What follows belongs to an exercise in optimizing a design on an open flow for small area; a production flow would make more cautious choices.
Function was checked by simulation only, so behaviour that the tests miss may differ from the original.
Some runs may be left out. An edit can pass the tests and still lose a function that they never use.
Power is estimated from default activity; no workload was simulated.

### Cell area per tile, run 1

Bar = 200 um. The die is cut into 33 by 33 equal tiles; dark purple is low, yellow is high, 0 to 100% covered.
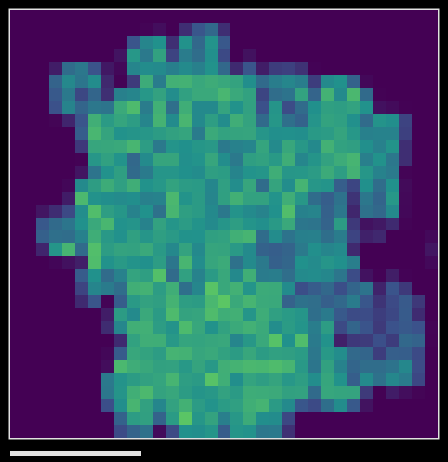
### The routed nets, run 1

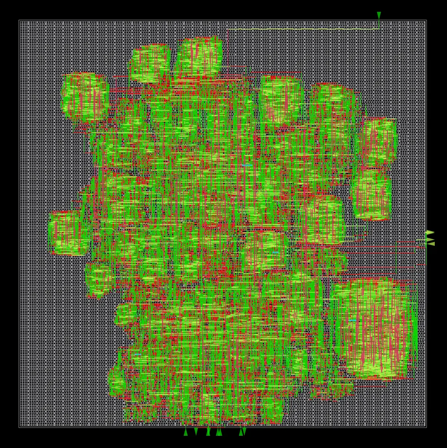
### Close-up of the layout, run 1

Region (148, 148) to (178, 178) um. Cells in gray, sequential cells in the stronger gray; small squares are vias.
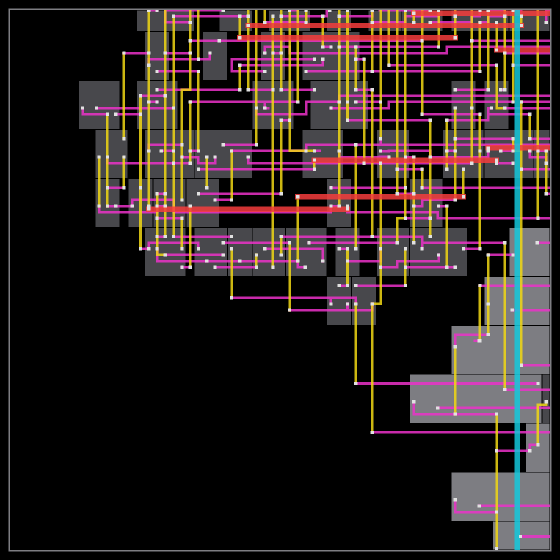
## flow/design.v in outline (module list and top-level ports)
// module hvsync_generator: 37 lines
// module ChangeBullet: 32 lines
// module bulletPosition: 79 lines
// module enemyPosition: 149 lines
// module drawMainCharacter: 1359 lines
// module drawBullet: 154 lines
// module drawEnemy: 550 lines
// module drawGameover: 36 lines
// module DrawScore: 591 lines
// module vgagame: 194 lines
module vgagame(clk, vga_h_sync, vga_v_sync, vga_R, vga_G, vga_B,up, down,left,right,shoot,test,reset );
  // ...
==> flow/run.sh <==
#!/bin/bash
# synth_recipe.tcl (not shown) runs the flow's synth.tcl, then flattens the netlist and writes it again
# the make line also repeats each setting of config.mk as NAME=value (left out here)
make -C /OpenROAD-flow-scripts/flow DESIGN_CONFIG=/design/flow/config.mk WORK_HOME=/design/flow/orfs CLKGATE_MAP_FILE= SYNTH_SCRIPT=/design/flow/synth_recipe.tcl finish
==> flow/config.mk <==
export PLATFORM = sky130hd
export DESIGN_NAME = vgagame
export DESIGN_NICKNAME = vgagame
export VERILOG_FILES = /design/flow/design.v
export SDC_FILE = /design/flow/constraint.sdc
export NUM_CORES = 4
export LEC_CHECK = 0
export CAP_MARGIN = 20
export CORE_MARGIN = 2
export CORE_UTILIZATION = 30
export SLEW_MARGIN = 20
export SYNTH_MEMORY_MAX_BITS = 16384
==> flow/constraint.sdc <==
create_clock -name core_clock -period 10.0 [get_ports {clk}]
set_input_delay 2.0000 -clock core_clock [delete_from_list [all_inputs] [get_ports {clk}]]
set_output_delay 2.0000 -clock core_clock [all_outputs]
set_load 0.01 [all_outputs]
==> results_dict.tcl, run 1 <==
set metrics [dict create \
    cts.sinks 1008 \
    syn_area_um2 126100 \
    grt.overflow.total 0 \
    status "finished clean" \
    via_per_inst 6.034 \
    layout-drive-gt1-share 0.04532 \
    cp-start-kind "flip-flop" \
    dpl_worst_slack_ps 4502 \
    vias 137100 \
    whs_path_depth 1 \
    netlist_instances 17810 \
    endpoint_kind "flip-flop" \
    relSlewSlack 0.1194 \
    synthArstFlopShare 0 \
    io_pins 13 \
    wl_per_cell_um 22.45 \
    met2_usage 0.3558 \
    place.gp.congestion 1.030 \
    setup_tns_ps 0 \
    max_clock_freq_mhz 195.1 \
    fin_ws_ps 4875 \
    dieArea_um2 425600 \
    critPathKind "reg2reg" \
    drt_pass1_iterations 9 \
    cts_made_buffers 140 \
    avgSynthCellArea_um2 7.080 \
    hp-class "reg2reg" \
    fin_nets 18670 \
    hpwl_um 366000 \
    synth_area_leaders "dfxtp_1 16%, ha_1 15%, xnor2_1 6.9%" \
    grt_pass1_wl_um 777900 \
    ff2ff_setup_slack_ps 4880 \
    cp_max_fo 56 \
    hold_ws_ps 440.0 \
    p_leak_nw 52.06 \
    cts-root-buf "clkbuf_16" \
    met3_usage 0.03515 \
    drv_slew 0 \
    htreeDepth 4 \
    clk_pin_slew_ps 60 \
    dieWidth_um 652.4 \
    finalHoldViolations 0 \
    grt_max_degree 169 \
    syn-num-nets 19390 \
    power_w 0.01844 \
    busiest_layer "met2" \
    cts_resized 0 \
    pwr_density_cell_nw_per_um2 135.7 \
    grt_pass1_vias 127800 \
    synth.most_common_cell "nand2_1" \
    port-buffer-count 12 \
    synthToLayoutAreaGrowth_pct 7.771 \
    yosysUniqueCellTypes 106 \
    maxCapViolCount 0 \
    reg2reg_depth 10 \
    drtAntennaViolNets 0 \
    largest_reg_flops 52 \
    cts_hold_buf 0 \
    cts_max_path_buffers 4 \
    finalClockSkew_ps 60.20 \
    worst_pin_slew_ps 1318 \
    fp.dieH_um 652.4 \
    worstPathRequired_ps 10550 \
    synthTopCellsByCount "1,712 x nand2_1, 1,706 x nor2_1, 1,510 x ha_1" \
    row_count 238 \
    drc 0 \
    ys_seq_area_frac 0.1602 \
    postCtsSetupRepairBufs 0 \
    yosys_register_bits 1008 \
    drt_iter0_drc 16230 \
    ir_worst_vdd_mv 0.2789 \
    synth_edf_count 3 \
    setup_viol 0 \
    cts_tree "built" \
    yosys.area.top_type "dfxtp_1" \
    timing.final.crit_share 0.5125 \
    yosysWarningCount 34 \
    rsz0062_at_grt "false" \
    synth_top_area_share 0.1595 \
    antenna_found_initial 20 \
    synth_flop_cell "dfxtp_1" \
    fin_crit_ps 5125 \
    met1_usage 0.3042 \
    arrival_ps 5670 \
    clock_latency_ps 860 \
]
Back to the opening pictures, 'Cell area per tile':
fullest tile: 74%
mean over tiles: 30%
emptiest ninth of the die: lower left
fin util: 0.3242
core area: 419,300 um2
Starting Density: 0.3008

Back to the opening pictures, 'The routed nets':
drt total wl: 509,900 um
gr usage total: 0.2267

Back to the opening pictures, 'Close-up of the layout':
[yellow] met2
[magenta] met1
[cyan] met4
[red] met3
most frequent: nand2_1 (6), nor2_1 (4)
sequential cells in the window: 3
cells with their middle in the window: 37

run 1: layout make-up:
type	instances	area [um2]
fillers	45100	283400
multi-input cells	14730	98290
flip-flops and latches	1008	20290
well taps	5520	6907
clock buffers	188	3950
inverters	891	3347
repair buffers	329	2530
clock inverters	48	578.1
diodes	8	20.02
run 1: cells in the final DEF (no fill, tap or decap), drive strengths merged, types with 219 or more instances in the layout:
| cell type | Yosys | routed |
|---|---|---|
| nor2 | 1706 | 1706 |
| nor3 | 516 | 516 |
| xor2 | 271 | 271 |
| o22ai | 252 | 252 |
| a21oi | 1515 | 1515 |
| nand2b | 219 | 219 |
| o21ai | 1188 | 1188 |
| a31oi | 264 | 264 |
| ha | 1510 | 1510 |
| buf | 198 | 318 |
| dfxtp | 1005 | 1005 |
| nand2 | 1712 | 1712 |
| xnor2 | 999 | 999 |
| nand4 | 272 | 272 |
| nand3 | 657 | 657 |
| nor4 | 248 | 248 |
| inv | 845 | 850 |
| a22oi | 286 | 286 |
run 1: logic make-up after synthesis:
group,count (synthesis),synth area share
simple gates,6189,0.2320
xor+xnor,1271,0.08838
compound gates,5548,0.2835
fa+ha+maj,1576,0.1597
flops,1008,0.1602
buf+inv,2079,0.06300
mux,142,0.01321
run 1: routing by layer:
layer  up-vias  share of wire  wire [um]
met5         -       0.000075         38
met4         8          0.050      25680
met1     64870           0.43     219100
met3      1420          0.085      43520
met2      7028           0.43     221600
li1      63770              -          -
run 1: power by group:
group,switching [W],total [W],leakage (nW),internal (W)
clock,0.00207,0.00510,2.18,0.00303
combinational,0.00572,0.00896,41.7,0.00323
sequential,0.000238,0.00438,8.19,0.00414
total,0.00803,0.0184,52.1,0.0104
run 1: critical path: stages (launching register included):
cell and delay, ps:
dfxtp_2 310, buf_4 420, buf_4 670, nand2b_1 480, nand2_1 420, nand3_1 390, a31oi_1 120, or4_1 710
a2111oi_0 410, nand4_1 250, or4b_1 590
run 1: stage by stage:
| stage | instances | area [um2] |
|---|---|---|
| global placement | 22470 | 131300 |
| finish | 22720 | 135900 |
| CTS | 22710 | 135900 |
| global route | 22710 | 135900 |
| detailed placement | 22470 | 131300 |
| floorplan | 17810 | 126100 |
==> run 2: too many edits to list; what changed since run 1 <==
flow/design.v: 3186 -> 2816 lines; modules unchanged: 0
  vgagame: edited, 194 -> 198 lines
  bullet: new, 27 lines
  enemy: new, 55 lines
  romE: new, 541 lines
  romB: new, 145 lines
  romC: new, 1340 lines
  romGO: new, 383 lines
  glyph: new, 127 lines
  removed: hvsync_generator, ChangeBullet, bulletPosition, enemyPosition, drawMainCharacter, drawBullet, drawEnemy, drawGameover, DrawScore
==> module glyph as of run 2 <==
module glyph(input mode, input [3:0] dig, input [4:0] rx, input [5:0] ry, output reg on);
always @* begin
	case ({mode, dig})
	{1'b0, 4'd0}: on = (rx >= 5'd3 && rx <= 5'd24 && ry >= 6'd3 && ry <= 6'd12)
		|| (rx >= 5'd3 && rx <= 5'd12 && ry >= 6'd12 && ry <= 6'd30)
		|| (rx >= 5'd15 && rx <= 5'd24 && ry >= 6'd12 && ry <= 6'd30)
		|| (rx >= 5'd3 && rx <= 5'd24 && ry >= 6'd30 && ry <= 6'd39);
	{1'b0, 4'd1}: on = (rx >= 5'd9 && rx <= 5'd21 && ry >= 6'd3 && ry <= 6'd12)
		|| (rx >= 5'd12 && rx <= 5'd21 && ry >= 6'd12 && ry <= 6'd39);
	{1'b0, 4'd2}: on = (rx >= 5'd3 && rx <= 5'd24 && ry >= 6'd3 && ry <= 6'd12)
		|| (rx >= 5'd15 && rx <= 5'd24 && ry >= 6'd12 && ry <= 6'd15)
		|| (rx >= 5'd3 && rx <= 5'd24 && ry >= 6'd15 && ry <= 6'd27)
		|| (rx >= 5'd3 && rx <= 5'd12 && ry >= 6'd27 && ry <= 6'd30)
		|| (rx >= 5'd3 && rx <= 5'd24 && ry >= 6'd30 && ry <= 6'd39);
	{1'b0, 4'd3}: on = (rx >= 5'd3 && rx <= 5'd24 && ry >= 6'd3 && ry <= 6'd12)
		|| (rx >= 5'd15 && rx <= 5'd24 && ry >= 6'd12 && ry <= 6'd15)
		|| (rx >= 5'd3 && rx <= 5'd24 && ry >= 6'd15 && ry <= 6'd27)
		|| (rx >= 5'd15 && rx <= 5'd24 && ry >= 6'd27 && ry <= 6'd30)
		|| (rx >= 5'd3 && rx <= 5'd24 && ry >= 6'd30 && ry <= 6'd39);
	{1'b0, 4'd4}: on = (rx >= 5'd3 && rx <= 5'd12 && ry >= 6'd3 && ry <= 6'd27)
		|| (rx >= 5'd12 && rx <= 5'd15 && ry >= 6'd18 && ry <= 6'd27)
		|| (rx >= 5'd15 && rx <= 5'd24 && ry >= 6'd3 && ry <= 6'd39);
	{1'b0, 4'd5}: on = (rx >= 5'd3 && rx <= 5'd24 && ry >= 6'd3 && ry <= 6'd12)
		|| (rx >= 5'd3 && rx <= 5'd12 && ry >= 6'd12 && ry <= 6'd15)
		|| (rx >= 5'd3 && rx <= 5'd24 && ry >= 6'd15 && ry <= 6'd27)
		|| (rx >= 5'd15 && rx <= 5'd24 && ry >= 6'd27 && ry <= 6'd30)
		|| (rx >= 5'd3 && rx <= 5'd24 && ry >= 6'd30 && ry <= 6'd39);
	{1'b0, 4'd6}: on = (rx >= 5'd3 && rx <= 5'd24 && ry >= 6'd3 && ry <= 6'd12)
		|| (rx >= 5'd3 && rx <= 5'd12 && ry >= 6'd12 && ry <= 6'd15)
		|| (rx >= 5'd3 && rx <= 5'd24 && ry >= 6'd15 && ry <= 6'd27)
		|| (rx >= 5'd3 && rx <= 5'd12 && ry >= 6'd27 && ry <= 6'd30)
		|| (rx >= 5'd15 && rx <= 5'd24 && ry >= 6'd27 && ry <= 6'd30)
		|| (rx >= 5'd3 && rx <= 5'd24 && ry >= 6'd30 && ry <= 6'd39);
	{1'b0, 4'd7}: on = (rx >= 5'd3 && rx <= 5'd24 && ry >= 6'd3 && ry <= 6'd12)
		|| (rx >= 5'd15 && rx <= 5'd24 && ry >= 6'd12 && ry <= 6'd39);
	{1'b0, 4'd8}: on = (rx >= 5'd3 && rx <= 5'd12 && ry >= 6'd3 && ry <= 6'd39)
		|| (rx >= 5'd15 && rx <= 5'd24 && ry >= 6'd3 && ry <= 6'd39)
		|| (rx >= 5'd12 && rx <= 5'd15 && ry >= 6'd3 && ry <= 6'd12)
		|| (rx >= 5'd12 && rx <= 5'd15 && ry >= 6'd15 && ry <= 6'd27)
		|| (rx >= 5'd12 && rx <= 5'd15 && ry >= 6'd30 && ry <= 6'd39);
	{1'b0, 4'd9}: on = (rx >= 5'd3 && rx <= 5'd12 && ry >= 6'd3 && ry <= 6'd27)
		|| (rx >= 5'd15 && rx <= 5'd24 && ry >= 6'd3 && ry <= 6'd39)
		|| (rx >= 5'd3 && rx <= 5'd15 && ry >= 6'd30 && ry <= 6'd39)
		|| (rx >= 5'd12 && rx <= 5'd15 && ry >= 6'd3 && ry <= 6'd12)
		|| (rx >= 5'd12 && rx <= 5'd15 && ry >= 6'd15 && ry <= 6'd27);
	{1'b1, 4'd0}: on = (rx >= 5'd0 && rx <= 5'd27 && ry >= 6'd0 && ry <= 6'd3)
		|| (rx >= 5'd0 && rx <= 5'd3 && ry >= 6'd3 && ry <= 6'd12)
		|| (rx >= 5'd24 && rx <= 5'd27 && ry >= 6'd3 && ry <= 6'd12)
		|| (rx >= 5'd0 && rx <= 5'd3 && ry >= 6'd12 && ry <= 6'd30)
		|| (rx >= 5'd12 && rx <= 5'd15 && ry >= 6'd12 && ry <= 6'd30)
		|| (rx >= 5'd24 && rx <= 5'd27 && ry >= 6'd12 && ry <= 6'd30)
		|| (rx >= 5'd0 && rx <= 5'd3 && ry >= 6'd30 && ry <= 6'd39)
		|| (rx >= 5'd24 && rx <= 5'd27 && ry >= 6'd30 && ry <= 6'd39)
		|| (rx >= 5'd0 && rx <= 5'd27 && ry >= 6'd39 && ry <= 6'd42);
	{1'b1, 4'd1}: on = (rx >= 5'd6 && rx <= 5'd24 && ry >= 6'd0 && ry <= 6'd3)
		|| (rx >= 5'd6 && rx <= 5'd9 && ry >= 6'd3 && ry <= 6'd12)
		|| (rx >= 5'd21 && rx <= 5'd24 && ry >= 6'd3 && ry <= 6'd12)
		|| (rx >= 5'd6 && rx <= 5'd12 && ry >= 6'd12 && ry <= 6'd15)
		|| (rx >= 5'd21 && rx <= 5'd24 && ry >= 6'd12 && ry <= 6'd15)
		|| (rx >= 5'd9 && rx <= 5'd12 && ry >= 6'd15 && ry <= 6'd39)
		|| (rx >= 5'd21 && rx <= 5'd24 && ry >= 6'd15 && ry <= 6'd39)
		|| (rx >= 5'd9 && rx <= 5'd24 && ry >= 6'd39 && ry <= 6'd42);
	{1'b1, 4'd2}: on = (rx >= 5'd0 && rx <= 5'd27 && ry >= 6'd0 && ry <= 6'd3)
		|| (rx >= 5'd0 && rx <= 5'd3 && ry >= 6'd3 && ry <= 6'd12)
		|| (rx >= 5'd24 && rx <= 5'd27 && ry >= 6'd3 && ry <= 6'd12)
		|| (rx >= 5'd0 && rx <= 5'd15 && ry >= 6'd12 && ry <= 6'd15)
		|| (rx >= 5'd24 && rx <= 5'd27 && ry >= 6'd12 && ry <= 6'd15)
		|| (rx >= 5'd0 && rx <= 5'd3 && ry >= 6'd15 && ry <= 6'd27)
		|| (rx >= 5'd24 && rx <= 5'd27 && ry >= 6'd15 && ry <= 6'd27)
		|| (rx >= 5'd0 && rx <= 5'd3 && ry >= 6'd27 && ry <= 6'd30)
		|| (rx >= 5'd12 && rx <= 5'd27 && ry >= 6'd27 && ry <= 6'd30)
		|| (rx >= 5'd0 && rx <= 5'd3 && ry >= 6'd30 && ry <= 6'd39)
		|| (rx >= 5'd24 && rx <= 5'd27 && ry >= 6'd30 && ry <= 6'd39)
		|| (rx >= 5'd0 && rx <= 5'd27 && ry >= 6'd39 && ry <= 6'd42);
	{1'b1, 4'd3}: on = (rx >= 5'd0 && rx <= 5'd27 && ry >= 6'd0 && ry <= 6'd3)
		|| (rx >= 5'd0 && rx <= 5'd3 && ry >= 6'd3 && ry <= 6'd12)
		|| (rx >= 5'd24 && rx <= 5'd27 && ry >= 6'd3 && ry <= 6'd12)
		|| (rx >= 5'd0 && rx <= 5'd15 && ry >= 6'd12 && ry <= 6'd15)
		|| (rx >= 5'd24 && rx <= 5'd27 && ry >= 6'd12 && ry <= 6'd15)
		|| (rx >= 5'd0 && rx <= 5'd3 && ry >= 6'd15 && ry <= 6'd27)
		|| (rx >= 5'd24 && rx <= 5'd27 && ry >= 6'd15 && ry <= 6'd27)
		|| (rx >= 5'd0 && rx <= 5'd15 && ry >= 6'd27 && ry <= 6'd30)
		|| (rx >= 5'd24 && rx <= 5'd27 && ry >= 6'd27 && ry <= 6'd30)
		|| (rx >= 5'd0 && rx <= 5'd3 && ry >= 6'd30 && ry <= 6'd39)
		|| (rx >= 5'd24 && rx <= 5'd27 && ry >= 6'd30 && ry <= 6'd39)
		|| (rx >= 5'd0 && rx <= 5'd27 && ry >= 6'd39 && ry <= 6'd42);
	{1'b1, 4'd4}: on = (rx >= 5'd0 && rx <= 5'd27 && ry >= 6'd0 && ry <= 6'd3)
		|| (rx >= 5'd0 && rx <= 5'd3 && ry >= 6'd3 && ry <= 6'd27)
		|| (rx >= 5'd12 && rx <= 5'd15 && ry >= 6'd3 && ry <= 6'd18)
		|| (rx >= 5'd24 && rx <= 5'd27 && ry >= 6'd3 && ry <= 6'd39)
		|| (rx >= 5'd0 && rx <= 5'd15 && ry >= 6'd27 && ry <= 6'd30)
		|| (rx >= 5'd12 && rx <= 5'd15 && ry >= 6'd30 && ry <= 6'd39)
		|| (rx >= 5'd12 && rx <= 5'd27 && ry >= 6'd39 && ry <= 6'd42);
	{1'b1, 4'd5}: on = (rx >= 5'd0 && rx <= 5'd27 && ry >= 6'd0 && ry <= 6'd3)
		|| (rx >= 5'd0 && rx <= 5'd3 && ry >= 6'd3 && ry <= 6'd39)
		|| (rx >= 5'd24 && rx <= 5'd27 && ry >= 6'd3 && ry <= 6'd39)
		|| (rx >= 5'd12 && rx <= 5'd24 && ry >= 6'd12 && ry <= 6'd15)
		|| (rx >= 5'd3 && rx <= 5'd15 && ry >= 6'd27 && ry <= 6'd30)
		|| (rx >= 5'd0 && rx <= 5'd27 && ry >= 6'd39 && ry <= 6'd42);
	{1'b1, 4'd6}: on = (rx >= 5'd0 && rx <= 5'd27 && ry >= 6'd0 && ry <= 6'd3)
		|| (rx >= 5'd0 && rx <= 5'd3 && ry >= 6'd3 && ry <= 6'd39)
		|| (rx >= 5'd24 && rx <= 5'd27 && ry >= 6'd3 && ry <= 6'd39)
		|| (rx >= 5'd12 && rx <= 5'd24 && ry >= 6'd12 && ry <= 6'd15)
		|| (rx >= 5'd12 && rx <= 5'd15 && ry >= 6'd27 && ry <= 6'd30)
		|| (rx >= 5'd0 && rx <= 5'd27 && ry >= 6'd39 && ry <= 6'd42);
	{1'b1, 4'd7}: on = (rx >= 5'd0 && rx <= 5'd27 && ry >= 6'd0 && ry <= 6'd3)
		|| (rx >= 5'd0 && rx <= 5'd3 && ry >= 6'd3 && ry <= 6'd12)
		|| (rx >= 5'd0 && rx <= 5'd15 && ry >= 6'd12 && ry <= 6'd15)
		|| (rx >= 5'd12 && rx <= 5'd15 && ry >= 6'd15 && ry <= 6'd39)
		|| (rx >= 5'd24 && rx <= 5'd27 && ry >= 6'd3 && ry <= 6'd39)
		|| (rx >= 5'd12 && rx <= 5'd27 && ry >= 6'd39 && ry <= 6'd42);
	{1'b1, 4'd8}: on = (rx >= 5'd0 && rx <= 5'd27 && ry >= 6'd0 && ry <= 6'd3)
		|| (rx >= 5'd0 && rx <= 5'd3 && ry >= 6'd3 && ry <= 6'd39)
		|| (rx >= 5'd24 && rx <= 5'd27 && ry >= 6'd3 && ry <= 6'd39)
		|| (rx >= 5'd12 && rx <= 5'd15 && ry >= 6'd12 && ry <= 6'd15)
		|| (rx >= 5'd12 && rx <= 5'd15 && ry >= 6'd27 && ry <= 6'd30)
		|| (rx >= 5'd0 && rx <= 5'd27 && ry >= 6'd39 && ry <= 6'd42);
	{1'b1, 4'd9}: on = (rx >= 5'd0 && rx <= 5'd27 && ry >= 6'd0 && ry <= 6'd3)
		|| (rx >= 5'd0 && rx <= 5'd3 && ry >= 6'd3 && ry <= 6'd39)
		|| (rx >= 5'd24 && rx <= 5'd27 && ry >= 6'd3 && ry <= 6'd39)
		|| (rx >= 5'd12 && rx <= 5'd15 && ry >= 6'd12 && ry <= 6'd15)
		|| (rx >= 5'd3 && rx <= 5'd15 && ry >= 6'd27 && ry <= 6'd30)
		|| (rx >= 5'd0 && rx <= 5'd27 && ry >= 6'd39 && ry <= 6'd42);
	default: on = 1'b0;
	endcase
end
endmodule
==> module bullet as of run 2 <==
module bullet #(parameter [2:0] ID = 0) (
	input clk, input reset, input tick, input shoot, input hit,
	input [2:0] Mag, input [8:0] cX, input [8:0] cY, input [1:0] cPo,
	output reg sh, output reg [9:0] X, output reg [8:0] Y
);
	reg [1:0] dir;
	always @(posedge clk) begin
		if (reset) begin
			X <= 10'd0; Y <= 9'd0; dir <= 2'd0; sh <= 1'b0;
		end else if (tick) begin
			if (!sh && !shoot) begin
				if (Mag == ID) begin
					X <= {1'b0, cX}; Y <= cY; dir <= cPo; sh <= 1'b1;
				end
			end else if (sh && !hit && X != 10'd0 && X < 10'd600 && Y != 9'd0 && Y < 9'd440) begin
				case (dir)
					2'b00: Y <= Y - 9'd1;
					2'b01: Y <= Y + 9'd1;
					2'b10: X <= X - 10'd1;
					2'b11: X <= X + 10'd1;
				endcase
			end else begin
				X <= 10'd0; Y <= 9'd0; sh <= 1'b0;
			end
		end
	end
endmodule
==> module enemy as of run 2 <==
module enemy #(parameter [3:0] UID = 1) (
	input clk, input reset, input tick, input active, input [3:0] n,
	output reg [9:0] X, output reg [8:0] Y
);
	reg [1:0] fr, to;
	reg rc;
	wire [3:0] seed = (n + 4'd1) * UID;
	wire [2:0] s = seed[2:0];
	wire [9:0] sx = seed[3] ? 10'd300 + s * 10'd30 : 10'd300 - s * 10'd30;
	wire [8:0] sy = seed[3] ? 9'd220 + s * 9'd25 : 9'd220 - s * 9'd25;
	wire [1:0] nto = (fr == to) ? fr + 2'd1 : seed[3:2];
	wire inb = (X >= 10'd20) && (X <= 10'd600) && (Y >= 9'd20) && (Y <= 9'd440);
	reg [9:0] ax;
	reg [8:0] ay;
	always @* begin
		if (inb) begin
			ax = to[1] ? (to[0] ? 10'd1 : 10'h3FF) : (fr[1] ? (fr[0] ? 10'h3FF : 10'd1) : 10'd0);
			ay = !to[1] ? (to[0] ? 9'd1 : 9'h1FF) : (!fr[1] ? (fr[0] ? 9'h1FF : 9'd1) : 9'd0);
		end else begin
			ax = (fr == 2'b10) ? 10'd2 : 10'h3FE;
			ay = (fr == 2'b00) ? 9'd2 : 9'h1FE;
		end
	end
	wire [9:0] xs = X + ax;
	wire [8:0] ys = Y + ay;
	always @(posedge clk) begin
		if (reset) begin
			X <= 10'd0; Y <= 9'd0; fr <= 2'd0; to <= 2'd0; rc <= 1'b0;
		end else if (tick) begin
			if (active) begin
				if (!rc) begin
					fr <= seed[1:0];
					to <= nto;
					rc <= 1'b1;
					case (fr)
						2'b00: begin X <= sx; Y <= 9'd21; end
						2'b01: begin X <= sx; Y <= 9'd439; end
						2'b10: begin X <= 10'd21; Y <= sy; end
						2'b11: begin X <= 10'd599; Y <= sy; end
					endcase
				end else if (inb) begin
					X <= xs;
					Y <= ys;
				end else begin
					fr <= to;
					to <= nto;
					X <= (!fr[1] && X <= 10'd20) ? 10'd22 : xs;
					Y <= (fr[1] && Y <= 9'd20) ? 9'd22 : ys;
				end
			end else begin
				X <= 10'd0; Y <= 9'd0; fr <= 2'd0; to <= 2'd0; rc <= 1'b0;
			end
		end
	end
endmodule
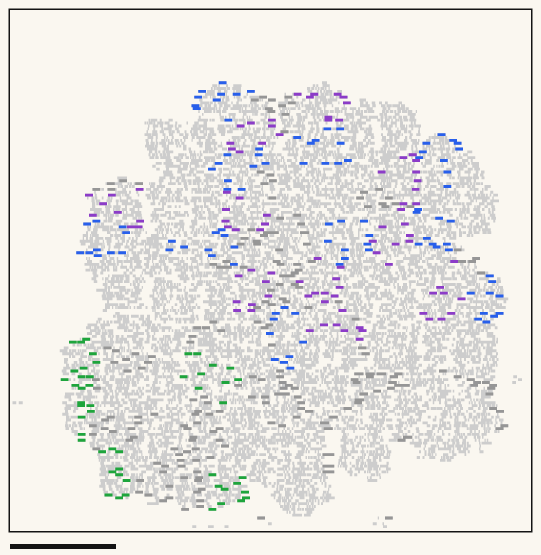
*Sequential cells colored by netlist name, run 2*
Bar = 100 um.
[blue] `ge.e.X` | sequential cells: 100
[green] `gb.b.X` | sequential cells: 50 | where: lower left
[purple] `ge.e.Y` | sequential cells: 90
sequential power: 0.00190 W
sequential standard cell area: 9120 um2
fin util: 0.3265

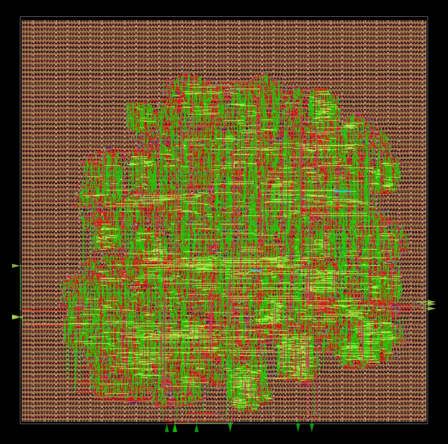
*The routed nets, run 2*
met2 WL: 110,400 um
gr usage total: 0.1977
wire length on met1: 114,000 um
Top Metal Used: met5
drt total wl: 251,300 um

==> run 2 against run 1 <==
Highest routed layer unchanged. First-iteration DRC count decreased by 54%. Design area decreased by 43%. Total power decreased by 39%.
==> results_dict.tcl, run 2 <==
set metrics [dict create \
    cp-start-kind "flip-flop" \
    hpwl_um 180200 \
    crit_top_cell "ha_1" \
    status "finished clean" \
    p_leak_nw 30.23 \
    arrival_ps 6550 \
    most-common-layout-cells "1,025 x nor2_1, 986 x ha_1, 935 x a21oi_1" \
    postCtsSetupRepairBufs 0 \
    via_per_inst 5.739 \
    ff2ff_setup_slack_ps 4010 \
    synth.most_common_cell "nor2_1" \
    synthToLayoutAreaGrowth_pct 7.999 \
    design_area_um2 77010 \
    relSlewSlack 0.1191 \
    clk_pin_slew_ps 60 \
    ys_seq_area_frac 0.1273 \
    drc 0 \
    dieWidth_um 491.5 \
    whs_path_depth 0 \
    cts-root-buf "clkbuf_16" \
    synthTopCellsByCount "1,026 x nor2_1, 987 x ha_1, 935 x a21oi_1" \
    yosys_register_bits 452 \
    setup_viol 0 \
    place_inst 12840 \
    cts_hold_buf 0 \
    path_delay_family "adder cells" \
    netlist_instances 10020 \
    clock_latency_ps 700 \
    synthArstFlopShare 0 \
    setup_tns_ps 0 \
    worstPathRequired_ps 10560 \
    p_clk_frac 0.231 \
    p_seq_frac 0.169 \
    synth_top_area_share 0.1732 \
    synth_area_leaders "ha_1 17%, dfxtp_1 13%, a21oi_1 6.6%" \
    met3_length_um 17990 \
    p_sw_w 0.005508 \
    place.gp.congestion 0.9598 \
    grt.overflow.total 0 \
    worst_pin_slew_ps 1309 \
    timing.final.crit_share 0.5986 \
    yosysWarningCount 21 \
    largest_reg_flops 100 \
    fin_nets 10830 \
    grt_pass1_vias 67590 \
    critPathKind "reg2reg" \
    synth_flop_cell "dfxtp_1" \
    critPathBufInv 3 \
    syn_area_um2 71310 \
]
-- run 2: layout make-up --
class,count,area [um2],share of cell area
clock inverter,30,442.9,0.005751
tap,3150,3941,0.05118
clock buffer,85,1857,0.02411
timing repair buffer,157,1226,0.01592
antenna,3,7.507,0.00009748
multi-input combinational,8259,57340,0.7446
inverter,820,3078,0.03997
sequential,452,9120,0.1184
-- run 2: logic make-up (layout without fill, tap and decap cells) --
| logic type | Yosys count | count (layout) | synth area share |
|---|---|---|---|
| simple gates | 3001 | 3001 | 0.1977 |
| other cells | 0 | 3 | 0 |
| buf+inv | 1310 | 1092 | 0.06997 |
| mux | 123 | 123 | 0.01846 |
| fa+ha+maj | 1068 | 1068 | 0.1958 |
| xor+xnor | 593 | 593 | 0.07373 |
| compound gates | 3474 | 3474 | 0.3170 |
| flops | 452 | 452 | 0.1273 |
-- run 2: per-stage QoR --
| step | power (W) | worst slack [ps] | hold WS (ps) |
|---|---|---|---|
| 5_1_grt | 0.01195 | 3629 | 334.7 |
| 3_5_place_dp | 0.008465 | 4103 | 312.1 |
| 6_report | 0.01125 | 4014 | 325.6 |
| 4_1_cts | 0.01112 | 4080 | 325.2 |
| 3_3_place_gp | 0.008474 | 3887 | 312.4 |
| 2_1_floorplan | 0.006615 | 5045 | 309.6 |
-- run 2: layer usage --
layer,global-route usage,vias to the layer above
met3,0.02616,405
met4,0.06875,4
met2,0.3114,2766
li1,-,36230
met5,0,-
met1,0.2747,34950
-- run 2: power groups by stage --
stage | registers, W | logic, W | clock network [W]
after detailed placement | 0.00194 | 0.00653 | 0
after global placement | 0.00194 | 0.00654 | 0
after global routing | 0.00190 | 0.00735 | 0.00270
final | 0.00190 | 0.00675 | 0.00260
after CTS | 0.00190 | 0.00658 | 0.00264
after floorplan | 0.00189 | 0.00473 | 0
--- run 3: outline of the changes from run 2 ---
flow/design.v: 2816 -> 2873 lines; modules unchanged: 2
  vgagame: edited, 198 -> 337 lines
  romE: edited, 541 -> 541 lines
  romB: edited, 145 -> 145 lines
  romC: edited, 1340 -> 1340 lines
  removed: bullet, enemy
==> module romB as of run 3 <==
module romB(input [3:0] x, input [4:0] y, output reg [2:0] c);
always @* begin
	case ({y, x})
	{5'd0, 4'd0}: c = 3'd4;
	{5'd0, 4'd1}: c = 3'd4;
	{5'd0, 4'd9}: c = 3'd4;
	{5'd0, 4'd10}: c = 3'd4;
	{5'd0, 4'd11}: c = 3'd4;
	{5'd0, 4'd12}: c = 3'd4;
	{5'd0, 4'd13}: c = 3'd4;
	{5'd0, 4'd14}: c = 3'd4;
	{5'd0, 4'd15}: c = 3'd6;
	{5'd1, 4'd0}: c = 3'd4;
	{5'd1, 4'd1}: c = 3'd4;
	{5'd1, 4'd9}: c = 3'd4;
	{5'd1, 4'd10}: c = 3'd4;
	{5'd1, 4'd11}: c = 3'd4;
	{5'd1, 4'd12}: c = 3'd4;
	{5'd1, 4'd13}: c = 3'd4;
	{5'd1, 4'd14}: c = 3'd4;
	{5'd1, 4'd15}: c = 3'd6;
	{5'd2, 4'd0}: c = 3'd4;
	{5'd2, 4'd1}: c = 3'd4;
	{5'd2, 4'd9}: c = 3'd6;
	{5'd2, 4'd10}: c = 3'd6;
	{5'd2, 4'd11}: c = 3'd6;
	{5'd2, 4'd12}: c = 3'd6;
	{5'd2, 4'd13}: c = 3'd6;
	{5'd2, 4'd14}: c = 3'd7;
	{5'd2, 4'd15}: c = 3'd6;
	{5'd3, 4'd0}: c = 3'd4;
	{5'd3, 4'd1}: c = 3'd4;
	{5'd3, 4'd9}: c = 3'd6;
	{5'd3, 4'd10}: c = 3'd6;
	{5'd3, 4'd11}: c = 3'd6;
	{5'd3, 4'd12}: c = 3'd6;
	{5'd3, 4'd13}: c = 3'd6;
	{5'd3, 4'd14}: c = 3'd7;
	{5'd3, 4'd15}: c = 3'd6;
	{5'd4, 4'd0}: c = 3'd4;
	{5'd4, 4'd1}: c = 3'd4;
	{5'd4, 4'd9}: c = 3'd6;
	{5'd4, 4'd10}: c = 3'd6;
	{5'd4, 4'd11}: c = 3'd6;
	{5'd4, 4'd12}: c = 3'd6;
	{5'd4, 4'd13}: c = 3'd6;
	{5'd4, 4'd14}: c = 3'd7;
	{5'd4, 4'd15}: c = 3'd6;
	{5'd5, 4'd0}: c = 3'd4;
	{5'd5, 4'd1}: c = 3'd4;
	{5'd5, 4'd9}: c = 3'd6;
	{5'd5, 4'd10}: c = 3'd6;
	{5'd5, 4'd11}: c = 3'd6;
	{5'd5, 4'd12}: c = 3'd6;
	{5'd5, 4'd13}: c = 3'd6;
	{5'd5, 4'd14}: c = 3'd6;
	{5'd5, 4'd15}: c = 3'd6;
	{5'd6, 4'd0}: c = 3'd4;
	{5'd6, 4'd1}: c = 3'd4;
	{5'd6, 4'd9}: c = 3'd6;
	{5'd6, 4'd10}: c = 3'd6;
	{5'd6, 4'd11}: c = 3'd6;
	{5'd6, 4'd12}: c = 3'd6;
	{5'd6, 4'd13}: c = 3'd6;
	{5'd6, 4'd14}: c = 3'd6;
	{5'd6, 4'd15}: c = 3'd6;
	{5'd7, 4'd0}: c = 3'd4;
	{5'd7, 4'd9}: c = 3'd4;
	{5'd7, 4'd10}: c = 3'd4;
	{5'd7, 4'd11}: c = 3'd4;
	{5'd7, 4'd12}: c = 3'd4;
	{5'd7, 4'd13}: c = 3'd4;
	{5'd7, 4'd14}: c = 3'd4;
	{5'd7, 4'd15}: c = 3'd4;
	{5'd8, 4'd9}: c = 3'd4;
	{5'd8, 4'd10}: c = 3'd4;
	{5'd8, 4'd11}: c = 3'd4;
	{5'd8, 4'd12}: c = 3'd4;
	{5'd8, 4'd13}: c = 3'd4;
	{5'd8, 4'd14}: c = 3'd4;
	{5'd8, 4'd15}: c = 3'd4;
	{5'd22, 4'd0}: c = 3'd4;
	{5'd22, 4'd1}: c = 3'd4;
	{5'd22, 4'd2}: c = 3'd4;
	{5'd22, 4'd14}: c = 3'd4;
	{5'd22, 4'd15}: c = 3'd4;
	{5'd23, 4'd0}: c = 3'd4;
	{5'd23, 4'd1}: c = 3'd4;
	{5'd23, 4'd2}: c = 3'd4;
	{5'd23, 4'd3}: c = 3'd4;
	{5'd23, 4'd4}: c = 3'd4;
	{5'd23, 4'd14}: c = 3'd4;
	{5'd23, 4'd15}: c = 3'd6;
	{5'd24, 4'd0}: c = 3'd6;
	{5'd24, 4'd1}: c = 3'd6;
	{5'd24, 4'd2}: c = 3'd6;
	{5'd24, 4'd3}: c = 3'd4;
	{5'd24, 4'd4}: c = 3'd4;
	{5'd24, 4'd5}: c = 3'd4;
	{5'd24, 4'd14}: c = 3'd4;
	{5'd24, 4'd15}: c = 3'd6;
	{5'd25, 4'd0}: c = 3'd4;
	{5'd25, 4'd1}: c = 3'd4;
	{5'd25, 4'd2}: c = 3'd6;
	{5'd25, 4'd3}: c = 3'd6;
	{5'd25, 4'd4}: c = 3'd6;
	{5'd25, 4'd5}: c = 3'd4;
	{5'd25, 4'd14}: c = 3'd4;
	{5'd25, 4'd15}: c = 3'd6;
	{5'd26, 4'd0}: c = 3'd4;
	{5'd26, 4'd1}: c = 3'd4;
	{5'd26, 4'd2}: c = 3'd6;
	{5'd26, 4'd3}: c = 3'd6;
	{5'd26, 4'd4}: c = 3'd6;
	{5'd26, 4'd5}: c = 3'd4;
	{5'd26, 4'd14}: c = 3'd4;
	{5'd26, 4'd15}: c = 3'd6;
	{5'd27, 4'd0}: c = 3'd4;
	{5'd27, 4'd1}: c = 3'd4;
	{5'd27, 4'd2}: c = 3'd4;
	{5'd27, 4'd3}: c = 3'd4;
	{5'd27, 4'd4}: c = 3'd4;
	{5'd27, 4'd5}: c = 3'd4;
	{5'd27, 4'd14}: c = 3'd4;
	{5'd27, 4'd15}: c = 3'd6;
	{5'd28, 4'd0}: c = 3'd4;
	{5'd28, 4'd1}: c = 3'd4;
	{5'd28, 4'd14}: c = 3'd4;
	{5'd28, 4'd15}: c = 3'd6;
	{5'd29, 4'd0}: c = 3'd4;
	{5'd29, 4'd1}: c = 3'd4;
	{5'd29, 4'd14}: c = 3'd4;
	{5'd29, 4'd15}: c = 3'd6;
	{5'd30, 4'd0}: c = 3'd4;
	{5'd30, 4'd1}: c = 3'd4;
	{5'd30, 4'd14}: c = 3'd4;
	{5'd30, 4'd15}: c = 3'd6;
	{5'd31, 4'd0}: c = 3'd4;
	{5'd31, 4'd1}: c = 3'd4;
	{5'd31, 4'd14}: c = 3'd4;
	{5'd31, 4'd15}: c = 3'd6;
	default: c = 3'd0;
	endcase
end
endmodule
--- a/flow/config.mk
+++ b/flow/config.mk
@@ -6,4 +6,5 @@
 export NUM_CORES = 4
 export LEC_CHECK = 0
+export ABC_AREA = 1
 export CAP_MARGIN = 20
 export CORE_MARGIN = 2
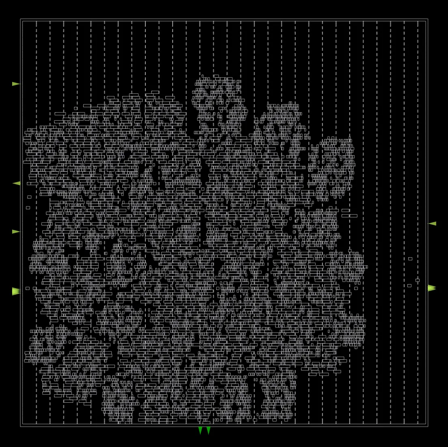
*Placed standard cells, run 3*
num rows: 150
tap cells: 2,204

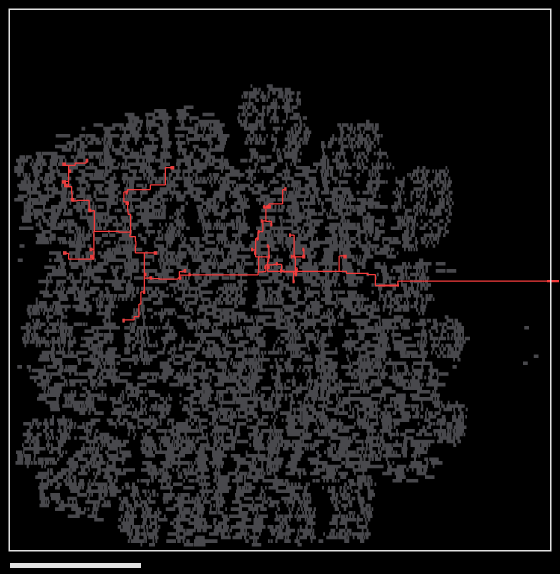
*Wires at chosen ports, followed through buffers, run 3*
Bar = 100 um.
[red] `reset` | direction: input | end cells: 47 | buffers: 2 | wire: 952 um

==> run 3 against run 2 <==
Clock-buffer cell count decreased by 4. Worst setup slack got worse by 670 ps. Clock skew increased by 5.4 ps. Global-route usage grew 0.73 points. Critical path type unchanged.
==> results_dict.tcl, run 3 <==
set metrics [dict create \
    status "finished clean" \
    p_leak_nw 23.82 \
    endpoint_kind "flip-flop" \
    yosys.area.top_type "fa_1" \
    cp_max_fo 11 \
    io_pins 13 \
    largest_reg_flops 100 \
    yosys_register_bits 454 \
    timing.final.crit_share 0.6660 \
    drc 0 \
    syn_area_um2 50200 \
    worstPathRequired_ps 10600 \
    netlist_instances 7068 \
    relSlewSlack 0.2779 \
    clock_latency_ps 690 \
    grt_pass1_vias 47730 \
    design_area_um2 55000 \
    via_per_inst 5.376 \
    synth_area_leaders "fa_1 21%, dfxtp_1 18%, inv_1 9.0%" \
    dieWidth_um 413.1 \
    maxCapViolCount 0 \
    htreeDepth 2 \
    most-common-layout-cells "1,192 x inv_1, 1,133 x nand2_1, 862 x nor2_1" \
    clk_pin_slew_ps 70 \
    arrival_ps 7260 \
    crit_top_cell "fa_1" \
    setup_tns_ps 0 \
    antenna_found_initial 6 \
    fin_nets 7846 \
    hpwl_um 135100 \
    worst_pin_slew_ps 1083 \
    cts_hold_buf 0 \
    yosysWarningCount 13 \
    rsz0062_at_grt "false" \
    hold_ws_ps 345.5 \
    setup_viol 0 \
    cp-start-kind "flip-flop" \
    multi_input_area_um2 35780 \
    globalRouteTotalUtil 0.2050 \
    wirelength_um 177800 \
    grt.overflow.total 0 \
    synthToLayoutAreaGrowth_pct 9.561 \
    synthArstFlopShare 0 \
    path_cells "inv_2 -> buf_4 -> ha_1 -> fa_1 -> inv_1 -> fa_1 -> fa_1 -> fa_1 -> fa_1 -> fa_1 -> fa_1 -> fa_1 -> fa_1 -> nand4_1 -> nand3b_1 -> o32ai_1 -> a41oi_1 -> nand4_1 -> nand3_1 -> a21oi_1" \
    place.gp.congestion 0.9646 \
    regArea_um2 9136 \
    synth_top_area_share 0.2066 \
    hp-class "reg2reg" \
    ys_seq_area_frac 0.1816 \
    critPathKind "reg2reg" \
    whs_path_depth 0 \
    synth_flop_cell "dfxtp_1" \
    fin_util 0.3300 \
    synth.most_common_cell "inv_1" \
    cts_resized 0 \
    synth_edf_count 3 \
    dpl_cell_area_um2 53000 \
    final_common_cell "inv_1" \
    reg2reg_depth 20 \
    ff2ff_setup_slack_ps 3340 \
    postCtsSetupRepairBufs 0 \
    cts-root-buf "clkbuf_16" \
    synthTopCellsByCount "1,197 x inv_1, 1,133 x nand2_1, 862 x nor2_1" \
]
## run 3: cell types whose count changed in the layout (fill, tap and decap cells not counted), moves of 163 or more
cell,before,now
a211oi_1,206,37
a21o_1,167,1
a21oi_1,935,551
a22oi_1,230,8
fa_1,80,518
ha_1,986,274
inv_1,803,1192
nand2_1,736,1133
nor2_1,1025,862
o21ai_0,667,459
xnor2_1,400,21
## run 3: metrics by stage
stage / setup WS [ps] / cells / total power, W
2_1_floorplan: 4419 / 7068 / 0.002569
3_3_place_gp: 3537 / 9189 / 0.002900
3_5_place_dp: 3477 / 9190 / 0.002899
4_1_cts: 3479 / 9297 / 0.005156
5_1_grt: 3104 / 9298 / 0.005363
6_report: 3340 / 9299 / 0.005132
## run 3: cell families after synthesis
logic type,share of synthesized area
fa+ha+maj,0.2749
simple gates,0.2392
mux,0.008001
buf+inv,0.1064
flops,0.1816
xor+xnor,0.008549
compound gates,0.1813
## run 3: worst max-delay path, delay by kind of cell, from the launching register on
kind	cells	cell delay (ps)
and+or+nand+nor	4	680
DFF	1	360
adders and majority gates	10	3630
buffers and inverters	3	810
AOI/OAI and AO/OA	3	1090
## run 3: final cells by class
type                            instances  area share
Clock buffer                           81     0.03053
Inverter                             1238     0.08449
Antenna cell                            1  0.00004550
Sequential cell                       454      0.1661
Timing Repair Buffer                   88     0.01247
Clock inverter                         26    0.005687
Multi-Input combinational cell       5207      0.6505
Tap cell                             2204     0.05014
## run 3: metal layers
metal,track usage,vias up,part of all wire
met5,0,-,0.000073
met4,0.06915,2,0.036
met3,0.03155,390,0.082
met2,0.3264,2278,0.45
met1,0.2818,23990,0.43
li1,-,23330,-
## run 3: where the power goes
group	total, W	switching (W)	internal [W]
logic	0.000992	0.000701	0.000292
registers	0.00189	0.0000625	0.00183
clock network	0.00225	0.000923	0.00132
## Run 4: large edit since run 3, in outline
flow/design.v: 2873 -> 1496 lines; modules unchanged: 1
  romE: edited, 541 -> 186 lines
  romB: edited, 145 -> 65 lines
  romC: edited, 1340 -> 339 lines
  romGO: edited, 383 -> 377 lines
  glyph: edited, 127 -> 192 lines
==> module romB as of run 4 <==
module romB(input [3:0] x, input [4:0] y, output [2:0] c);
  wire n13, n14, n15, n16, n17, n18, n19,
    n20, n21, n22, n23, n24, n25, n26, n27,
    n28, n29, n30, n31, n32, n33, n34, n35,
    n36, n37, n38, n39, n40, n41, n42, n43,
    n44, n45, n47, n48, n49, n50, n51, n52,
    n53, n54, n55, n56, n57, n58, n59, n60,
    n61, n62, n64, n65, n66, n67;
  assign n13 = x[2] & x[1];
  assign n14 = ~x[2] & ~x[1];
  assign n15 = ~n13 & ~n14;
  assign n16 = y[2] & n15;
  assign n17 = y[4] & ~n16;
  assign n18 = y[3] & ~n17;
  assign n19 = ~x[0] & n14;
  assign n20 = ~y[4] & ~n19;
  assign n21 = ~n13 & ~n20;
  assign n22 = y[1] & y[0];
  assign n23 = y[2] & n22;
  assign n24 = n14 & ~n23;
  assign n25 = ~x[3] & ~n24;
  assign n26 = ~n21 & n25;
  assign n27 = ~n18 & ~n26;
  assign n28 = ~y[1] & ~y[0];
  assign n29 = ~y[2] & x[3];
  assign n30 = n28 & n29;
  assign n31 = ~n27 & ~n30;
  assign n32 = x[3] & n21;
  assign n33 = x[1] & x[0];
  assign n34 = ~x[2] & ~n33;
  assign n35 = ~x[1] & x[0];
  assign n36 = ~n22 & ~n35;
  assign n37 = n15 & n36;
  assign n38 = ~n34 & n37;
  assign n39 = x[2] & n35;
  assign n40 = y[2] & y[1];
  assign n41 = ~n39 & n40;
  assign n42 = ~n38 & n41;
  assign n43 = y[4] & ~y[3];
  assign n44 = ~n42 & n43;
  assign n45 = ~n32 & ~n44;
  assign c[2] = ~n31 & n45;
  assign n47 = ~y[3] & ~n23;
  assign n48 = x[0] & n13;
  assign n49 = x[3] & ~n48;
  assign n50 = ~y[2] & ~y[1];
  assign n51 = ~n48 & n50;
  assign n52 = n20 & ~n51;
  assign n53 = ~n49 & ~n52;
  assign n54 = ~n47 & ~n53;
  assign n55 = ~n28 & ~n37;
  assign n56 = n28 & ~n34;
  assign n57 = y[4] & ~y[2];
  assign n58 = ~n56 & n57;
  assign n59 = ~n55 & n58;
  assign n60 = ~x[3] & ~n59;
  assign n61 = n47 & ~n52;
  assign n62 = ~n60 & ~n61;
  assign c[1] = ~n54 & n62;
  assign n64 = y[2] & ~n28;
  assign n65 = ~y[3] & n13;
  assign n66 = ~n64 & n65;
  assign n67 = n49 & n66;
  assign c[0] = n52 & n67;
endmodule
==> module romGO as of run 4 <==
module romGO(input [6:0] x, input [3:0] y, output c);
  wire n13, n14, n15, n16, n17, n18, n19,
    n20, n21, n22, n23, n24, n25, n26, n27,
    n28, n29, n30, n31, n32, n33, n34, n35,
    n36, n37, n38, n39, n40, n41, n42, n43,
    n44, n45, n46, n47, n48, n49, n50, n51,
    n52, n53, n54, n55, n56, n57, n58, n59,
    n60, n61, n62, n63, n64, n65, n66, n67,
    n68, n69, n70, n71, n72, n73, n74, n75,
    n76, n77, n78, n79, n80, n81, n82, n83,
    n84, n85, n86, n87, n88, n89, n90, n91,
    n92, n93, n94, n95, n96, n97, n98, n99,
    n100, n101, n102, n103, n104, n105, n106,
    n107, n108, n109, n110, n111, n112, n113,
    n114, n115, n116, n117, n118, n119, n120,
    n121, n122, n123, n124, n125, n126, n127,
    n128, n129, n130, n131, n132, n133, n134,
    n135, n136, n137, n138, n139, n140, n141,
    n142, n143, n144, n145, n146, n147, n148,
    n149, n150, n151, n152, n153, n154, n155,
    n156, n157, n158, n159, n160, n161, n162,
    n163, n164, n165, n166, n167, n168, n169,
    n170, n171, n172, n173, n174, n175, n176,
    n177, n178, n179, n180, n181, n182, n183,
    n184, n185, n186, n187, n188, n189, n190,
    n191, n192, n193, n194, n195, n196, n197,
    n198, n199, n200, n201, n202, n203, n204,
    n205, n206, n207, n208, n209, n210, n211,
    n212, n213, n214, n215, n216, n217, n218,
    n219, n220, n221, n222, n223, n224, n225,
    n226, n227, n228, n229, n230, n231, n232,
    n233, n234, n235, n236, n237, n238, n239,
    n240, n241, n242, n243, n244, n245, n246,
    n247, n248, n249, n250, n251, n252, n253,
    n254, n255, n256, n257, n258, n259, n260,
    n261, n262, n263, n264, n265, n266, n267,
    n268, n269, n270, n271, n272, n273, n274,
    n275, n276, n277, n278, n279, n280, n281,
    n282, n283, n284, n285, n286, n287, n288,
    n289, n290, n291, n292, n293, n294, n295,
    n296, n297, n298, n299, n300, n301, n302,
    n303, n304, n305, n306, n307, n308, n309,
    n310, n311, n312, n313, n314, n315, n316,
    n317, n318, n319, n320, n321, n322, n323,
    n324, n325, n326, n327, n328, n329, n330,
    n331, n332, n333, n334, n335, n336, n337,
    n338, n339, n340;
  assign n13 = ~y[3] & y[2];
  assign n14 = x[4] & x[3];
  assign n15 = x[3] & x[1];
  assign n16 = x[1] & x[0];
  assign n17 = x[4] & n16;
  assign n18 = ~n15 & ~n17;
  assign n19 = ~n14 & ~n18;
  assign n20 = ~x[3] & x[1];
  assign n21 = x[3] & ~x[1];
  assign n22 = ~n20 & ~n21;
  assign n23 = x[4] & ~x[1];
  assign n24 = x[6] & ~n23;
  assign n25 = n22 & n24;
  assign n26 = ~n19 & ~n25;
  assign n27 = y[0] & ~n26;
  assign n28 = ~y[0] & ~x[0];
  assign n29 = y[1] & ~x[1];
  assign n30 = ~y[1] & n15;
  assign n31 = ~n29 & ~n30;
  assign n32 = n28 & n31;
  assign n33 = ~x[6] & x[4];
  assign n34 = ~n21 & ~n28;
  assign n35 = n33 & ~n34;
  assign n36 = ~n32 & n35;
  assign n37 = ~x[3] & ~x[0];
  assign n38 = n23 & n37;
  assign n39 = ~y[1] & ~n38;
  assign n40 = ~n36 & n39;
  assign n41 = ~n27 & n40;
  assign n42 = ~x[2] & x[1];
  assign n43 = n14 & n42;
  assign n44 = n41 & n43;
  assign n45 = ~x[5] & ~x[2];
  assign n46 = ~n41 & ~n45;
  assign n47 = ~y[0] & x[4];
  assign n48 = x[6] & ~x[3];
  assign n49 = n16 & n48;
  assign n50 = ~n47 & n49;
  assign n51 = ~n46 & ~n50;
  assign n52 = ~n44 & n51;
  assign n53 = ~n33 & ~n37;
  assign n54 = x[3] & x[0];
  assign n55 = ~y[0] & x[1];
  assign n56 = ~n54 & n55;
  assign n57 = n53 & n56;
  assign n58 = ~x[1] & ~x[0];
  assign n59 = n33 & n58;
  assign n60 = y[1] & ~n59;
  assign n61 = ~n57 & n60;
  assign n62 = ~x[6] & ~x[4];
  assign n63 = y[0] & x[0];
  assign n64 = n62 & n63;
  assign n65 = x[5] & ~n64;
  assign n66 = ~n61 & ~n65;
  assign n67 = ~n52 & n66;
  assign n68 = ~y[1] & ~y[0];
  assign n69 = ~x[3] & ~x[1];
  assign n70 = ~x[6] & x[0];
  assign n71 = n69 & n70;
  assign n72 = n68 & ~n71;
  assign n73 = ~x[5] & ~n72;
  assign n74 = x[6] & x[4];
  assign n75 = ~x[0] & n20;
  assign n76 = ~n74 & n75;
  assign n77 = ~n73 & ~n76;
  assign n78 = x[5] & x[4];
  assign n79 = ~n77 & ~n78;
  assign n80 = x[6] & ~x[4];
  assign n81 = x[5] & ~x[3];
  assign n82 = y[1] & ~n54;
  assign n83 = ~n81 & ~n82;
  assign n84 = n22 & ~n83;
  assign n85 = n80 & n84;
  assign n86 = ~n79 & ~n85;
  assign n87 = ~n36 & n86;
  assign n88 = ~y[0] & ~x[5];
  assign n89 = x[6] & n20;
  assign n90 = n88 & n89;
  assign n91 = n62 & n69;
  assign n92 = ~n68 & ~n91;
  assign n93 = ~n90 & n92;
  assign n94 = ~n86 & n93;
  assign n95 = ~x[2] & ~n94;
  assign n96 = ~n87 & n95;
  assign n97 = ~x[5] & x[4];
  assign n98 = ~n81 & ~n97;
  assign n99 = ~x[0] & ~n20;
  assign n100 = ~n98 & n99;
  assign n101 = ~x[3] & n74;
  assign n102 = ~y[1] & ~x[2];
  assign n103 = ~n62 & ~n102;
  assign n104 = ~n101 & ~n103;
  assign n105 = n100 & n104;
  assign n106 = ~y[1] & ~n20;
  assign n107 = y[1] & n20;
  assign n108 = ~n106 & ~n107;
  assign n109 = x[2] & ~n63;
  assign n110 = ~n108 & ~n109;
  assign n111 = ~x[2] & n63;
  assign n112 = x[5] & ~x[4];
  assign n113 = ~n111 & n112;
  assign n114 = ~n110 & n113;
  assign n115 = x[1] & n97;
  assign n116 = ~n114 & ~n115;
  assign n117 = x[2] & n20;
  assign n118 = ~x[6] & ~n117;
  assign n119 = ~n116 & n118;
  assign n120 = ~x[4] & n29;
  assign n121 = ~n119 & ~n120;
  assign n122 = y[1] & y[0];
  assign n123 = ~x[3] & ~n122;
  assign n124 = x[3] & ~n68;
  assign n125 = ~n123 & ~n124;
  assign n126 = ~y[0] & n16;
  assign n127 = ~n125 & ~n126;
  assign n128 = ~x[0] & n69;
  assign n129 = ~n48 & ~n128;
  assign n130 = n97 & ~n129;
  assign n131 = ~n62 & ~n130;
  assign n132 = ~n127 & ~n131;
  assign n133 = ~x[4] & n31;
  assign n134 = ~x[0] & ~n133;
  assign n135 = ~y[0] & x[3];
  assign n136 = ~x[6] & ~n135;
  assign n137 = ~x[5] & x[3];
  assign n138 = ~n136 & ~n137;
  assign n139 = ~n134 & ~n138;
  assign n140 = ~n132 & ~n139;
  assign n141 = ~n121 & ~n140;
  assign n142 = ~n105 & ~n141;
  assign n143 = ~n96 & n142;
  assign n144 = ~n67 & n143;
  assign n145 = n13 & ~n144;
  assign n146 = y[3] & ~y[2];
  assign n147 = x[5] & x[3];
  assign n148 = ~x[4] & n55;
  assign n149 = ~n23 & ~n148;
  assign n150 = n102 & ~n149;
  assign n151 = x[2] & n122;
  assign n152 = ~n150 & ~n151;
  assign n153 = n147 & ~n152;
  assign n154 = ~n28 & n97;
  assign n155 = ~n61 & ~n154;
  assign n156 = x[2] & n15;
  assign n157 = ~n155 & n156;
  assign n158 = y[1] & ~y[0];
  assign n159 = ~x[5] & ~x[3];
  assign n160 = n158 & n159;
  assign n161 = ~x[2] & n37;
  assign n162 = ~n160 & ~n161;
  assign n163 = ~x[1] & n162;
  assign n164 = ~x[2] & ~n37;
  assign n165 = ~n158 & ~n164;
  assign n166 = x[5] & n55;
  assign n167 = x[4] & ~n16;
  assign n168 = ~n166 & n167;
  assign n169 = ~n165 & n168;
  assign n170 = ~n163 & n169;
  assign n171 = ~x[2] & n122;
  assign n172 = ~x[4] & x[2];
  assign n173 = ~n68 & n172;
  assign n174 = ~n171 & ~n173;
  assign n175 = ~n21 & ~n166;
  assign n176 = ~n147 & ~n175;
  assign n177 = ~n174 & n176;
  assign n178 = ~n170 & ~n177;
  assign n179 = ~n157 & n178;
  assign n180 = ~n153 & n179;
  assign n181 = n146 & ~n180;
  assign n182 = ~n23 & ~n47;
  assign n183 = x[2] & ~n182;
  assign n184 = n42 & n63;
  assign n185 = ~n183 & ~n184;
  assign n186 = ~y[3] & ~y[2];
  assign n187 = ~y[1] & n186;
  assign n188 = n98 & ~n112;
  assign n189 = n187 & n188;
  assign n190 = ~n185 & n189;
  assign n191 = ~y[1] & ~x[5];
  assign n192 = ~x[4] & n191;
  assign n193 = ~y[3] & ~n192;
  assign n194 = ~n122 & ~n193;
  assign n195 = y[1] & n78;
  assign n196 = ~y[3] & y[0];
  assign n197 = n195 & n196;
  assign n198 = ~n194 & ~n197;
  assign n199 = x[0] & ~n198;
  assign n200 = ~x[2] & n21;
  assign n201 = ~y[2] & n200;
  assign n202 = n199 & n201;
  assign n203 = ~n190 & ~n202;
  assign n204 = ~n181 & n203;
  assign n205 = ~x[6] & ~n204;
  assign n206 = x[2] & ~n28;
  assign n207 = n62 & n206;
  assign n208 = ~x[2] & x[0];
  assign n209 = n80 & n208;
  assign n210 = ~n207 & ~n209;
  assign n211 = n187 & ~n210;
  assign n212 = x[6] & n13;
  assign n213 = y[3] & y[1];
  assign n214 = n62 & ~n213;
  assign n215 = ~n212 & ~n214;
  assign n216 = ~y[3] & ~y[1];
  assign n217 = n111 & ~n216;
  assign n218 = ~n215 & n217;
  assign n219 = ~n211 & ~n218;
  assign n220 = n69 & ~n219;
  assign n221 = x[2] & n146;
  assign n222 = n58 & n74;
  assign n223 = n221 & n222;
  assign n224 = ~y[1] & y[0];
  assign n225 = ~x[2] & ~n224;
  assign n226 = ~n128 & n212;
  assign n227 = ~n225 & n226;
  assign n228 = ~n223 & ~n227;
  assign n229 = y[0] & x[4];
  assign n230 = n82 & n229;
  assign n231 = ~x[4] & ~n122;
  assign n232 = n21 & ~n231;
  assign n233 = ~n14 & ~n21;
  assign n234 = n68 & n233;
  assign n235 = ~n232 & ~n234;
  assign n236 = ~n230 & n235;
  assign n237 = ~n228 & ~n236;
  assign n238 = x[6] & ~x[0];
  assign n239 = n68 & n238;
  assign n240 = ~y[1] & n28;
  assign n241 = ~n146 & ~n240;
  assign n242 = ~n239 & ~n241;
  assign n243 = ~n13 & ~n242;
  assign n244 = ~y[1] & n13;
  assign n245 = ~x[4] & ~n244;
  assign n246 = ~n238 & ~n245;
  assign n247 = n200 & ~n229;
  assign n248 = ~n246 & n247;
  assign n249 = ~n243 & n248;
  assign n250 = ~x[2] & n28;
  assign n251 = n108 & n250;
  assign n252 = n21 & n240;
  assign n253 = ~y[3] & n225;
  assign n254 = ~n252 & ~n253;
  assign n255 = ~n251 & n254;
  assign n256 = ~y[1] & n69;
  assign n257 = ~y[3] & ~n107;
  assign n258 = ~n256 & n257;
  assign n259 = ~y[2] & n80;
  assign n260 = ~n258 & n259;
  assign n261 = ~n255 & n260;
  assign n262 = ~n249 & ~n261;
  assign n263 = ~n237 & n262;
  assign n264 = ~n220 & n263;
  assign n265 = ~x[5] & ~n264;
  assign n266 = ~y[0] & n45;
  assign n267 = ~n191 & ~n266;
  assign n268 = ~n240 & ~n267;
  assign n269 = x[1] & ~n268;
  assign n270 = ~n117 & n162;
  assign n271 = ~y[2] & n109;
  assign n272 = ~y[2] & n68;
  assign n273 = ~x[2] & n58;
  assign n274 = ~n272 & n273;
  assign n275 = y[3] & ~n274;
  assign n276 = ~n271 & n275;
  assign n277 = ~n270 & n276;
  assign n278 = ~n269 & n277;
  assign n279 = y[0] & n13;
  assign n280 = n84 & n279;
  assign n281 = y[1] & ~x[0];
  assign n282 = y[2] & n281;
  assign n283 = ~n187 & ~n282;
  assign n284 = n88 & n117;
  assign n285 = ~n283 & n284;
  assign n286 = ~n280 & ~n285;
  assign n287 = ~n278 & n286;
  assign n288 = n62 & ~n287;
  assign n289 = ~x[4] & ~n106;
  assign n290 = ~x[6] & x[3];
  assign n291 = n45 & ~n290;
  assign n292 = ~n49 & n291;
  assign n293 = ~n289 & n292;
  assign n294 = ~n58 & n123;
  assign n295 = ~n74 & n224;
  assign n296 = ~n16 & ~n295;
  assign n297 = ~n294 & n296;
  assign n298 = n293 & ~n297;
  assign n299 = x[6] & ~x[1];
  assign n300 = ~n42 & ~n299;
  assign n301 = n47 & n191;
  assign n302 = ~n300 & n301;
  assign n303 = ~n293 & n302;
  assign n304 = ~n298 & ~n303;
  assign n305 = n146 & ~n304;
  assign n306 = ~n288 & ~n305;
  assign n307 = x[1] & n77;
  assign n308 = n132 & ~n307;
  assign n309 = ~n105 & ~n308;
  assign n310 = n221 & ~n309;
  assign n311 = n80 & n196;
  assign n312 = ~y[2] & n62;
  assign n313 = ~n186 & n229;
  assign n314 = ~n312 & ~n313;
  assign n315 = ~n191 & ~n314;
  assign n316 = ~n311 & ~n315;
  assign n317 = ~y[3] & ~x[0];
  assign n318 = ~n88 & ~n146;
  assign n319 = ~n317 & n318;
  assign n320 = x[5] & ~x[0];
  assign n321 = ~x[3] & ~n78;
  assign n322 = ~n320 & n321;
  assign n323 = ~n319 & n322;
  assign n324 = ~n316 & n323;
  assign n325 = x[5] & n146;
  assign n326 = n13 & n281;
  assign n327 = ~n325 & ~n326;
  assign n328 = ~n78 & ~n327;
  assign n329 = ~y[2] & n195;
  assign n330 = n186 & n192;
  assign n331 = ~n329 & ~n330;
  assign n332 = ~n328 & n331;
  assign n333 = n290 & ~n332;
  assign n334 = ~n199 & n333;
  assign n335 = ~n324 & ~n334;
  assign n336 = n42 & ~n335;
  assign n337 = ~n310 & ~n336;
  assign n338 = n306 & n337;
  assign n339 = ~n265 & n338;
  assign n340 = ~n205 & n339;
  assign c = n145 | ~n340;
endmodule
--- a/flow/config.mk
+++ b/flow/config.mk
@@ -9,5 +9,6 @@
 export CAP_MARGIN = 20
 export CORE_MARGIN = 2
-export CORE_UTILIZATION = 30
+export CORE_UTILIZATION = 55
+export CTS_BUF_LIST = sky130_fd_sc_hd__clkbuf_4 sky130_fd_sc_hd__clkbuf_8
 export SLEW_MARGIN = 20
 export SYNTH_MEMORY_MAX_BITS = 16384
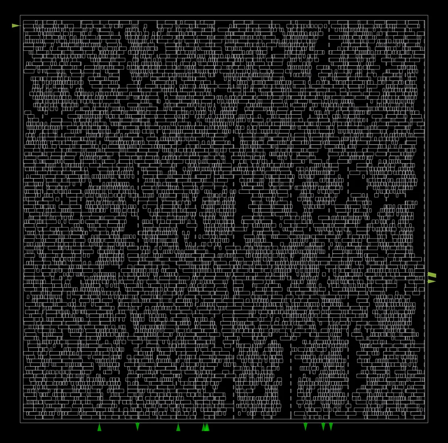
*Placed standard cells, run 4*
core area: 83,690 um2
FF+latch count: 454
sequential share of cell area: 0.1830

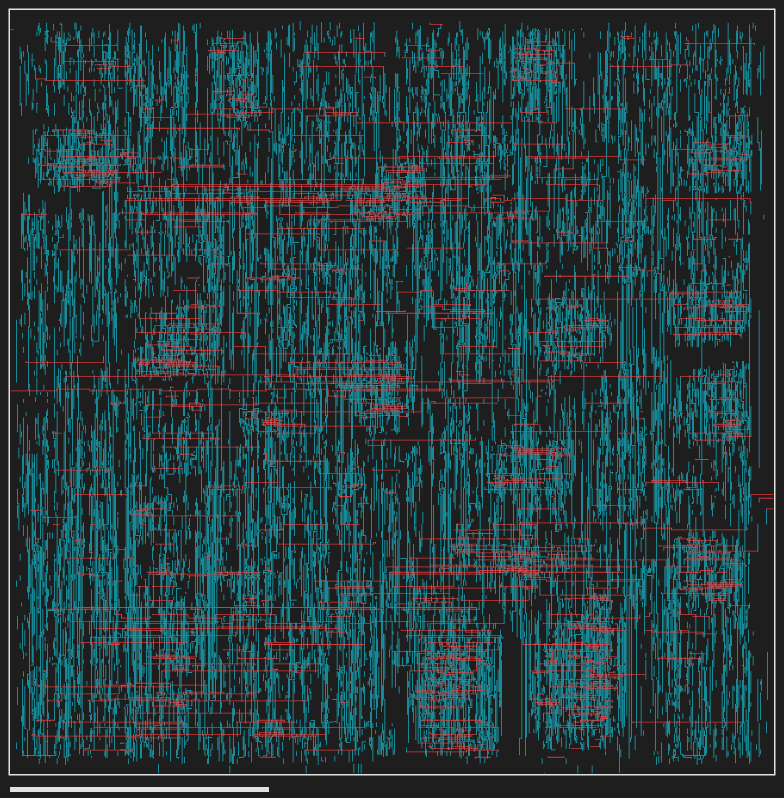
*Routed metal, one color a layer, run 4*
Bar = 100 um. Two of the layers only.
[red] met3 | wire length: 12,900 um
[cyan] met2 | wire length: 66.6 mm
DR vias: 44,550
drt total wl: 151,000 um
gr usage total: 0.3501
WL/cell: 19.83 um

==> run 4 against run 3 <==
Worst hold slack worse by 22 ps. Non-clock buffer count is 25 lower. Maximum frequency is 3.6% lower. Critical path depth is 1 higher.
==> results_dict.tcl, run 4 <==
set metrics [dict create \
    status "finished clean" \
    critPathKind "reg2reg" \
    io_pins 13 \
    postCtsSetupRepairBufs 0 \
    p_seq_frac 0.380 \
    row_count 106 \
    yosysWarningCount 8 \
    setup_viol 0 \
    most-common-layout-cells "1,193 x inv_1, 916 x nand2_1, 846 x nor2_1" \
    grt.overflow.total 0 \
    ys_seq_area_frac 0.1960 \
    synth_area_leaders "fa_1 22%, dfxtp_1 19%, inv_1 9.7%" \
    htreeDepth 3 \
    combPwrFrac 0.182 \
    maxCapViolCount 0 \
    internal_power_w 0.003315 \
    netlist_instances 6397 \
    ff2ff_setup_slack_ps 3090 \
    cts_hold_buf 0 \
    syn_area_um2 46530 \
    cp-start-kind "flip-flop" \
    hp-class "reg2reg" \
    crit_top_cell "fa_1" \
    worstPathRequired_ps 10720 \
    switching_share 0.3313 \
    timing.final.crit_share 0.6908 \
    yosys_register_bits 454 \
    via_per_inst 5.851 \
    synth_edf_count 3 \
    synth_flop_cell "dfxtp_1" \
    drc 0 \
    p_leak_nw 22.20 \
    power_w 0.004957 \
    hold_ws_ps 323.9 \
    p_clk_frac 0.438 \
    antenna_found_initial 1 \
    clk_pin_slew_ps 70 \
    setup_tns_ps 0 \
    rsz0062_at_grt "false" \
    fin_nets 7174 \
    worst_pin_slew_ps 1018 \
    hpwl_um 112800 \
    synthToLayoutAreaGrowth_pct 7.304 \
    synth.most_common_cell "inv_1" \
    cts-root-buf "clkbuf_8" \
    dpl_cell_area_um2 47880 \
    endpoint_kind "flip-flop" \
    yosys.area.top_type "fa_1" \
    reg2reg_depth 21 \
    cts_resized 0 \
    dieWidth_um 294.9 \
    synthTopCellsByCount "1,198 x inv_1, 916 x nand2_1, 846 x nor2_1" \
    whs_path_depth 0 \
    cp_max_fo 19 \
]
run 4: changes by cell type after synthesis, sizes merged, moves of 13 or more:
cell,delta
nand2,-232
a21oi,-103
nand3,-86
o21ai,-52
ha,-31
a31oi,-27
o31ai,+26
nor2,-25
mux2i,-22
o211ai,-16
o221ai,-15
a211oi,+13
clkbuf,-13
o2111ai,-13
run 4: cell families after synthesis:
group                    share of synthesized area
multiplexers                              0.003899
adder cells (fa/ha/maj)                     0.2882
flip-flops                                  0.1960
XOR/XNOR                                   0.01073
AND/OR/NAND/NOR                             0.2217
AO/OA/AOI/OAI                               0.1680
buffers and inverters                       0.1114
run 4: stage by stage:
step	utilization	cells	setup slack, ps
floorplan	-	6397	3912
global placement	0.5721	7447	3341
detailed placement	0.5721	7447	3133
CTS	0.5962	7611	3156
global route	0.5966	7614	2854
finish	0.5966	7615	3092
run 4: worst max-delay path, delay by kind of cell (launching register included):
family / cells / cell delay (ps)
and+or+nand+nor: 5 / 1350
adders and majority gates: 10 / 3860
AOI/OAI and AO/OA: 2 / 250
DFF: 1 / 420
buffers and inverters: 4 / 920
run 4: layer usage:
layer  GRT usage  routed length, um  up-vias
li1            -                  -    20940
met2      0.5441              66550     2077
met1      0.4750              63930    21100
met5           0                  0        -
met4      0.1640               7668        0
met3     0.06033              12850      437
run 4: final cells by class:
type                            count  area (um2)  share of cell area
Clock inverter                     24       261.5            0.005238
Antenna cell                        3       7.507           0.0001504
Multi-Input combinational cell   4572       32240              0.6457
Inverter                         1225        4598             0.09210
Clock buffer                      140        1752             0.03509
Sequential cell                   454        9135              0.1830
Timing Repair Buffer               63       518.0             0.01038
Tap cell                         1134        1419             0.02842
run 4: power by group through the flow:
stage / registers [W] / logic (W) / clock network (W)
after detailed placement: 0.00192 / 0.000873 / 0
after global placement: 0.00192 / 0.000871 / 0
final: 0.00188 / 0.000901 / 0.00217
after global routing: 0.00188 / 0.000999 / 0.00227
after CTS: 0.00188 / 0.000877 / 0.00220
after floorplan: 0.00189 / 0.000600 / 0
==> run 4 -> run 5 <==
--- a/flow/config.mk
+++ b/flow/config.mk
@@ -8,7 +8,6 @@
 export ABC_AREA = 1
 export CAP_MARGIN = 20
 export CORE_MARGIN = 2
-export CORE_UTILIZATION = 55
-export CTS_BUF_LIST = sky130_fd_sc_hd__clkbuf_4 sky130_fd_sc_hd__clkbuf_8
+export CORE_UTILIZATION = 30
 export SLEW_MARGIN = 20
 export SYNTH_MEMORY_MAX_BITS = 16384
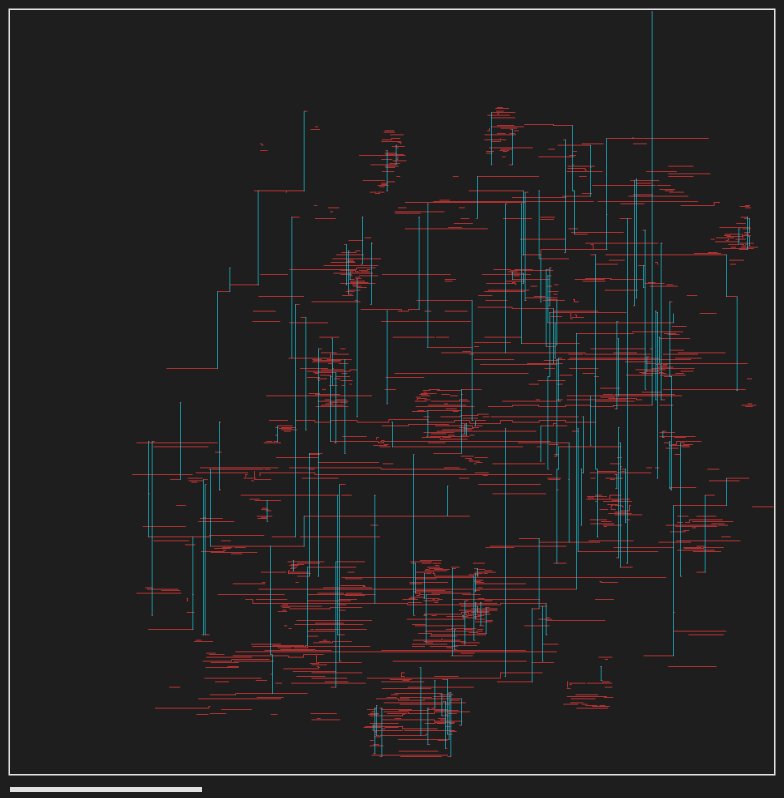
*Routed metal, one color a layer, run 5*
Bar = 100 um. Two of the layers only.
DR vias: 44,560
gr usage total: 0.1980
WL/cell: 18.80 um
drt total wl: 159,400 um

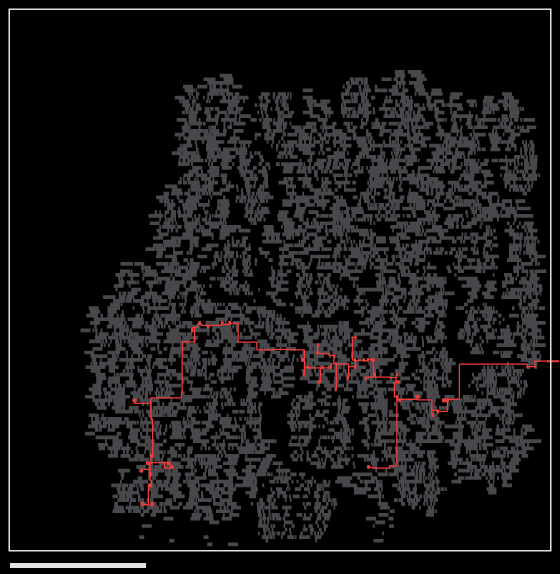
*Wires at chosen ports, followed through buffers, run 5*
Bar = 100 um.
[red] `reset` | direction: input | end cells: 46 | buffers: 2 | wire: 818 um
I/O Pins: 13
port bufs: 12

==> run 5 against run 4 <==
Worst setup slack gained 200 ps. Synthesized cell count is the same. Design area increased by 2.6%. Largest power group unchanged. Non-clock buffer count grew 10. Maximum frequency rose by 2.9%. Cell count is 11% higher. Still clean on timing, DRC and antenna.
==> results_dict.tcl, run 5 <==
set metrics [dict create \
    status "finished clean" \
    yosysWarningCount 8 \
    htreeDepth 2 \
    fin_nets 7153 \
    crit_cells 23 \
    row_count 144 \
    hpwl_um 119900 \
    reg2reg_depth 23 \
    p_seq_frac 0.364 \
    p_sw_w 0.001665 \
    dieWidth_um 397.8 \
    setup_tns_ps 0 \
    cts-root-buf "clkbuf_16" \
    postCtsSetupRepairBufs 0 \
    cts_hold_buf 0 \
    syn_area_um2 46530 \
    setup_viol 0 \
    worst_pin_slew_ps 1139 \
    path_delay_family "adder cells" \
    cts_resized 0 \
    endpoint_kind "flip-flop" \
    switching_share 0.3253 \
    p_clk_frac 0.450 \
    multi_input_area_um2 32240 \
    power_w 0.005118 \
    worstPathRequired_ps 10600 \
    ff2ff_setup_slack_ps 3290 \
    p_leak_nw 22.20 \
    drc 0 \
    grt.overflow.total 0 \
    netlist_instances 6397 \
    timing.final.crit_share 0.6711 \
    arrival_ps 7310 \
    synthTopCellsByCount "1,198 x inv_1, 916 x nand2_1, 846 x nor2_1" \
    hp-class "reg2reg" \
    critPathKind "reg2reg" \
    start_util 0.3020 \
    synthToLayoutAreaGrowth_pct 10.07 \
    rsz0062_at_grt "false" \
    via_per_inst 5.254 \
    internal_power_w 0.003453 \
    yosys_register_bits 454 \
    core_area_um2 154000 \
    fin_ws_ps 3289 \
    dpl_worst_slack_ps 3319 \
    crit_top_cell "fa_1" \
    clk_pin_slew_ps 70 \
    synth_flop_cell "dfxtp_1" \
    whs_path_depth 0 \
    maxCapViolCount 0 \
    ys_seq_area_frac 0.1960 \
    antenna_found_initial 4 \
    yosys.area.top_type "fa_1" \
    synth_area_leaders "fa_1 22%, dfxtp_1 19%, inv_1 9.7%" \
    regArea_um2 9135 \
    cp_max_fo 15 \
    fin_crit_ps 6711 \
    synth.most_common_cell "inv_1" \
    most-common-layout-cells "1,191 x inv_1, 916 x nand2_1, 846 x nor2_1" \
    cp-start-kind "flip-flop" \
    synth_edf_count 3 \
    critPathBufInv 4 \
]
-- run 5: cell counts after synthesis --
No cell type changed its count.
-- run 5: cell type report --
type,instances,area share
Multi-Input combinational cell,4572,0.6294
Antenna cell,1,0.00004886
Sequential cell,454,0.1784
Timing Repair Buffer,73,0.01182
Tap cell,2044,0.04994
Inverter,1225,0.08978
Clock inverter,25,0.006181
Clock buffer,87,0.03442
-- run 5: cells by family (layout without fill, tap and decap cells) --
family | Yosys count | after routing | synth area share
xor gates and xnor gates | 57 | 57 | 0.01073
AOI/OAI and AO/OA | 1317 | 1317 | 0.1680
and+or+nand+nor | 2420 | 2420 | 0.2217
DFF | 454 | 454 | 0.1960
adders and majority gates | 761 | 761 | 0.2882
muxes | 17 | 17 | 0.003899
other | 0 | 1 | 0
buffers and inverters | 1371 | 1410 | 0.1114
-- run 5: metrics by stage --
stage / hold WS [ps] / cell area [um2] / util / instances
floorplan: 309.6 / 46530 / - / 6397
global placement: 311.3 / 49100 / 0.3188 / 8367
detailed placement: 312.1 / 49100 / 0.3188 / 8367
CTS: 325.4 / 51180 / 0.3323 / 8479
global route: 346.8 / 51210 / 0.3324 / 8480
finish: 325.8 / 51210 / 0.3325 / 8481
-- run 5: metal layers --
| metal | part of all wire | GRT usage | vias to the layer above |
|---|---|---|---|
| li1 | - | - | 20900 |
| met1 | 0.43 | 0.2683 | 21340 |
| met2 | 0.46 | 0.3216 | 1984 |
| met3 | 0.077 | 0.02692 | 333 |
| met4 | 0.037 | 0.07008 | 2 |
| met5 | 0.000082 | 0 | - |
-- run 5: power by group through the flow --
stage                     Clock [W]  Sequential (W)  Combinational, W
after floorplan                   0         0.00189          0.000600
after global placement            0         0.00190          0.000934
after detailed placement          0         0.00190          0.000927
after CTS                   0.00236         0.00186          0.000932
after global routing        0.00242         0.00186           0.00104
final                       0.00230         0.00186          0.000951
==> run 6: too many edits to list; what changed since run 5 <==
flow/design.v: 1496 -> 1469 lines; modules unchanged: 1
  vgagame: edited, 337 -> 366 lines
  romE: edited, 186 -> 172 lines
  romB: edited, 65 -> 65 lines
  romC: edited, 339 -> 304 lines
  romGO: edited, 377 -> 370 lines
==> module romB as of run 6 <==
module romB(input [3:0] x, input [4:0] y, output [2:0] c);
  wire n13, n14, n15, n16, n17, n18, n19,
    n20, n21, n22, n23, n24, n25, n26, n27,
    n28, n29, n30, n31, n32, n33, n34, n35,
    n36, n37, n38, n39, n40, n41, n42, n44,
    n45, n46, n47, n48, n49, n50, n51, n52,
    n53, n54, n55, n56, n57, n58, n59, n60,
    n61, n62, n63, n65, n66, n67;
  assign n13 = ~x[2] & ~x[1];
  assign n14 = x[2] & x[1];
  assign n15 = ~n13 & ~n14;
  assign n16 = x[2] & x[0];
  assign n17 = ~x[2] & ~x[0];
  assign n18 = ~y[0] & ~n17;
  assign n19 = ~n16 & ~n18;
  assign n20 = n15 & n19;
  assign n21 = ~y[2] & ~y[1];
  assign n22 = ~n20 & n21;
  assign n23 = ~y[4] & y[3];
  assign n24 = ~n22 & n23;
  assign n25 = ~y[1] & ~y[0];
  assign n26 = ~y[2] & n25;
  assign n27 = n14 & ~n26;
  assign n28 = x[0] & n14;
  assign n29 = ~y[4] & ~n13;
  assign n30 = ~n28 & ~n29;
  assign n31 = x[3] & n30;
  assign n32 = ~n27 & n31;
  assign n33 = ~x[3] & ~n30;
  assign n34 = ~y[2] & n15;
  assign n35 = ~y[4] & ~n34;
  assign n36 = y[1] & y[0];
  assign n37 = y[2] & ~x[3];
  assign n38 = n36 & n37;
  assign n39 = ~y[3] & ~n38;
  assign n40 = ~n35 & n39;
  assign n41 = ~n33 & ~n40;
  assign n42 = ~n32 & n41;
  assign c[2] = ~n24 & n42;
  assign n44 = y[3] & ~n26;
  assign n45 = y[2] & y[1];
  assign n46 = ~n28 & ~n45;
  assign n47 = n44 & n46;
  assign n48 = ~x[0] & n13;
  assign n49 = ~n47 & ~n48;
  assign n50 = ~x[3] & ~n49;
  assign n51 = y[4] & n50;
  assign n52 = n44 & n51;
  assign n53 = n15 & ~n17;
  assign n54 = ~n36 & ~n53;
  assign n55 = ~n14 & ~n16;
  assign n56 = n36 & n55;
  assign n57 = y[2] & x[3];
  assign n58 = ~n25 & n57;
  assign n59 = ~n56 & n58;
  assign n60 = ~n54 & n59;
  assign n61 = ~n50 & ~n60;
  assign n62 = ~y[4] & ~n44;
  assign n63 = ~n61 & n62;
  assign c[1] = n52 | n63;
  assign n65 = ~y[2] & ~n36;
  assign n66 = x[0] & n13;
  assign n67 = ~n65 & n66;
  assign c[0] = n51 & n67;
endmodule
==> module romE as of run 6 <==
module romE(input [4:0] x, input [4:0] y, output [2:0] c);
  wire n14, n15, n16, n17, n18, n19, n20,
    n21, n22, n23, n24, n25, n26, n27, n28,
    n29, n30, n31, n32, n33, n34, n35, n36,
    n37, n38, n39, n40, n41, n42, n43, n44,
    n45, n46, n47, n48, n49, n50, n51, n52,
    n53, n54, n55, n56, n57, n58, n59, n60,
    n61, n62, n63, n64, n65, n66, n67, n68,
    n69, n70, n71, n72, n73, n74, n75, n76,
    n77, n78, n79, n80, n81, n82, n83, n84,
    n85, n86, n87, n88, n89, n90, n91, n92,
    n93, n94, n95, n96, n97, n98, n99,
    n100, n101, n102, n103, n104, n105, n106,
    n107, n108, n109, n110, n111, n112, n113,
    n114, n115, n116, n117, n118, n119, n120,
    n121, n122, n123, n124, n125, n126, n127,
    n128, n129, n130, n131, n132, n133, n134,
    n135, n136, n137, n138, n139, n140, n141,
    n142, n144, n145, n146, n147, n148, n149,
    n150, n151, n153, n154, n155, n156, n157,
    n158, n159, n160, n161, n162;
  assign n14 = y[1] & y[0];
  assign n15 = x[2] & x[1];
  assign n16 = x[0] & n15;
  assign n17 = ~n14 & n16;
  assign n18 = ~y[3] & ~y[1];
  assign n19 = x[3] & n18;
  assign n20 = ~n17 & ~n19;
  assign n21 = y[4] & x[1];
  assign n22 = x[1] & x[0];
  assign n23 = ~x[2] & ~n22;
  assign n24 = x[1] & ~x[0];
  assign n25 = ~n14 & ~n24;
  assign n26 = ~n23 & ~n25;
  assign n27 = ~y[1] & ~x[0];
  assign n28 = y[1] & x[0];
  assign n29 = y[3] & ~n28;
  assign n30 = ~n27 & n29;
  assign n31 = ~n26 & ~n30;
  assign n32 = ~n21 & ~n31;
  assign n33 = ~y[2] & ~n32;
  assign n34 = ~n14 & ~n28;
  assign n35 = x[1] & n34;
  assign n36 = ~y[1] & ~y[0];
  assign n37 = x[2] & n36;
  assign n38 = y[2] & ~n15;
  assign n39 = y[3] & x[0];
  assign n40 = n38 & ~n39;
  assign n41 = ~n37 & n40;
  assign n42 = ~n35 & n41;
  assign n43 = ~n14 & n21;
  assign n44 = ~y[2] & ~n14;
  assign n45 = ~y[4] & x[2];
  assign n46 = x[1] & n45;
  assign n47 = ~n44 & n46;
  assign n48 = ~n43 & ~n47;
  assign n49 = ~n42 & n48;
  assign n50 = ~n33 & n49;
  assign n51 = y[3] & y[2];
  assign n52 = x[2] & ~n51;
  assign n53 = x[4] & ~n52;
  assign n54 = ~n50 & ~n53;
  assign n55 = ~n20 & ~n54;
  assign n56 = ~x[1] & n36;
  assign n57 = n51 & n56;
  assign n58 = y[3] & x[2];
  assign n59 = ~x[3] & ~n15;
  assign n60 = ~n58 & n59;
  assign n61 = n57 & n60;
  assign n62 = y[4] & ~n61;
  assign n63 = ~y[3] & ~y[2];
  assign n64 = ~x[2] & ~x[1];
  assign n65 = ~x[0] & n64;
  assign n66 = x[3] & ~n65;
  assign n67 = n14 & ~n66;
  assign n68 = n63 & ~n67;
  assign n69 = x[4] & n60;
  assign n70 = ~n68 & ~n69;
  assign n71 = n62 & n70;
  assign n72 = ~n55 & n71;
  assign n73 = ~n36 & n51;
  assign n74 = ~x[3] & ~n16;
  assign n75 = y[2] & ~n74;
  assign n76 = x[3] & x[1];
  assign n77 = ~y[1] & ~n76;
  assign n78 = x[2] & ~n77;
  assign n79 = ~n14 & ~n78;
  assign n80 = n75 & n79;
  assign n81 = n73 & ~n80;
  assign n82 = y[1] & n63;
  assign n83 = y[2] & n18;
  assign n84 = ~n82 & ~n83;
  assign n85 = ~x[2] & ~n84;
  assign n86 = ~n14 & ~n36;
  assign n87 = ~x[1] & x[0];
  assign n88 = ~x[4] & n87;
  assign n89 = ~n86 & n88;
  assign n90 = n85 & n89;
  assign n91 = ~y[4] & ~n90;
  assign n92 = ~n81 & n91;
  assign n93 = ~n72 & ~n92;
  assign n94 = n63 & ~n64;
  assign n95 = ~x[4] & x[3];
  assign n96 = x[2] & n95;
  assign n97 = x[0] & ~n86;
  assign n98 = n86 & ~n87;
  assign n99 = ~n97 & ~n98;
  assign n100 = ~n51 & n99;
  assign n101 = ~n22 & n34;
  assign n102 = n51 & ~n101;
  assign n103 = ~n64 & ~n87;
  assign n104 = n38 & n103;
  assign n105 = ~n102 & ~n104;
  assign n106 = x[2] & n14;
  assign n107 = ~n87 & n106;
  assign n108 = ~x[3] & ~n107;
  assign n109 = ~n56 & ~n108;
  assign n110 = ~n105 & n109;
  assign n111 = ~n100 & n110;
  assign n112 = ~n96 & ~n111;
  assign n113 = ~x[4] & ~n112;
  assign n114 = ~n94 & ~n113;
  assign n115 = x[3] & ~n43;
  assign n116 = x[0] & ~n36;
  assign n117 = ~y[3] & ~x[0];
  assign n118 = ~n116 & ~n117;
  assign n119 = ~n115 & n118;
  assign n120 = ~x[1] & ~x[0];
  assign n121 = ~y[4] & y[3];
  assign n122 = n120 & ~n121;
  assign n123 = ~n57 & n122;
  assign n124 = y[4] & n87;
  assign n125 = ~n73 & n124;
  assign n126 = n96 & ~n125;
  assign n127 = ~n123 & n126;
  assign n128 = ~n119 & ~n127;
  assign n129 = ~n114 & ~n128;
  assign n130 = ~y[3] & ~y[0];
  assign n131 = y[4] & ~n130;
  assign n132 = ~n63 & ~n131;
  assign n133 = ~n82 & ~n132;
  assign n134 = n65 & ~n133;
  assign n135 = y[3] & ~n44;
  assign n136 = n97 & n135;
  assign n137 = ~n121 & ~n136;
  assign n138 = n50 & n137;
  assign n139 = ~x[3] & ~n138;
  assign n140 = ~n134 & ~n139;
  assign n141 = x[4] & ~n140;
  assign n142 = ~n129 & ~n141;
  assign c[0] = ~n93 & n142;
  assign n144 = n37 & ~n120;
  assign n145 = x[4] & ~n144;
  assign n146 = ~n34 & n76;
  assign n147 = ~n75 & ~n146;
  assign n148 = ~n145 & n147;
  assign n149 = n121 & ~n148;
  assign n150 = ~n69 & ~n149;
  assign n151 = ~n55 & ~n150;
  assign c[2] = c[0] & ~n151;
  assign n153 = ~n20 & ~n98;
  assign n154 = y[2] & ~n153;
  assign n155 = y[4] & ~y[3];
  assign n156 = ~n154 & n155;
  assign n157 = n85 & n99;
  assign n158 = ~n62 & ~n157;
  assign n159 = x[3] & ~n23;
  assign n160 = x[4] & ~n159;
  assign n161 = ~n158 & ~n160;
  assign n162 = ~n156 & n161;
  assign c[1] = n112 & n162;
endmodule
--- a/flow/config.mk
+++ b/flow/config.mk
@@ -9,5 +9,8 @@
 export CAP_MARGIN = 20
 export CORE_MARGIN = 2
-export CORE_UTILIZATION = 30
+export CORE_UTILIZATION = 55
+export CTS_BUF_LIST = sky130_fd_sc_hd__clkbuf_8 sky130_fd_sc_hd__clkbuf_16
+export CTS_CLUSTER_DIAMETER = 100
+export CTS_CLUSTER_SIZE = 14
 export SLEW_MARGIN = 20
 export SYNTH_MEMORY_MAX_BITS = 16384
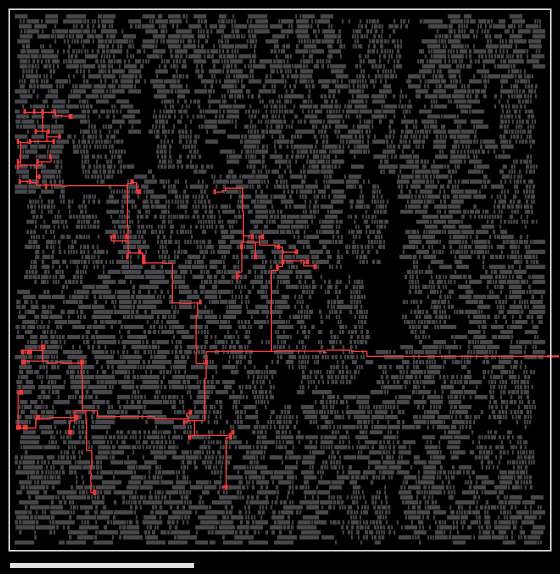
*Wires at chosen ports, followed through buffers, run 6*
Bar = 100 um.

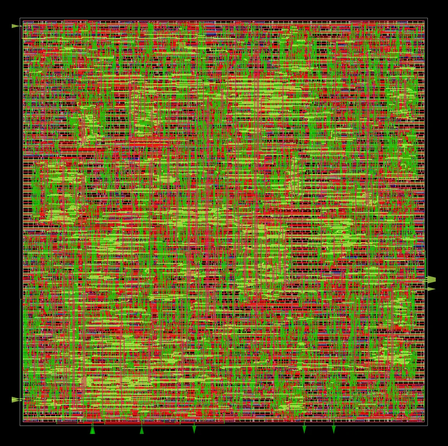
*The routed nets, run 6*
gr usage total: 0.3573
met2 WL: 66,810 um
Top Metal Used: met4
drt total wl: 154,100 um

==> run 6 against run 5 <==
Still clean on timing, DRC and antenna. First-iteration DRC count shrank 3.4%. Cell count shrank 15%. Worst setup slack improved by 170 ps. Clock-buffer cell count fell by 46. Sequential cell count did not move. Largest cell class unchanged. Largest power group is now sequential cells.
==> results_dict.tcl, run 6 <==
set metrics [dict create \
    dieWidth_um 293.1 \
    synthTopCellsByCount "1,134 x inv_1, 969 x nand2_1, 673 x nor2_1" \
    arrival_ps 7100 \
    synthSimpleGateAreaFrac 0.2191 \
    netlist_instances 6148 \
    crit_top_cell "fa_1" \
    worstPathRequired_ps 10570 \
    synthToLayoutAreaGrowth_pct 5.686 \
    status "finished clean" \
    wl_met1_um 64510 \
    synthMuxAreaShare 0.002885 \
    hpwl_um 117000 \
    path_delay_family "adder cells" \
    synth.most_common_cell "inv_1" \
    grt.overflow.total 0 \
    syn_area_um2 45970 \
    cts-root-buf "clkbuf_16" \
    cp-start-kind "flip-flop" \
    port-buffer-count 12 \
    cts_hold_buf 0 \
    wl_per_cell_um 21.27 \
    endpoint_kind "flip-flop" \
    cts_resized 0 \
    largest_reg_flops 100 \
    clk_pin_slew_ps 80 \
    synth_xor_area_frac 0.008003 \
    synthAdderAreaFrac 0.2689 \
    crit_cells 22 \
    yosysWarningCount 8 \
    io_pins 13 \
    fin_ws_ps 3463 \
    regArea_um2 10330 \
    core_area_um2 83160 \
    setup_tns_ps 0 \
    postCtsSetupRepairBufs 0 \
    p_leak_nw 21.89 \
    multi_input_area_um2 30850 \
    reg2reg_depth 22 \
    rsz0062_at_grt "false" \
    vias 43530 \
    htreeDepth 2 \
    synth_edf_count 123 \
    most-common-layout-cells "1,141 x inv_1, 969 x nand2_1, 673 x nor2_1" \
    maxCapViolCount 0 \
    dpl_cell_area_um2 47350 \
    critPathBufInv 3 \
    worst_pin_slew_ps 1194 \
    timing.final.crit_share 0.6537 \
    row_count 106 \
    ys_seq_area_frac 0.2245 \
    yosys_register_bits 454 \
    via_per_inst 6.009 \
    synth_top_family_by_area "adder cells" \
    fin_crit_ps 6537 \
    yosys.area.top_type "fa_1" \
    start_util 0.5528 \
]
-- run 6: changes by cell type in the layout (fill, tap and decap cells not counted), sizes merged, moves of 59 or more --
cell    delta
nor2     -162
edfxtp   +120
dfxtp    -120
a21oi     -91
nand2     +59
o21ai    +103
-- run 6: routing by layer --
| layer | vias up | GRT usage |
|---|---|---|
| li1 | 20270 | - |
| met1 | 20680 | 0.4954 |
| met2 | 2211 | 0.5457 |
| met3 | 373 | 0.06566 |
| met4 | 0 | 0.1602 |
| met5 | - | 0 |
-- run 6: cell families (layout without fill, tap and decap cells) --
kind of cell	after synthesis	in the layout
adders and majority gates	698	698
DFF	454	454
xor gates and xnor gates	42	42
buffers and inverters	1272	1285
muxes	13	13
and+or+nand+nor	2332	2332
other	0	3
AOI/OAI and AO/OA	1337	1337
-- run 6: area by class of cell --
type / count / area share
Tap cell: 1080 / 0.02782
Antenna cell: 3 / 0.0001545
Clock buffer: 41 / 0.02112
Sequential cell: 454 / 0.2126
Inverter: 1152 / 0.08911
Timing Repair Buffer: 62 / 0.01010
Multi-Input combinational cell: 4422 / 0.6350
Clock inverter: 30 / 0.004121
-- run 6: through the flow --
| step | hold WS, ps | power [W] | utilization | instances |
|---|---|---|---|---|
| after global placement | 310.9 | 0.002953 | 0.5693 | 7170 |
| after detailed placement | 323.6 | 0.002957 | 0.5694 | 7170 |
| after floorplan | 309.6 | 0.002589 | - | 6148 |
| after CTS | 348.2 | 0.004554 | 0.5841 | 7241 |
| final | 344.6 | 0.004546 | 0.5842 | 7244 |
| after global routing | 359.9 | 0.004748 | 0.5841 | 7241 |
-- run 6: power breakdown --
group,switching [W],internal [W],total [W],leakage [nW]
Combinational,0.000718,0.000283,0.00100,17.4
Sequential,0.0000449,0.00189,0.00194,3.82
Clock,0.000825,0.000780,0.00161,0.666
==> run 6 -> run 7 <==
--- a/flow/config.mk
+++ b/flow/config.mk
@@ -8,9 +8,9 @@
 export ABC_AREA = 1
 export CAP_MARGIN = 20
 export CORE_MARGIN = 2
-export CORE_UTILIZATION = 55
+export CORE_UTILIZATION = 70
 export CTS_BUF_LIST = sky130_fd_sc_hd__clkbuf_8 sky130_fd_sc_hd__clkbuf_16
 export CTS_CLUSTER_DIAMETER = 100
-export CTS_CLUSTER_SIZE = 14
+export CTS_CLUSTER_SIZE = 18
 export SLEW_MARGIN = 20
 export SYNTH_MEMORY_MAX_BITS = 16384
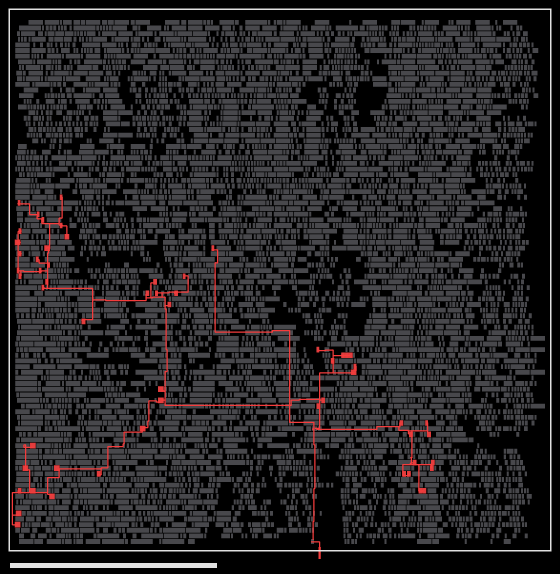
*Wires at chosen ports, followed through buffers, run 7*
Bar = 100 um.

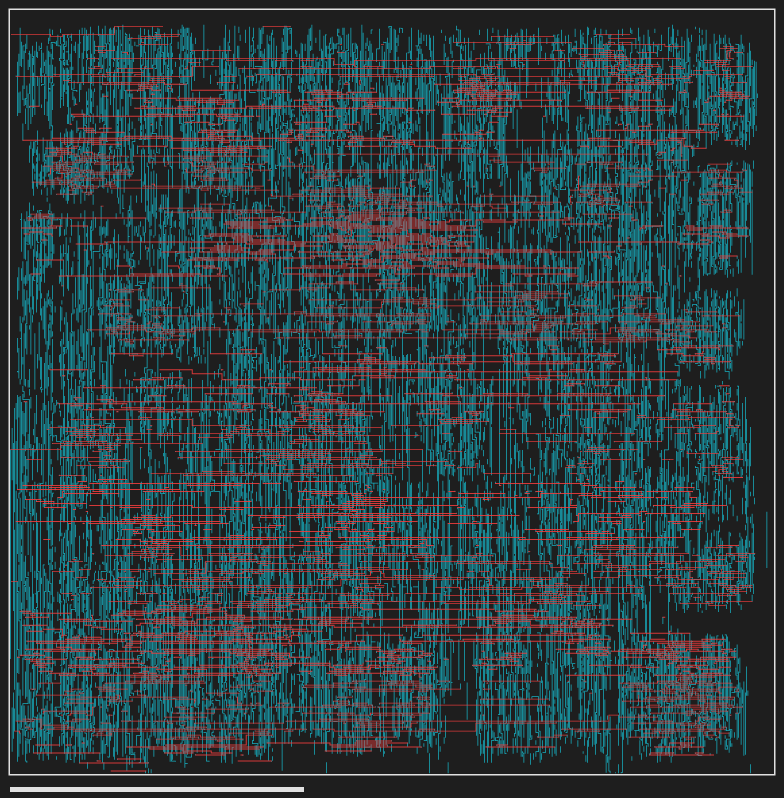
*Routed metal, one color a layer, run 7*
Bar = 100 um. Two of the layers only.
[cyan] met2 | wire length: 64.8 mm
[red] met3 | wire length: 21.6 mm
DR vias: 45,660
drt total wl: 150,500 um
WL/cell: 21.48 um
gr usage total: 0.4401

==> run 7 against run 6 <==
Design area down 1.2%. Core utilization up 16 points. Register-to-register slack worse by 60 ps. Total power down 6.8%. Sequential power about the same. Clock-buffer cell count down 7. Sequential cell count unchanged. Via count up 4.9%. Maximum frequency down 0.84%. Sequential share of layout area up 0.27 points. Worst setup slack worse by 55 ps. Largest cell class unchanged. Highest routed layer unchanged.
==> results_dict.tcl, run 7 <==
set metrics [dict create \
    arrival_ps 7160 \
    power_w 0.004239 \
    cts_max_path_buffers 3 \
    hpwl_um 113100 \
    layout-drive-gt1-share 0.03793 \
    maxCapViolCount 0 \
    synth_edf_count 123 \
    largest_reg_flops 100 \
    max_clock_freq_mhz 151.7 \
    clk_pin_slew_ps 90 \
    drt_iter0_drc 6975 \
    ff2ff_setup_slack_ps 3410 \
    finalHoldViolations 0 \
    row_count 93 \
    fin_crit_ps 6592 \
    path_delay_family "adder cells" \
    cp_slowest_cell "fa_1" \
    multi_input_area_um2 30830 \
    p_leak_nw 21.71 \
    synthArstFlopShare 0 \
    start_util 0.7105 \
    layout.cells.non_filler 7008 \
    drtAntennaViolNets 0 \
    nFillCells 4987 \
    netlist_instances 6148 \
    yosys.area.top_type "fa_1" \
    grt_pass1_wl_um 234200 \
    grt.overflow.total 0 \
    syn_area_um2 45970 \
    cp_max_fo 13 \
    worst_pin_slew_ps 1140 \
    critPathKind "reg2reg" \
    critPathMaxStageDelay_ps 580 \
    regArea_um2 10330 \
    place_inst 6943 \
    crit_top_cell "fa_1" \
    via_per_inst 6.515 \
    yosysWarningCount 8 \
    syn-num-nets 6853 \
    whs_path_depth 0 \
    timing.final.crit_share 0.6592 \
    relSlewSlack 0.2201 \
    antenna_found_initial 7 \
    status "finished clean" \
    place.gp.congestion 1.039 \
    pwr_density_cell_nw_per_um2 88.34 \
    dpl_worst_slack_ps 3656 \
    endpoint_kind "flip-flop" \
    cts_tree "built" \
    hp-class "reg2reg" \
    setup_tns_ps 0 \
    core_area_um2 64700 \
    avgSynthCellArea_um2 7.477 \
    cts_hold_buf 0 \
    reg2reg_depth 22 \
    port-buffer-count 12 \
    cts_made_buffers 30 \
    grt_pass1_vias 43490 \
    finalClockSkew_ps 26.91 \
    htreeDepth 1 \
    critPathBufInv 5 \
    drv_slew 0 \
    fp.dieH_um 260.3 \
    postCtsSetupRepairBufs 0 \
    hold_ws_ps 331.4 \
    ys_seq_area_frac 0.2245 \
    drc 0 \
    synth_flop_cell "dfxtp_1" \
    synthTopCellsByCount "1,134 x inv_1, 969 x nand2_1, 673 x nor2_1" \
    grt_max_degree 59 \
    fin_ws_ps 3408 \
    cts_resized 0 \
    dieArea_um2 67730 \
    dieWidth_um 260.3 \
    most-common-layout-cells "1,139 x inv_1, 969 x nand2_1, 673 x nor2_1" \
    drt_pass1_iterations 10 \
    yosys_register_bits 454 \
    ir_worst_vdd_mv 0.2536 \
    yosysUniqueCellTypes 71 \
    worstPathRequired_ps 10570 \
    cts-root-buf "clkbuf_16" \
    setup_viol 0 \
    fin_nets 6825 \
    final_common_cell "inv_1" \
    synth.most_common_cell "inv_1" \
    rsz0062_at_grt "false" \
    synth_top_area_share 0.2104 \
    clock_latency_ps 650 \
    cp-start-kind "flip-flop" \
    cts.sinks 454 \
    path_cells "buf_4 -> inv_1 -> fa_1 -> fa_1 -> fa_1 -> fa_1 -> inv_1 -> fa_1 -> inv_1 -> fa_1 -> fa_1 -> inv_1 -> fa_1 -> fa_1 -> and3_1 -> nand4_1 -> a21oi_1 -> o2111ai_1 -> nand2_1 -> nor2_1 -> o21ai_0 -> nand2_1" \
    synth_area_leaders "fa_1 21%, dfxtp_1 14%, inv_1 9.3%" \
    io_pins 13 \
    crit_cells 22 \
    synthToLayoutAreaGrowth_pct 4.382 \
]
## run 7: cell counts after synthesis
No cell type changed its count.
## run 7: area by class of cell
cell class	count	area share
Antenna cell	10	0.0005215
Clock buffer	34	0.01726
Clock inverter	21	0.002008
Inverter	1152	0.09023
Multi-Input combinational cell	4422	0.6425
Sequential cell	454	0.2152
Tap cell	855	0.02230
Timing Repair Buffer	60	0.009909
## run 7: power by group
part | switching, W | leakage, nW | internal, W
sequential | 0.0000544 | 3.82 | 0.00189
clock | 0.000728 | 0.514 | 0.000594
combinational | 0.000688 | 17.4 | 0.000281
total | 0.00147 | 21.7 | 0.00277
## run 7: routing by layer
metal,wire length (um),track usage,vias up,share of wire
li1,-,-,20240,-
met1,53750,0.5676,21120,0.36
met2,64830,0.6744,3538,0.43
met3,21590,0.1223,765,0.14
met4,10350,0.2410,0,0.069
met5,0,0,-,0
## run 7: kinds of logic (layout without fill, tap and decap cells)
family                     after synthesis  count (layout)  synth area share
and+or+nand+nor                       2332            2332            0.2191
DFF                                    454             454            0.2245
buffers and inverters                 1272            1267            0.1049
AOI/OAI and AO/OA                     1337            1337            0.1717
xor gates and xnor gates                42              42          0.008003
muxes                                   13              13          0.002885
adders and majority gates              698             698            0.2689
other                                    0              10                 0
## run 7: worst reg2reg max path: stages (launching register included)
cell and delay (ps):
dfxtp_2 320, buf_4 500, inv_1 570, fa_1 580
fa_1 390, fa_1 410, fa_1 400, inv_1 120
fa_1 210, inv_1 70, fa_1 410, fa_1 400
inv_1 80, fa_1 190, fa_1 440, and3_1 200
nand4_1 90, a21oi_1 60, o2111ai_1 420, nand2_1 150
nor2_1 330, o21ai_0 140, nand2_1 70
## run 7: per-stage QoR
step           area (um2)    util
2_1_floorplan       45970       -
3_3_place_gp        47030  0.7269
3_5_place_dp        47030  0.7269
4_1_cts             47960  0.7412
5_1_grt             47960  0.7412
6_report            47980  0.7416
==> run 7 -> run 8 <==
==> flow/config.mk (replaced) <==
export PLATFORM = sky130hd
export DESIGN_NAME = vgagame
export DESIGN_NICKNAME = vgagame
export VERILOG_FILES = /design/flow/design.v
export SDC_FILE = /design/flow/constraint.sdc
export NUM_CORES = 4
export LEC_CHECK = 0
export ABC_AREA = 1
export CAP_MARGIN = 20
export CORE_MARGIN = 2
export CORE_UTILIZATION = 55
export SLEW_MARGIN = 20
export SYNTH_MEMORY_MAX_BITS = 16384
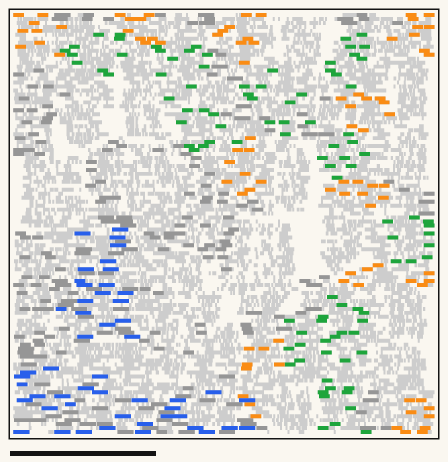
*Sequential cells colored by netlist name, run 8*
Bar = 100 um.
[orange] `EY` | sequential cells: 90 | where: all over the die
[blue] `BX` | sequential cells: 50
[green] `EX` | sequential cells: 100
not colored: 214
sequential share of cell area: 0.2096
fin util: 0.5926

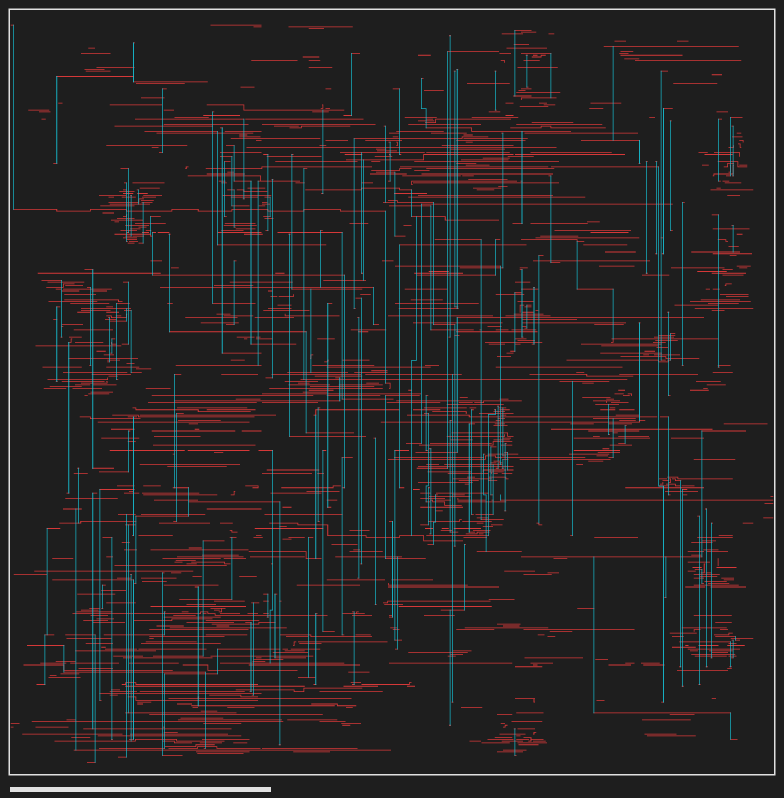
*Routed metal, one color a layer, run 8*
Bar = 100 um. Two of the layers only.
[red] met3 | wire length: 15,300 um
[cyan] met4 | wire length: 8,130 um

==> run 8 against run 7 <==
Still clean. Sequential cell count unchanged. Design area increased by 2.7%. Sequential share of layout area decreased by 0.57 points. Core utilization decreased by 15 points. Cell count increased by 3.9%. Highest routed layer is now met5.
==> results_dict.tcl, run 8 <==
set metrics [dict create \
    setup_tns_ps 0 \
    setup_viol 0 \
    most-common-layout-cells "1,122 x inv_1, 969 x nand2_1, 673 x nor2_1" \
    dieWidth_um 293.1 \
    multi_input_area_um2 30850 \
    syn-num-nets 6853 \
    hpwl_um 117000 \
    cts_resized 0 \
    htreeDepth 2 \
    place.gp.congestion 1.018 \
    maxCapViolCount 0 \
    row_count 106 \
    synth.most_common_cell "inv_1" \
    cp-start-kind "flip-flop" \
    pwr_density_cell_nw_per_um2 103.6 \
    drc 0 \
    core_area_um2 83160 \
    fin_nets 6853 \
    cp_slowest_cell "buf_4" \
    dieArea_um2 85900 \
    wl_per_cell_um 21.14 \
    status "finished clean" \
    grt_pass1_vias 41490 \
    whs_path_depth 0 \
    reg2reg_depth 22 \
    avgSynthCellArea_um2 7.477 \
    start_util 0.5528 \
    clk_pin_slew_ps 70 \
    cts_tree "built" \
    place_inst 7170 \
    timing.final.crit_share 0.6518 \
    synthToLayoutAreaGrowth_pct 7.202 \
    synthArstFlopShare 0 \
    nFillCells 7744 \
    synth_flop_cell "dfxtp_1" \
    grt.overflow.total 0 \
    antenna_found_initial 3 \
    regArea_um2 10330 \
    largest_reg_flops 100 \
    drv_slew 0 \
    critPathMaxStageDelay_ps 550 \
    crit_cells 22 \
    port-buffer-count 12 \
    via_per_inst 5.989 \
    ir_worst_vdd_mv 0.1920 \
    yosysWarningCount 8 \
    power_w 0.005104 \
    cts_made_buffers 56 \
    layout-drive-gt1-share 0.04697 \
    postCtsSetupRepairBufs 0 \
    synth_area_leaders "fa_1 21%, dfxtp_1 14%, inv_1 9.3%" \
    arrival_ps 7150 \
    hold_ws_ps 362.8 \
    finalClockSkew_ps 56.81 \
    critPathKind "reg2reg" \
    cts_hold_buf 0 \
    synth_top_area_share 0.2104 \
    globalRouteTotalUtil 0.3574 \
    path_delay_family "adder cells" \
    hp-class "reg2reg" \
    crit_top_cell "fa_1" \
    cts.sinks 454 \
    fin_crit_ps 6518 \
    syn_area_um2 45970 \
]
-- run 8: cell count changes in the layout (fill, tap and decap cells not counted), sizes merged --
cell and change:
diode -6, clkinv +17, clkinvlp +1, bufinv +5
inv -13, buf +2, clkbuf +40
-- run 8: cell families after synthesis --
group                    count (synthesis)  synth area share
AO/OA/AOI/OAI                         1337            0.1717
buffers and inverters                 1272            0.1049
AND/OR/NAND/NOR                       2332            0.2191
adder cells (fa/ha/maj)                698            0.2689
multiplexers                            13          0.002885
XOR/XNOR                                42          0.008003
flip-flops                             454            0.2245
-- run 8: where the power goes --
part           internal (W)  total [W]  switching [W]
Clock               0.00123    0.00216       0.000931
Combinational      0.000284    0.00100       0.000717
Sequential          0.00190    0.00194      0.0000453
Total               0.00341    0.00510        0.00169
-- run 8: final cells by class --
| cell class | count | area share |
|---|---|---|
| Antenna cell | 4 | 0.0002031 |
| Sequential cell | 454 | 0.2096 |
| Multi-Input combinational cell | 4422 | 0.6260 |
| Inverter | 1152 | 0.08785 |
| Timing Repair Buffer | 62 | 0.009953 |
| Clock buffer | 74 | 0.03146 |
| Clock inverter | 31 | 0.007516 |
| Tap cell | 1080 | 0.02742 |
-- run 8: per-layer routing --
| layer | share of wire | GRT usage |
|---|---|---|
| met4 | 0.053 | 0.1652 |
| met2 | 0.43 | 0.5431 |
| met5 | 0.000084 | 0 |
| met3 | 0.099 | 0.07005 |
| met1 | 0.42 | 0.4931 |
-- run 8: metrics by stage --
step	instance area, um2	util	worst slack, ps
5_1_grt	49270	0.5925	3260
2_1_floorplan	45970	-	3962
6_report	49280	0.5926	3482
3_3_place_gp	47350	0.5693	3687
4_1_cts	49270	0.5925	3566
3_5_place_dp	47350	0.5694	3559
==> run 9: too many edits to list; what changed since run 8 <==
flow/design.v: 1469 -> 1419 lines; modules unchanged: 2
  vgagame: edited, 366 -> 364 lines
  romB: edited, 65 -> 60 lines
  romGO: edited, 370 -> 337 lines
  glyph: edited, 192 -> 182 lines
==> module romB as of run 9 <==
module romB(input [3:0] x, input [4:0] y, output [2:0] c);
  wire n13, n14, n15, n16, n17, n18, n19,
    n20, n21, n22, n23, n24, n25, n26, n27,
    n28, n29, n30, n31, n32, n33, n34, n35,
    n36, n37, n38, n39, n40, n41, n43, n44,
    n45, n46, n47, n48, n49, n50, n51, n52,
    n53, n54, n55, n56, n57, n58, n59, n61,
    n62;
  assign n13 = ~y[2] & ~y[1];
  assign n14 = ~y[0] & n13;
  assign n15 = y[3] & ~n14;
  assign n16 = y[4] & ~n15;
  assign n17 = x[2] & x[1];
  assign n18 = ~y[2] & ~n17;
  assign n19 = ~n16 & ~n18;
  assign n20 = ~x[1] & x[0];
  assign n21 = y[0] & ~n20;
  assign n22 = x[1] & ~x[0];
  assign n23 = y[3] & ~n22;
  assign n24 = ~n21 & n23;
  assign n25 = ~n19 & ~n24;
  assign n26 = y[1] & y[0];
  assign n27 = y[2] & n26;
  assign n28 = ~y[3] & ~n27;
  assign n29 = y[4] & ~n28;
  assign n30 = ~x[2] & ~x[1];
  assign n31 = ~y[4] & n30;
  assign n32 = ~n29 & ~n31;
  assign n33 = ~n17 & ~n32;
  assign n34 = x[3] & ~n33;
  assign n35 = ~n25 & n34;
  assign n36 = x[0] & n17;
  assign n37 = ~x[3] & ~n36;
  assign n38 = ~n32 & n37;
  assign n39 = ~n35 & ~n38;
  assign n40 = ~y[4] & y[3];
  assign n41 = ~n13 & n40;
  assign c[2] = ~n39 & ~n41;
  assign n43 = x[0] & n30;
  assign n44 = ~n15 & ~n43;
  assign n45 = ~x[0] & n30;
  assign n46 = y[2] & y[1];
  assign n47 = ~n45 & n46;
  assign n48 = y[4] & ~n47;
  assign n49 = ~n44 & ~n48;
  assign n50 = ~n20 & n26;
  assign n51 = ~y[1] & ~y[0];
  assign n52 = ~n17 & ~n22;
  assign n53 = ~n51 & n52;
  assign n54 = ~n50 & n53;
  assign n55 = n17 & n27;
  assign n56 = x[3] & ~n55;
  assign n57 = ~n54 & n56;
  assign n58 = ~n16 & ~n57;
  assign n59 = ~n49 & n58;
  assign c[1] = ~n39 & n59;
  assign n61 = ~y[2] & ~n26;
  assign n62 = n43 & ~n61;
  assign c[0] = c[1] & n62;
endmodule
--- a/flow/config.mk
+++ b/flow/config.mk
@@ -10,4 +10,7 @@
 export CORE_MARGIN = 2
 export CORE_UTILIZATION = 55
+export CTS_BUF_LIST = sky130_fd_sc_hd__clkbuf_8 sky130_fd_sc_hd__clkbuf_16
+export CTS_CLUSTER_DIAMETER = 100
+export CTS_CLUSTER_SIZE = 14
 export SLEW_MARGIN = 20
 export SYNTH_MEMORY_MAX_BITS = 16384
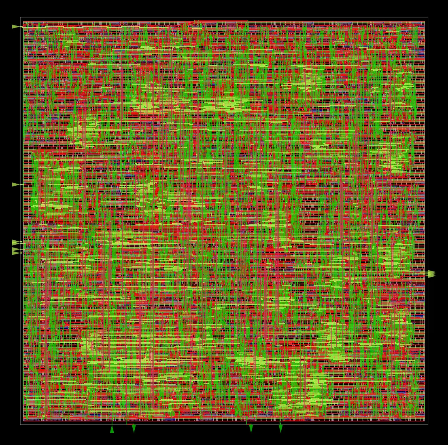
*The routed nets, run 9*
met2 WL: 65,460 um
drt total wl: 147,800 um
gr usage total: 0.3471
DR vias: 42,460
wire length on met1: 61,240 um

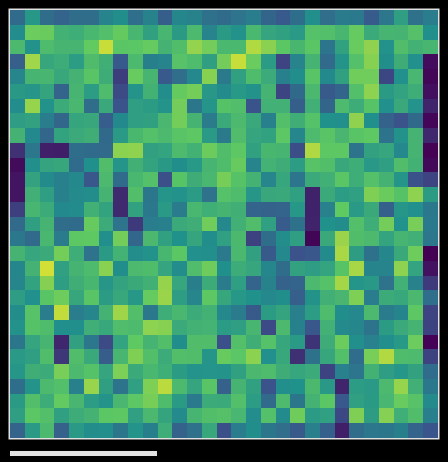
*Cell area per tile, run 9*
Bar = 100 um. The die is cut into 29 by 29 equal tiles; dark purple is low, yellow is high, 0 to 100% covered.
mean over tiles: 55%
tiles over 75% full: 10%
nearly empty tiles: 0.70%
fullest tile: 93%
fin util: 0.5860
Starting Density: 0.5547

==> run 9 against run 8 <==
Combinational power rose by 15%. Global-route usage is 1.0 points lower. Wire length decreased by 4.0%. Clock power down 26%. Synthesized cell count decreased by 1.9%. Synthesized area fell by 1.2%. Non-clock buffer count fell by 14. Via count is 2.6% lower. Worst setup slack gained 7.0 ps. Sequential cell count shrank 2. Cell count shrank 2.2%. Largest cell class unchanged. Largest power group is now sequential cells. Highest routed layer is now met4.
==> results_dict.tcl, run 9 <==
set metrics [dict create \
    critPathMaxStageDelay_ps 790 \
    switching_share 0.3576 \
    p_sw_w 0.001674 \
    dieArea_um2 84860 \
    finalClockSkew_ps 50.73 \
    synthArstFlopShare 0 \
    hp-class "reg2reg" \
    hold_ws_ps 418.5 \
    htreeDepth 2 \
    dpl_worst_slack_ps 3475 \
    internal_power_w 0.003006 \
    design_area_um2 47970 \
    cts_hold_buf 0 \
    syn_area_um2 45400 \
    critPathKind "reg2reg" \
    setup_tns_ps 0 \
    highest_layer "met4" \
    grt_pass1_vias 40950 \
    whs_path_depth 1 \
    p_seq_frac 0.412 \
    crit_cells 27 \
    row_count 105 \
    synthToLayoutAreaGrowth_pct 5.652 \
    met3_length_um 13420 \
    fin_nets 6722 \
    arrival_ps 6990 \
    drv_slew 0 \
    fin_crit_ps 6511 \
    synth_area_leaders "fa_1 21%, dfxtp_1 15%, inv_1 8.9%" \
    via_per_inst 5.965 \
    antenna_found_initial 1 \
    grt.overflow.total 0 \
    synth_flop_cell "dfxtp_1" \
    hpwl_um 111100 \
    pwr_density_cell_nw_per_um2 97.56 \
    status "finished clean" \
    path_delay_family "adder cells" \
    cts_tree "built" \
    postCtsSetupRepairBufs 0 \
    place.gp.congestion 1.012 \
    cts_made_buffers 40 \
    dpl_cell_area_um2 46720 \
    yosysWarningCount 8 \
    syn-num-nets 6735 \
    most-common-layout-cells "1,091 x inv_1, 991 x nand2_1, 617 x nor2_1" \
    cts_resized 0 \
    nFillCells 7642 \
    drc 0 \
    synth_top_area_share 0.2130 \
    place_inst 7044 \
    setup_viol 0 \
    crit_top_cell "fa_1" \
    dieWidth_um 291.3 \
    power_w 0.004680 \
    clk_pin_slew_ps 80 \
    reg2reg_depth 27 \
    cts.sinks 452 \
    wl_per_cell_um 20.77 \
]
-- run 9: changes by cell type after synthesis, moves of 15 or more --
| cell | change |
|---|---|
| or2_2 | +17 |
| o22ai_1 | +19 |
| inv_1 | -54 |
| nor2_1 | -56 |
| o21ai_0 | +21 |
| nand3_1 | +43 |
| a211oi_1 | -22 |
| nand2_1 | +22 |
| a21oi_1 | -87 |
| nor3_1 | +15 |
-- run 9: cell families (layout without fill, tap and decap cells) --
kind of cell / Yosys count / in the layout / share of synthesized area
AOI/OAI and AO/OA: 1242 / 1242 / 0.1607
xor gates and xnor gates: 38 / 38 / 0.007331
adders and majority gates: 699 / 699 / 0.2725
buffers and inverters: 1211 / 1228 / 0.1009
DFF: 452 / 452 / 0.2264
muxes: 12 / 12 / 0.002756
other: 0 / 1 / 0
and+or+nand+nor: 2375 / 2375 / 0.2294
-- run 9: worst register-to-register path, cell delays in order, from the launching register on --
cell and delay [ps]:
dfxtp_2 790, buf_4 490, ha_1 240, inv_1 50
fa_1 390, fa_1 400, fa_1 390, fa_1 360
inv_1 80, fa_1 160, inv_1 50, fa_1 370
fa_1 390, fa_1 360, inv_1 70, fa_1 400
inv_1 80, nor3_1 40, and3_1 160, nor2_1 100
a211oi_1 50, and2_1 250, nand3_1 110, nand3_1 160
nor2_1 130, nand3_1 90, nor2_1 110, nand3_1 80
-- run 9: power groups by stage --
stage | Clock (W) | Sequential [W] | Combinational, W
3_3_place_gp | 0 | 0.00197 | 0.00112
6_report | 0.00160 | 0.00193 | 0.00115
3_5_place_dp | 0 | 0.00197 | 0.00112
4_1_cts | 0.00163 | 0.00193 | 0.00113
2_1_floorplan | 0 | 0.00195 | 0.000773
5_1_grt | 0.00168 | 0.00193 | 0.00127
-- run 9: area by class of cell --
class / count / area [um2] / area share
flip-flops and latches: 452 / 10290 / 0.2145
inverters: 1108 / 4163 / 0.08679
multi-input cells: 4366 / 30550 / 0.6369
clock buffers: 40 / 1001 / 0.02087
repair buffers: 48 / 385.4 / 0.008034
diodes: 1 / 2.502 / 0.00005217
well taps: 1070 / 1339 / 0.02791
clock inverters: 32 / 239.0 / 0.004982
-- run 9: layer usage --
metal  global-route usage  vias up
li1                     -    19860
met1               0.4721    20120
met2               0.5446     2067
met3              0.05513      406
met4               0.1609        0
met5                    0        -

==> screenshots <==
The routed nets.
Plate I
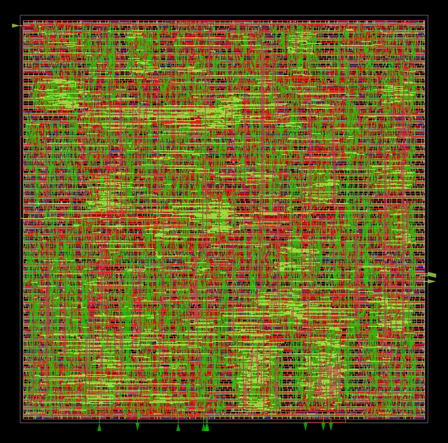
Plate II
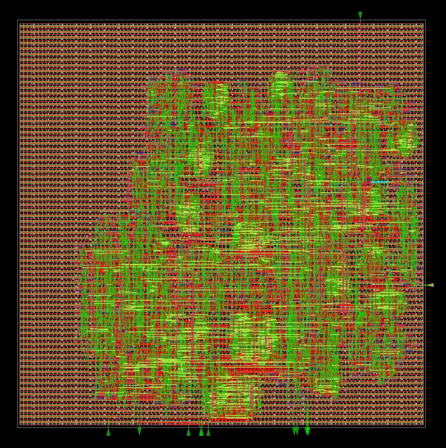
Plate III
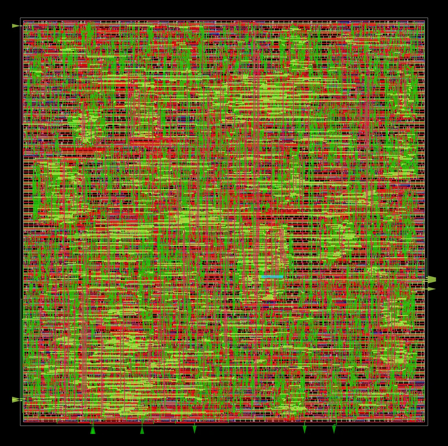
Plate IV
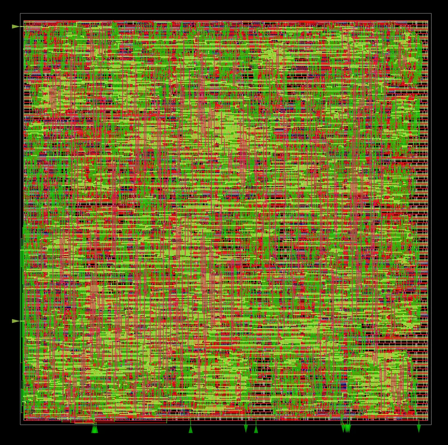
Plate V
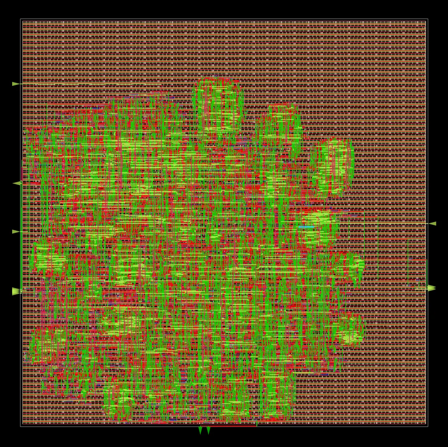
Run 3 is Plate V.
Run 8 is Plate III.
Run 5 is Plate II.
Run 7 is Plate IV.
Run 4 is Plate I.


==> gallery <==
Cell area per tile.
(a)
Bar = 100 um. The die is cut into 29 by 29 equal tiles; dark purple is low, yellow is high, 0 to 100% covered.
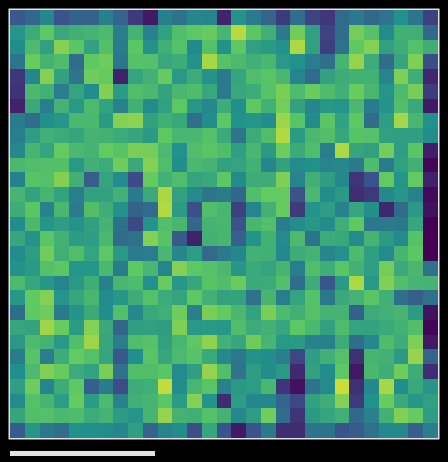
(b)
Bar = 100 um. The die is cut into 29 by 29 equal tiles; dark purple is low, yellow is high, 0 to 100% covered.
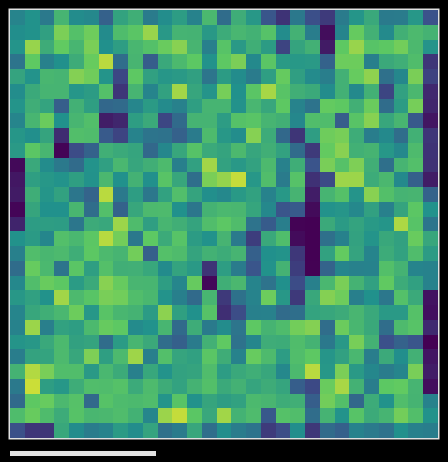
(c)
Bar = 100 um. The die is cut into 26 by 26 equal tiles; dark purple is low, yellow is high, 0 to 100% covered.
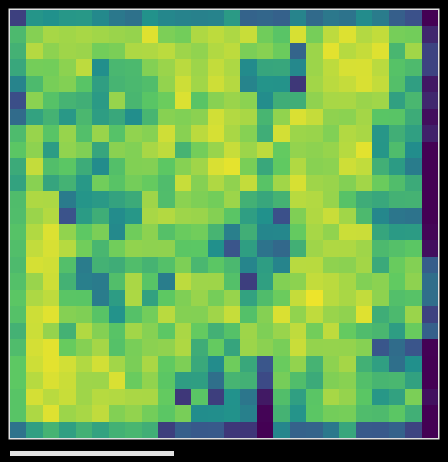
(d)
Bar = 100 um. The die is cut into 40 by 40 equal tiles; dark purple is low, yellow is high, 0 to 100% covered.
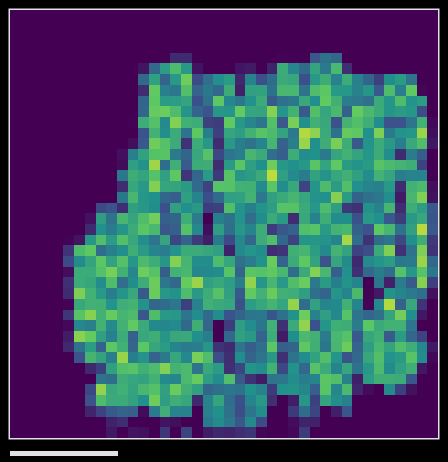
(e)
Bar = 100 um. The die is cut into 21 by 21 equal tiles; dark purple is low, yellow is high, 0 to 100% covered.
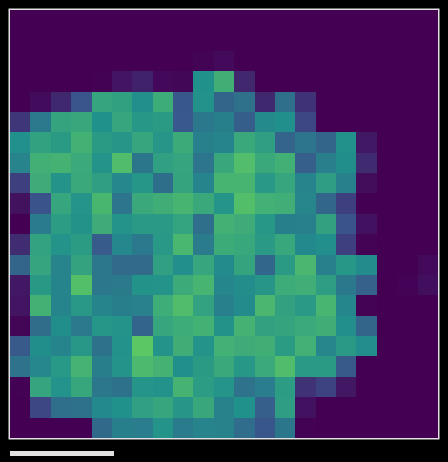
The one with the highest utilization is (c).
The one with the smallest die is (c).
Run 6 is (b).
Run 3 is (e).
Run 4 is (a).
Run 7 is (c).
Run 5 is (d).

Key to (b):
fullest tile: 92%
nearly empty tiles: 1.0%
tiles over 75% full: 11%
mean over tiles: 55%

static timing again, ports no longer ideal:
No port has a modelled driver above. Below, the same layouts with a new extraction and two added sets of constraints.
Step 1 sets driving cells, clkbuf_16 on the clock port and buf_2 on the other inputs (assumed; they add their load-dependent delay and slew).
Step 2 times the ports against the registers' clock, not the clock port: input delays grow and output delays shrink by t, the midpoint of the rising clock arrivals with the driver on.
Three values: ideal, step 1, step 2; two values: the first two.
run | shift t [ns] | setup slack, ns | worst setup path after step 2
run 1 | 0.947 | 4.875 / 4.875 / 4.301 | input to register
run 2 | 0.754 | 4.014 / 4.014 / 4.014 | register to register
run 3 | 0.743 | 3.340 / 3.340 / 3.340 | register to register
run 4 | 0.831 | 3.092 / 3.092 / 3.092 | register to register
run 5 | 0.762 | 3.289 / 3.289 / 3.289 | register to register
run 6 | 0.691 | 3.463 / 3.463 / 3.463 | register to register
run 7 | 0.703 | 3.408 / 3.408 / 3.408 | register to register
run 8 | 0.734 | 3.482 / 3.482 / 3.482 | register to register
run 9 | 0.689 | 3.489 / 3.489 / 3.489 | register to register
After both steps every run listed still meets setup and hold. The setup slack of run 1, which loses most, moves by 0.000 ns with the drivers and by -0.574 ns with both steps.
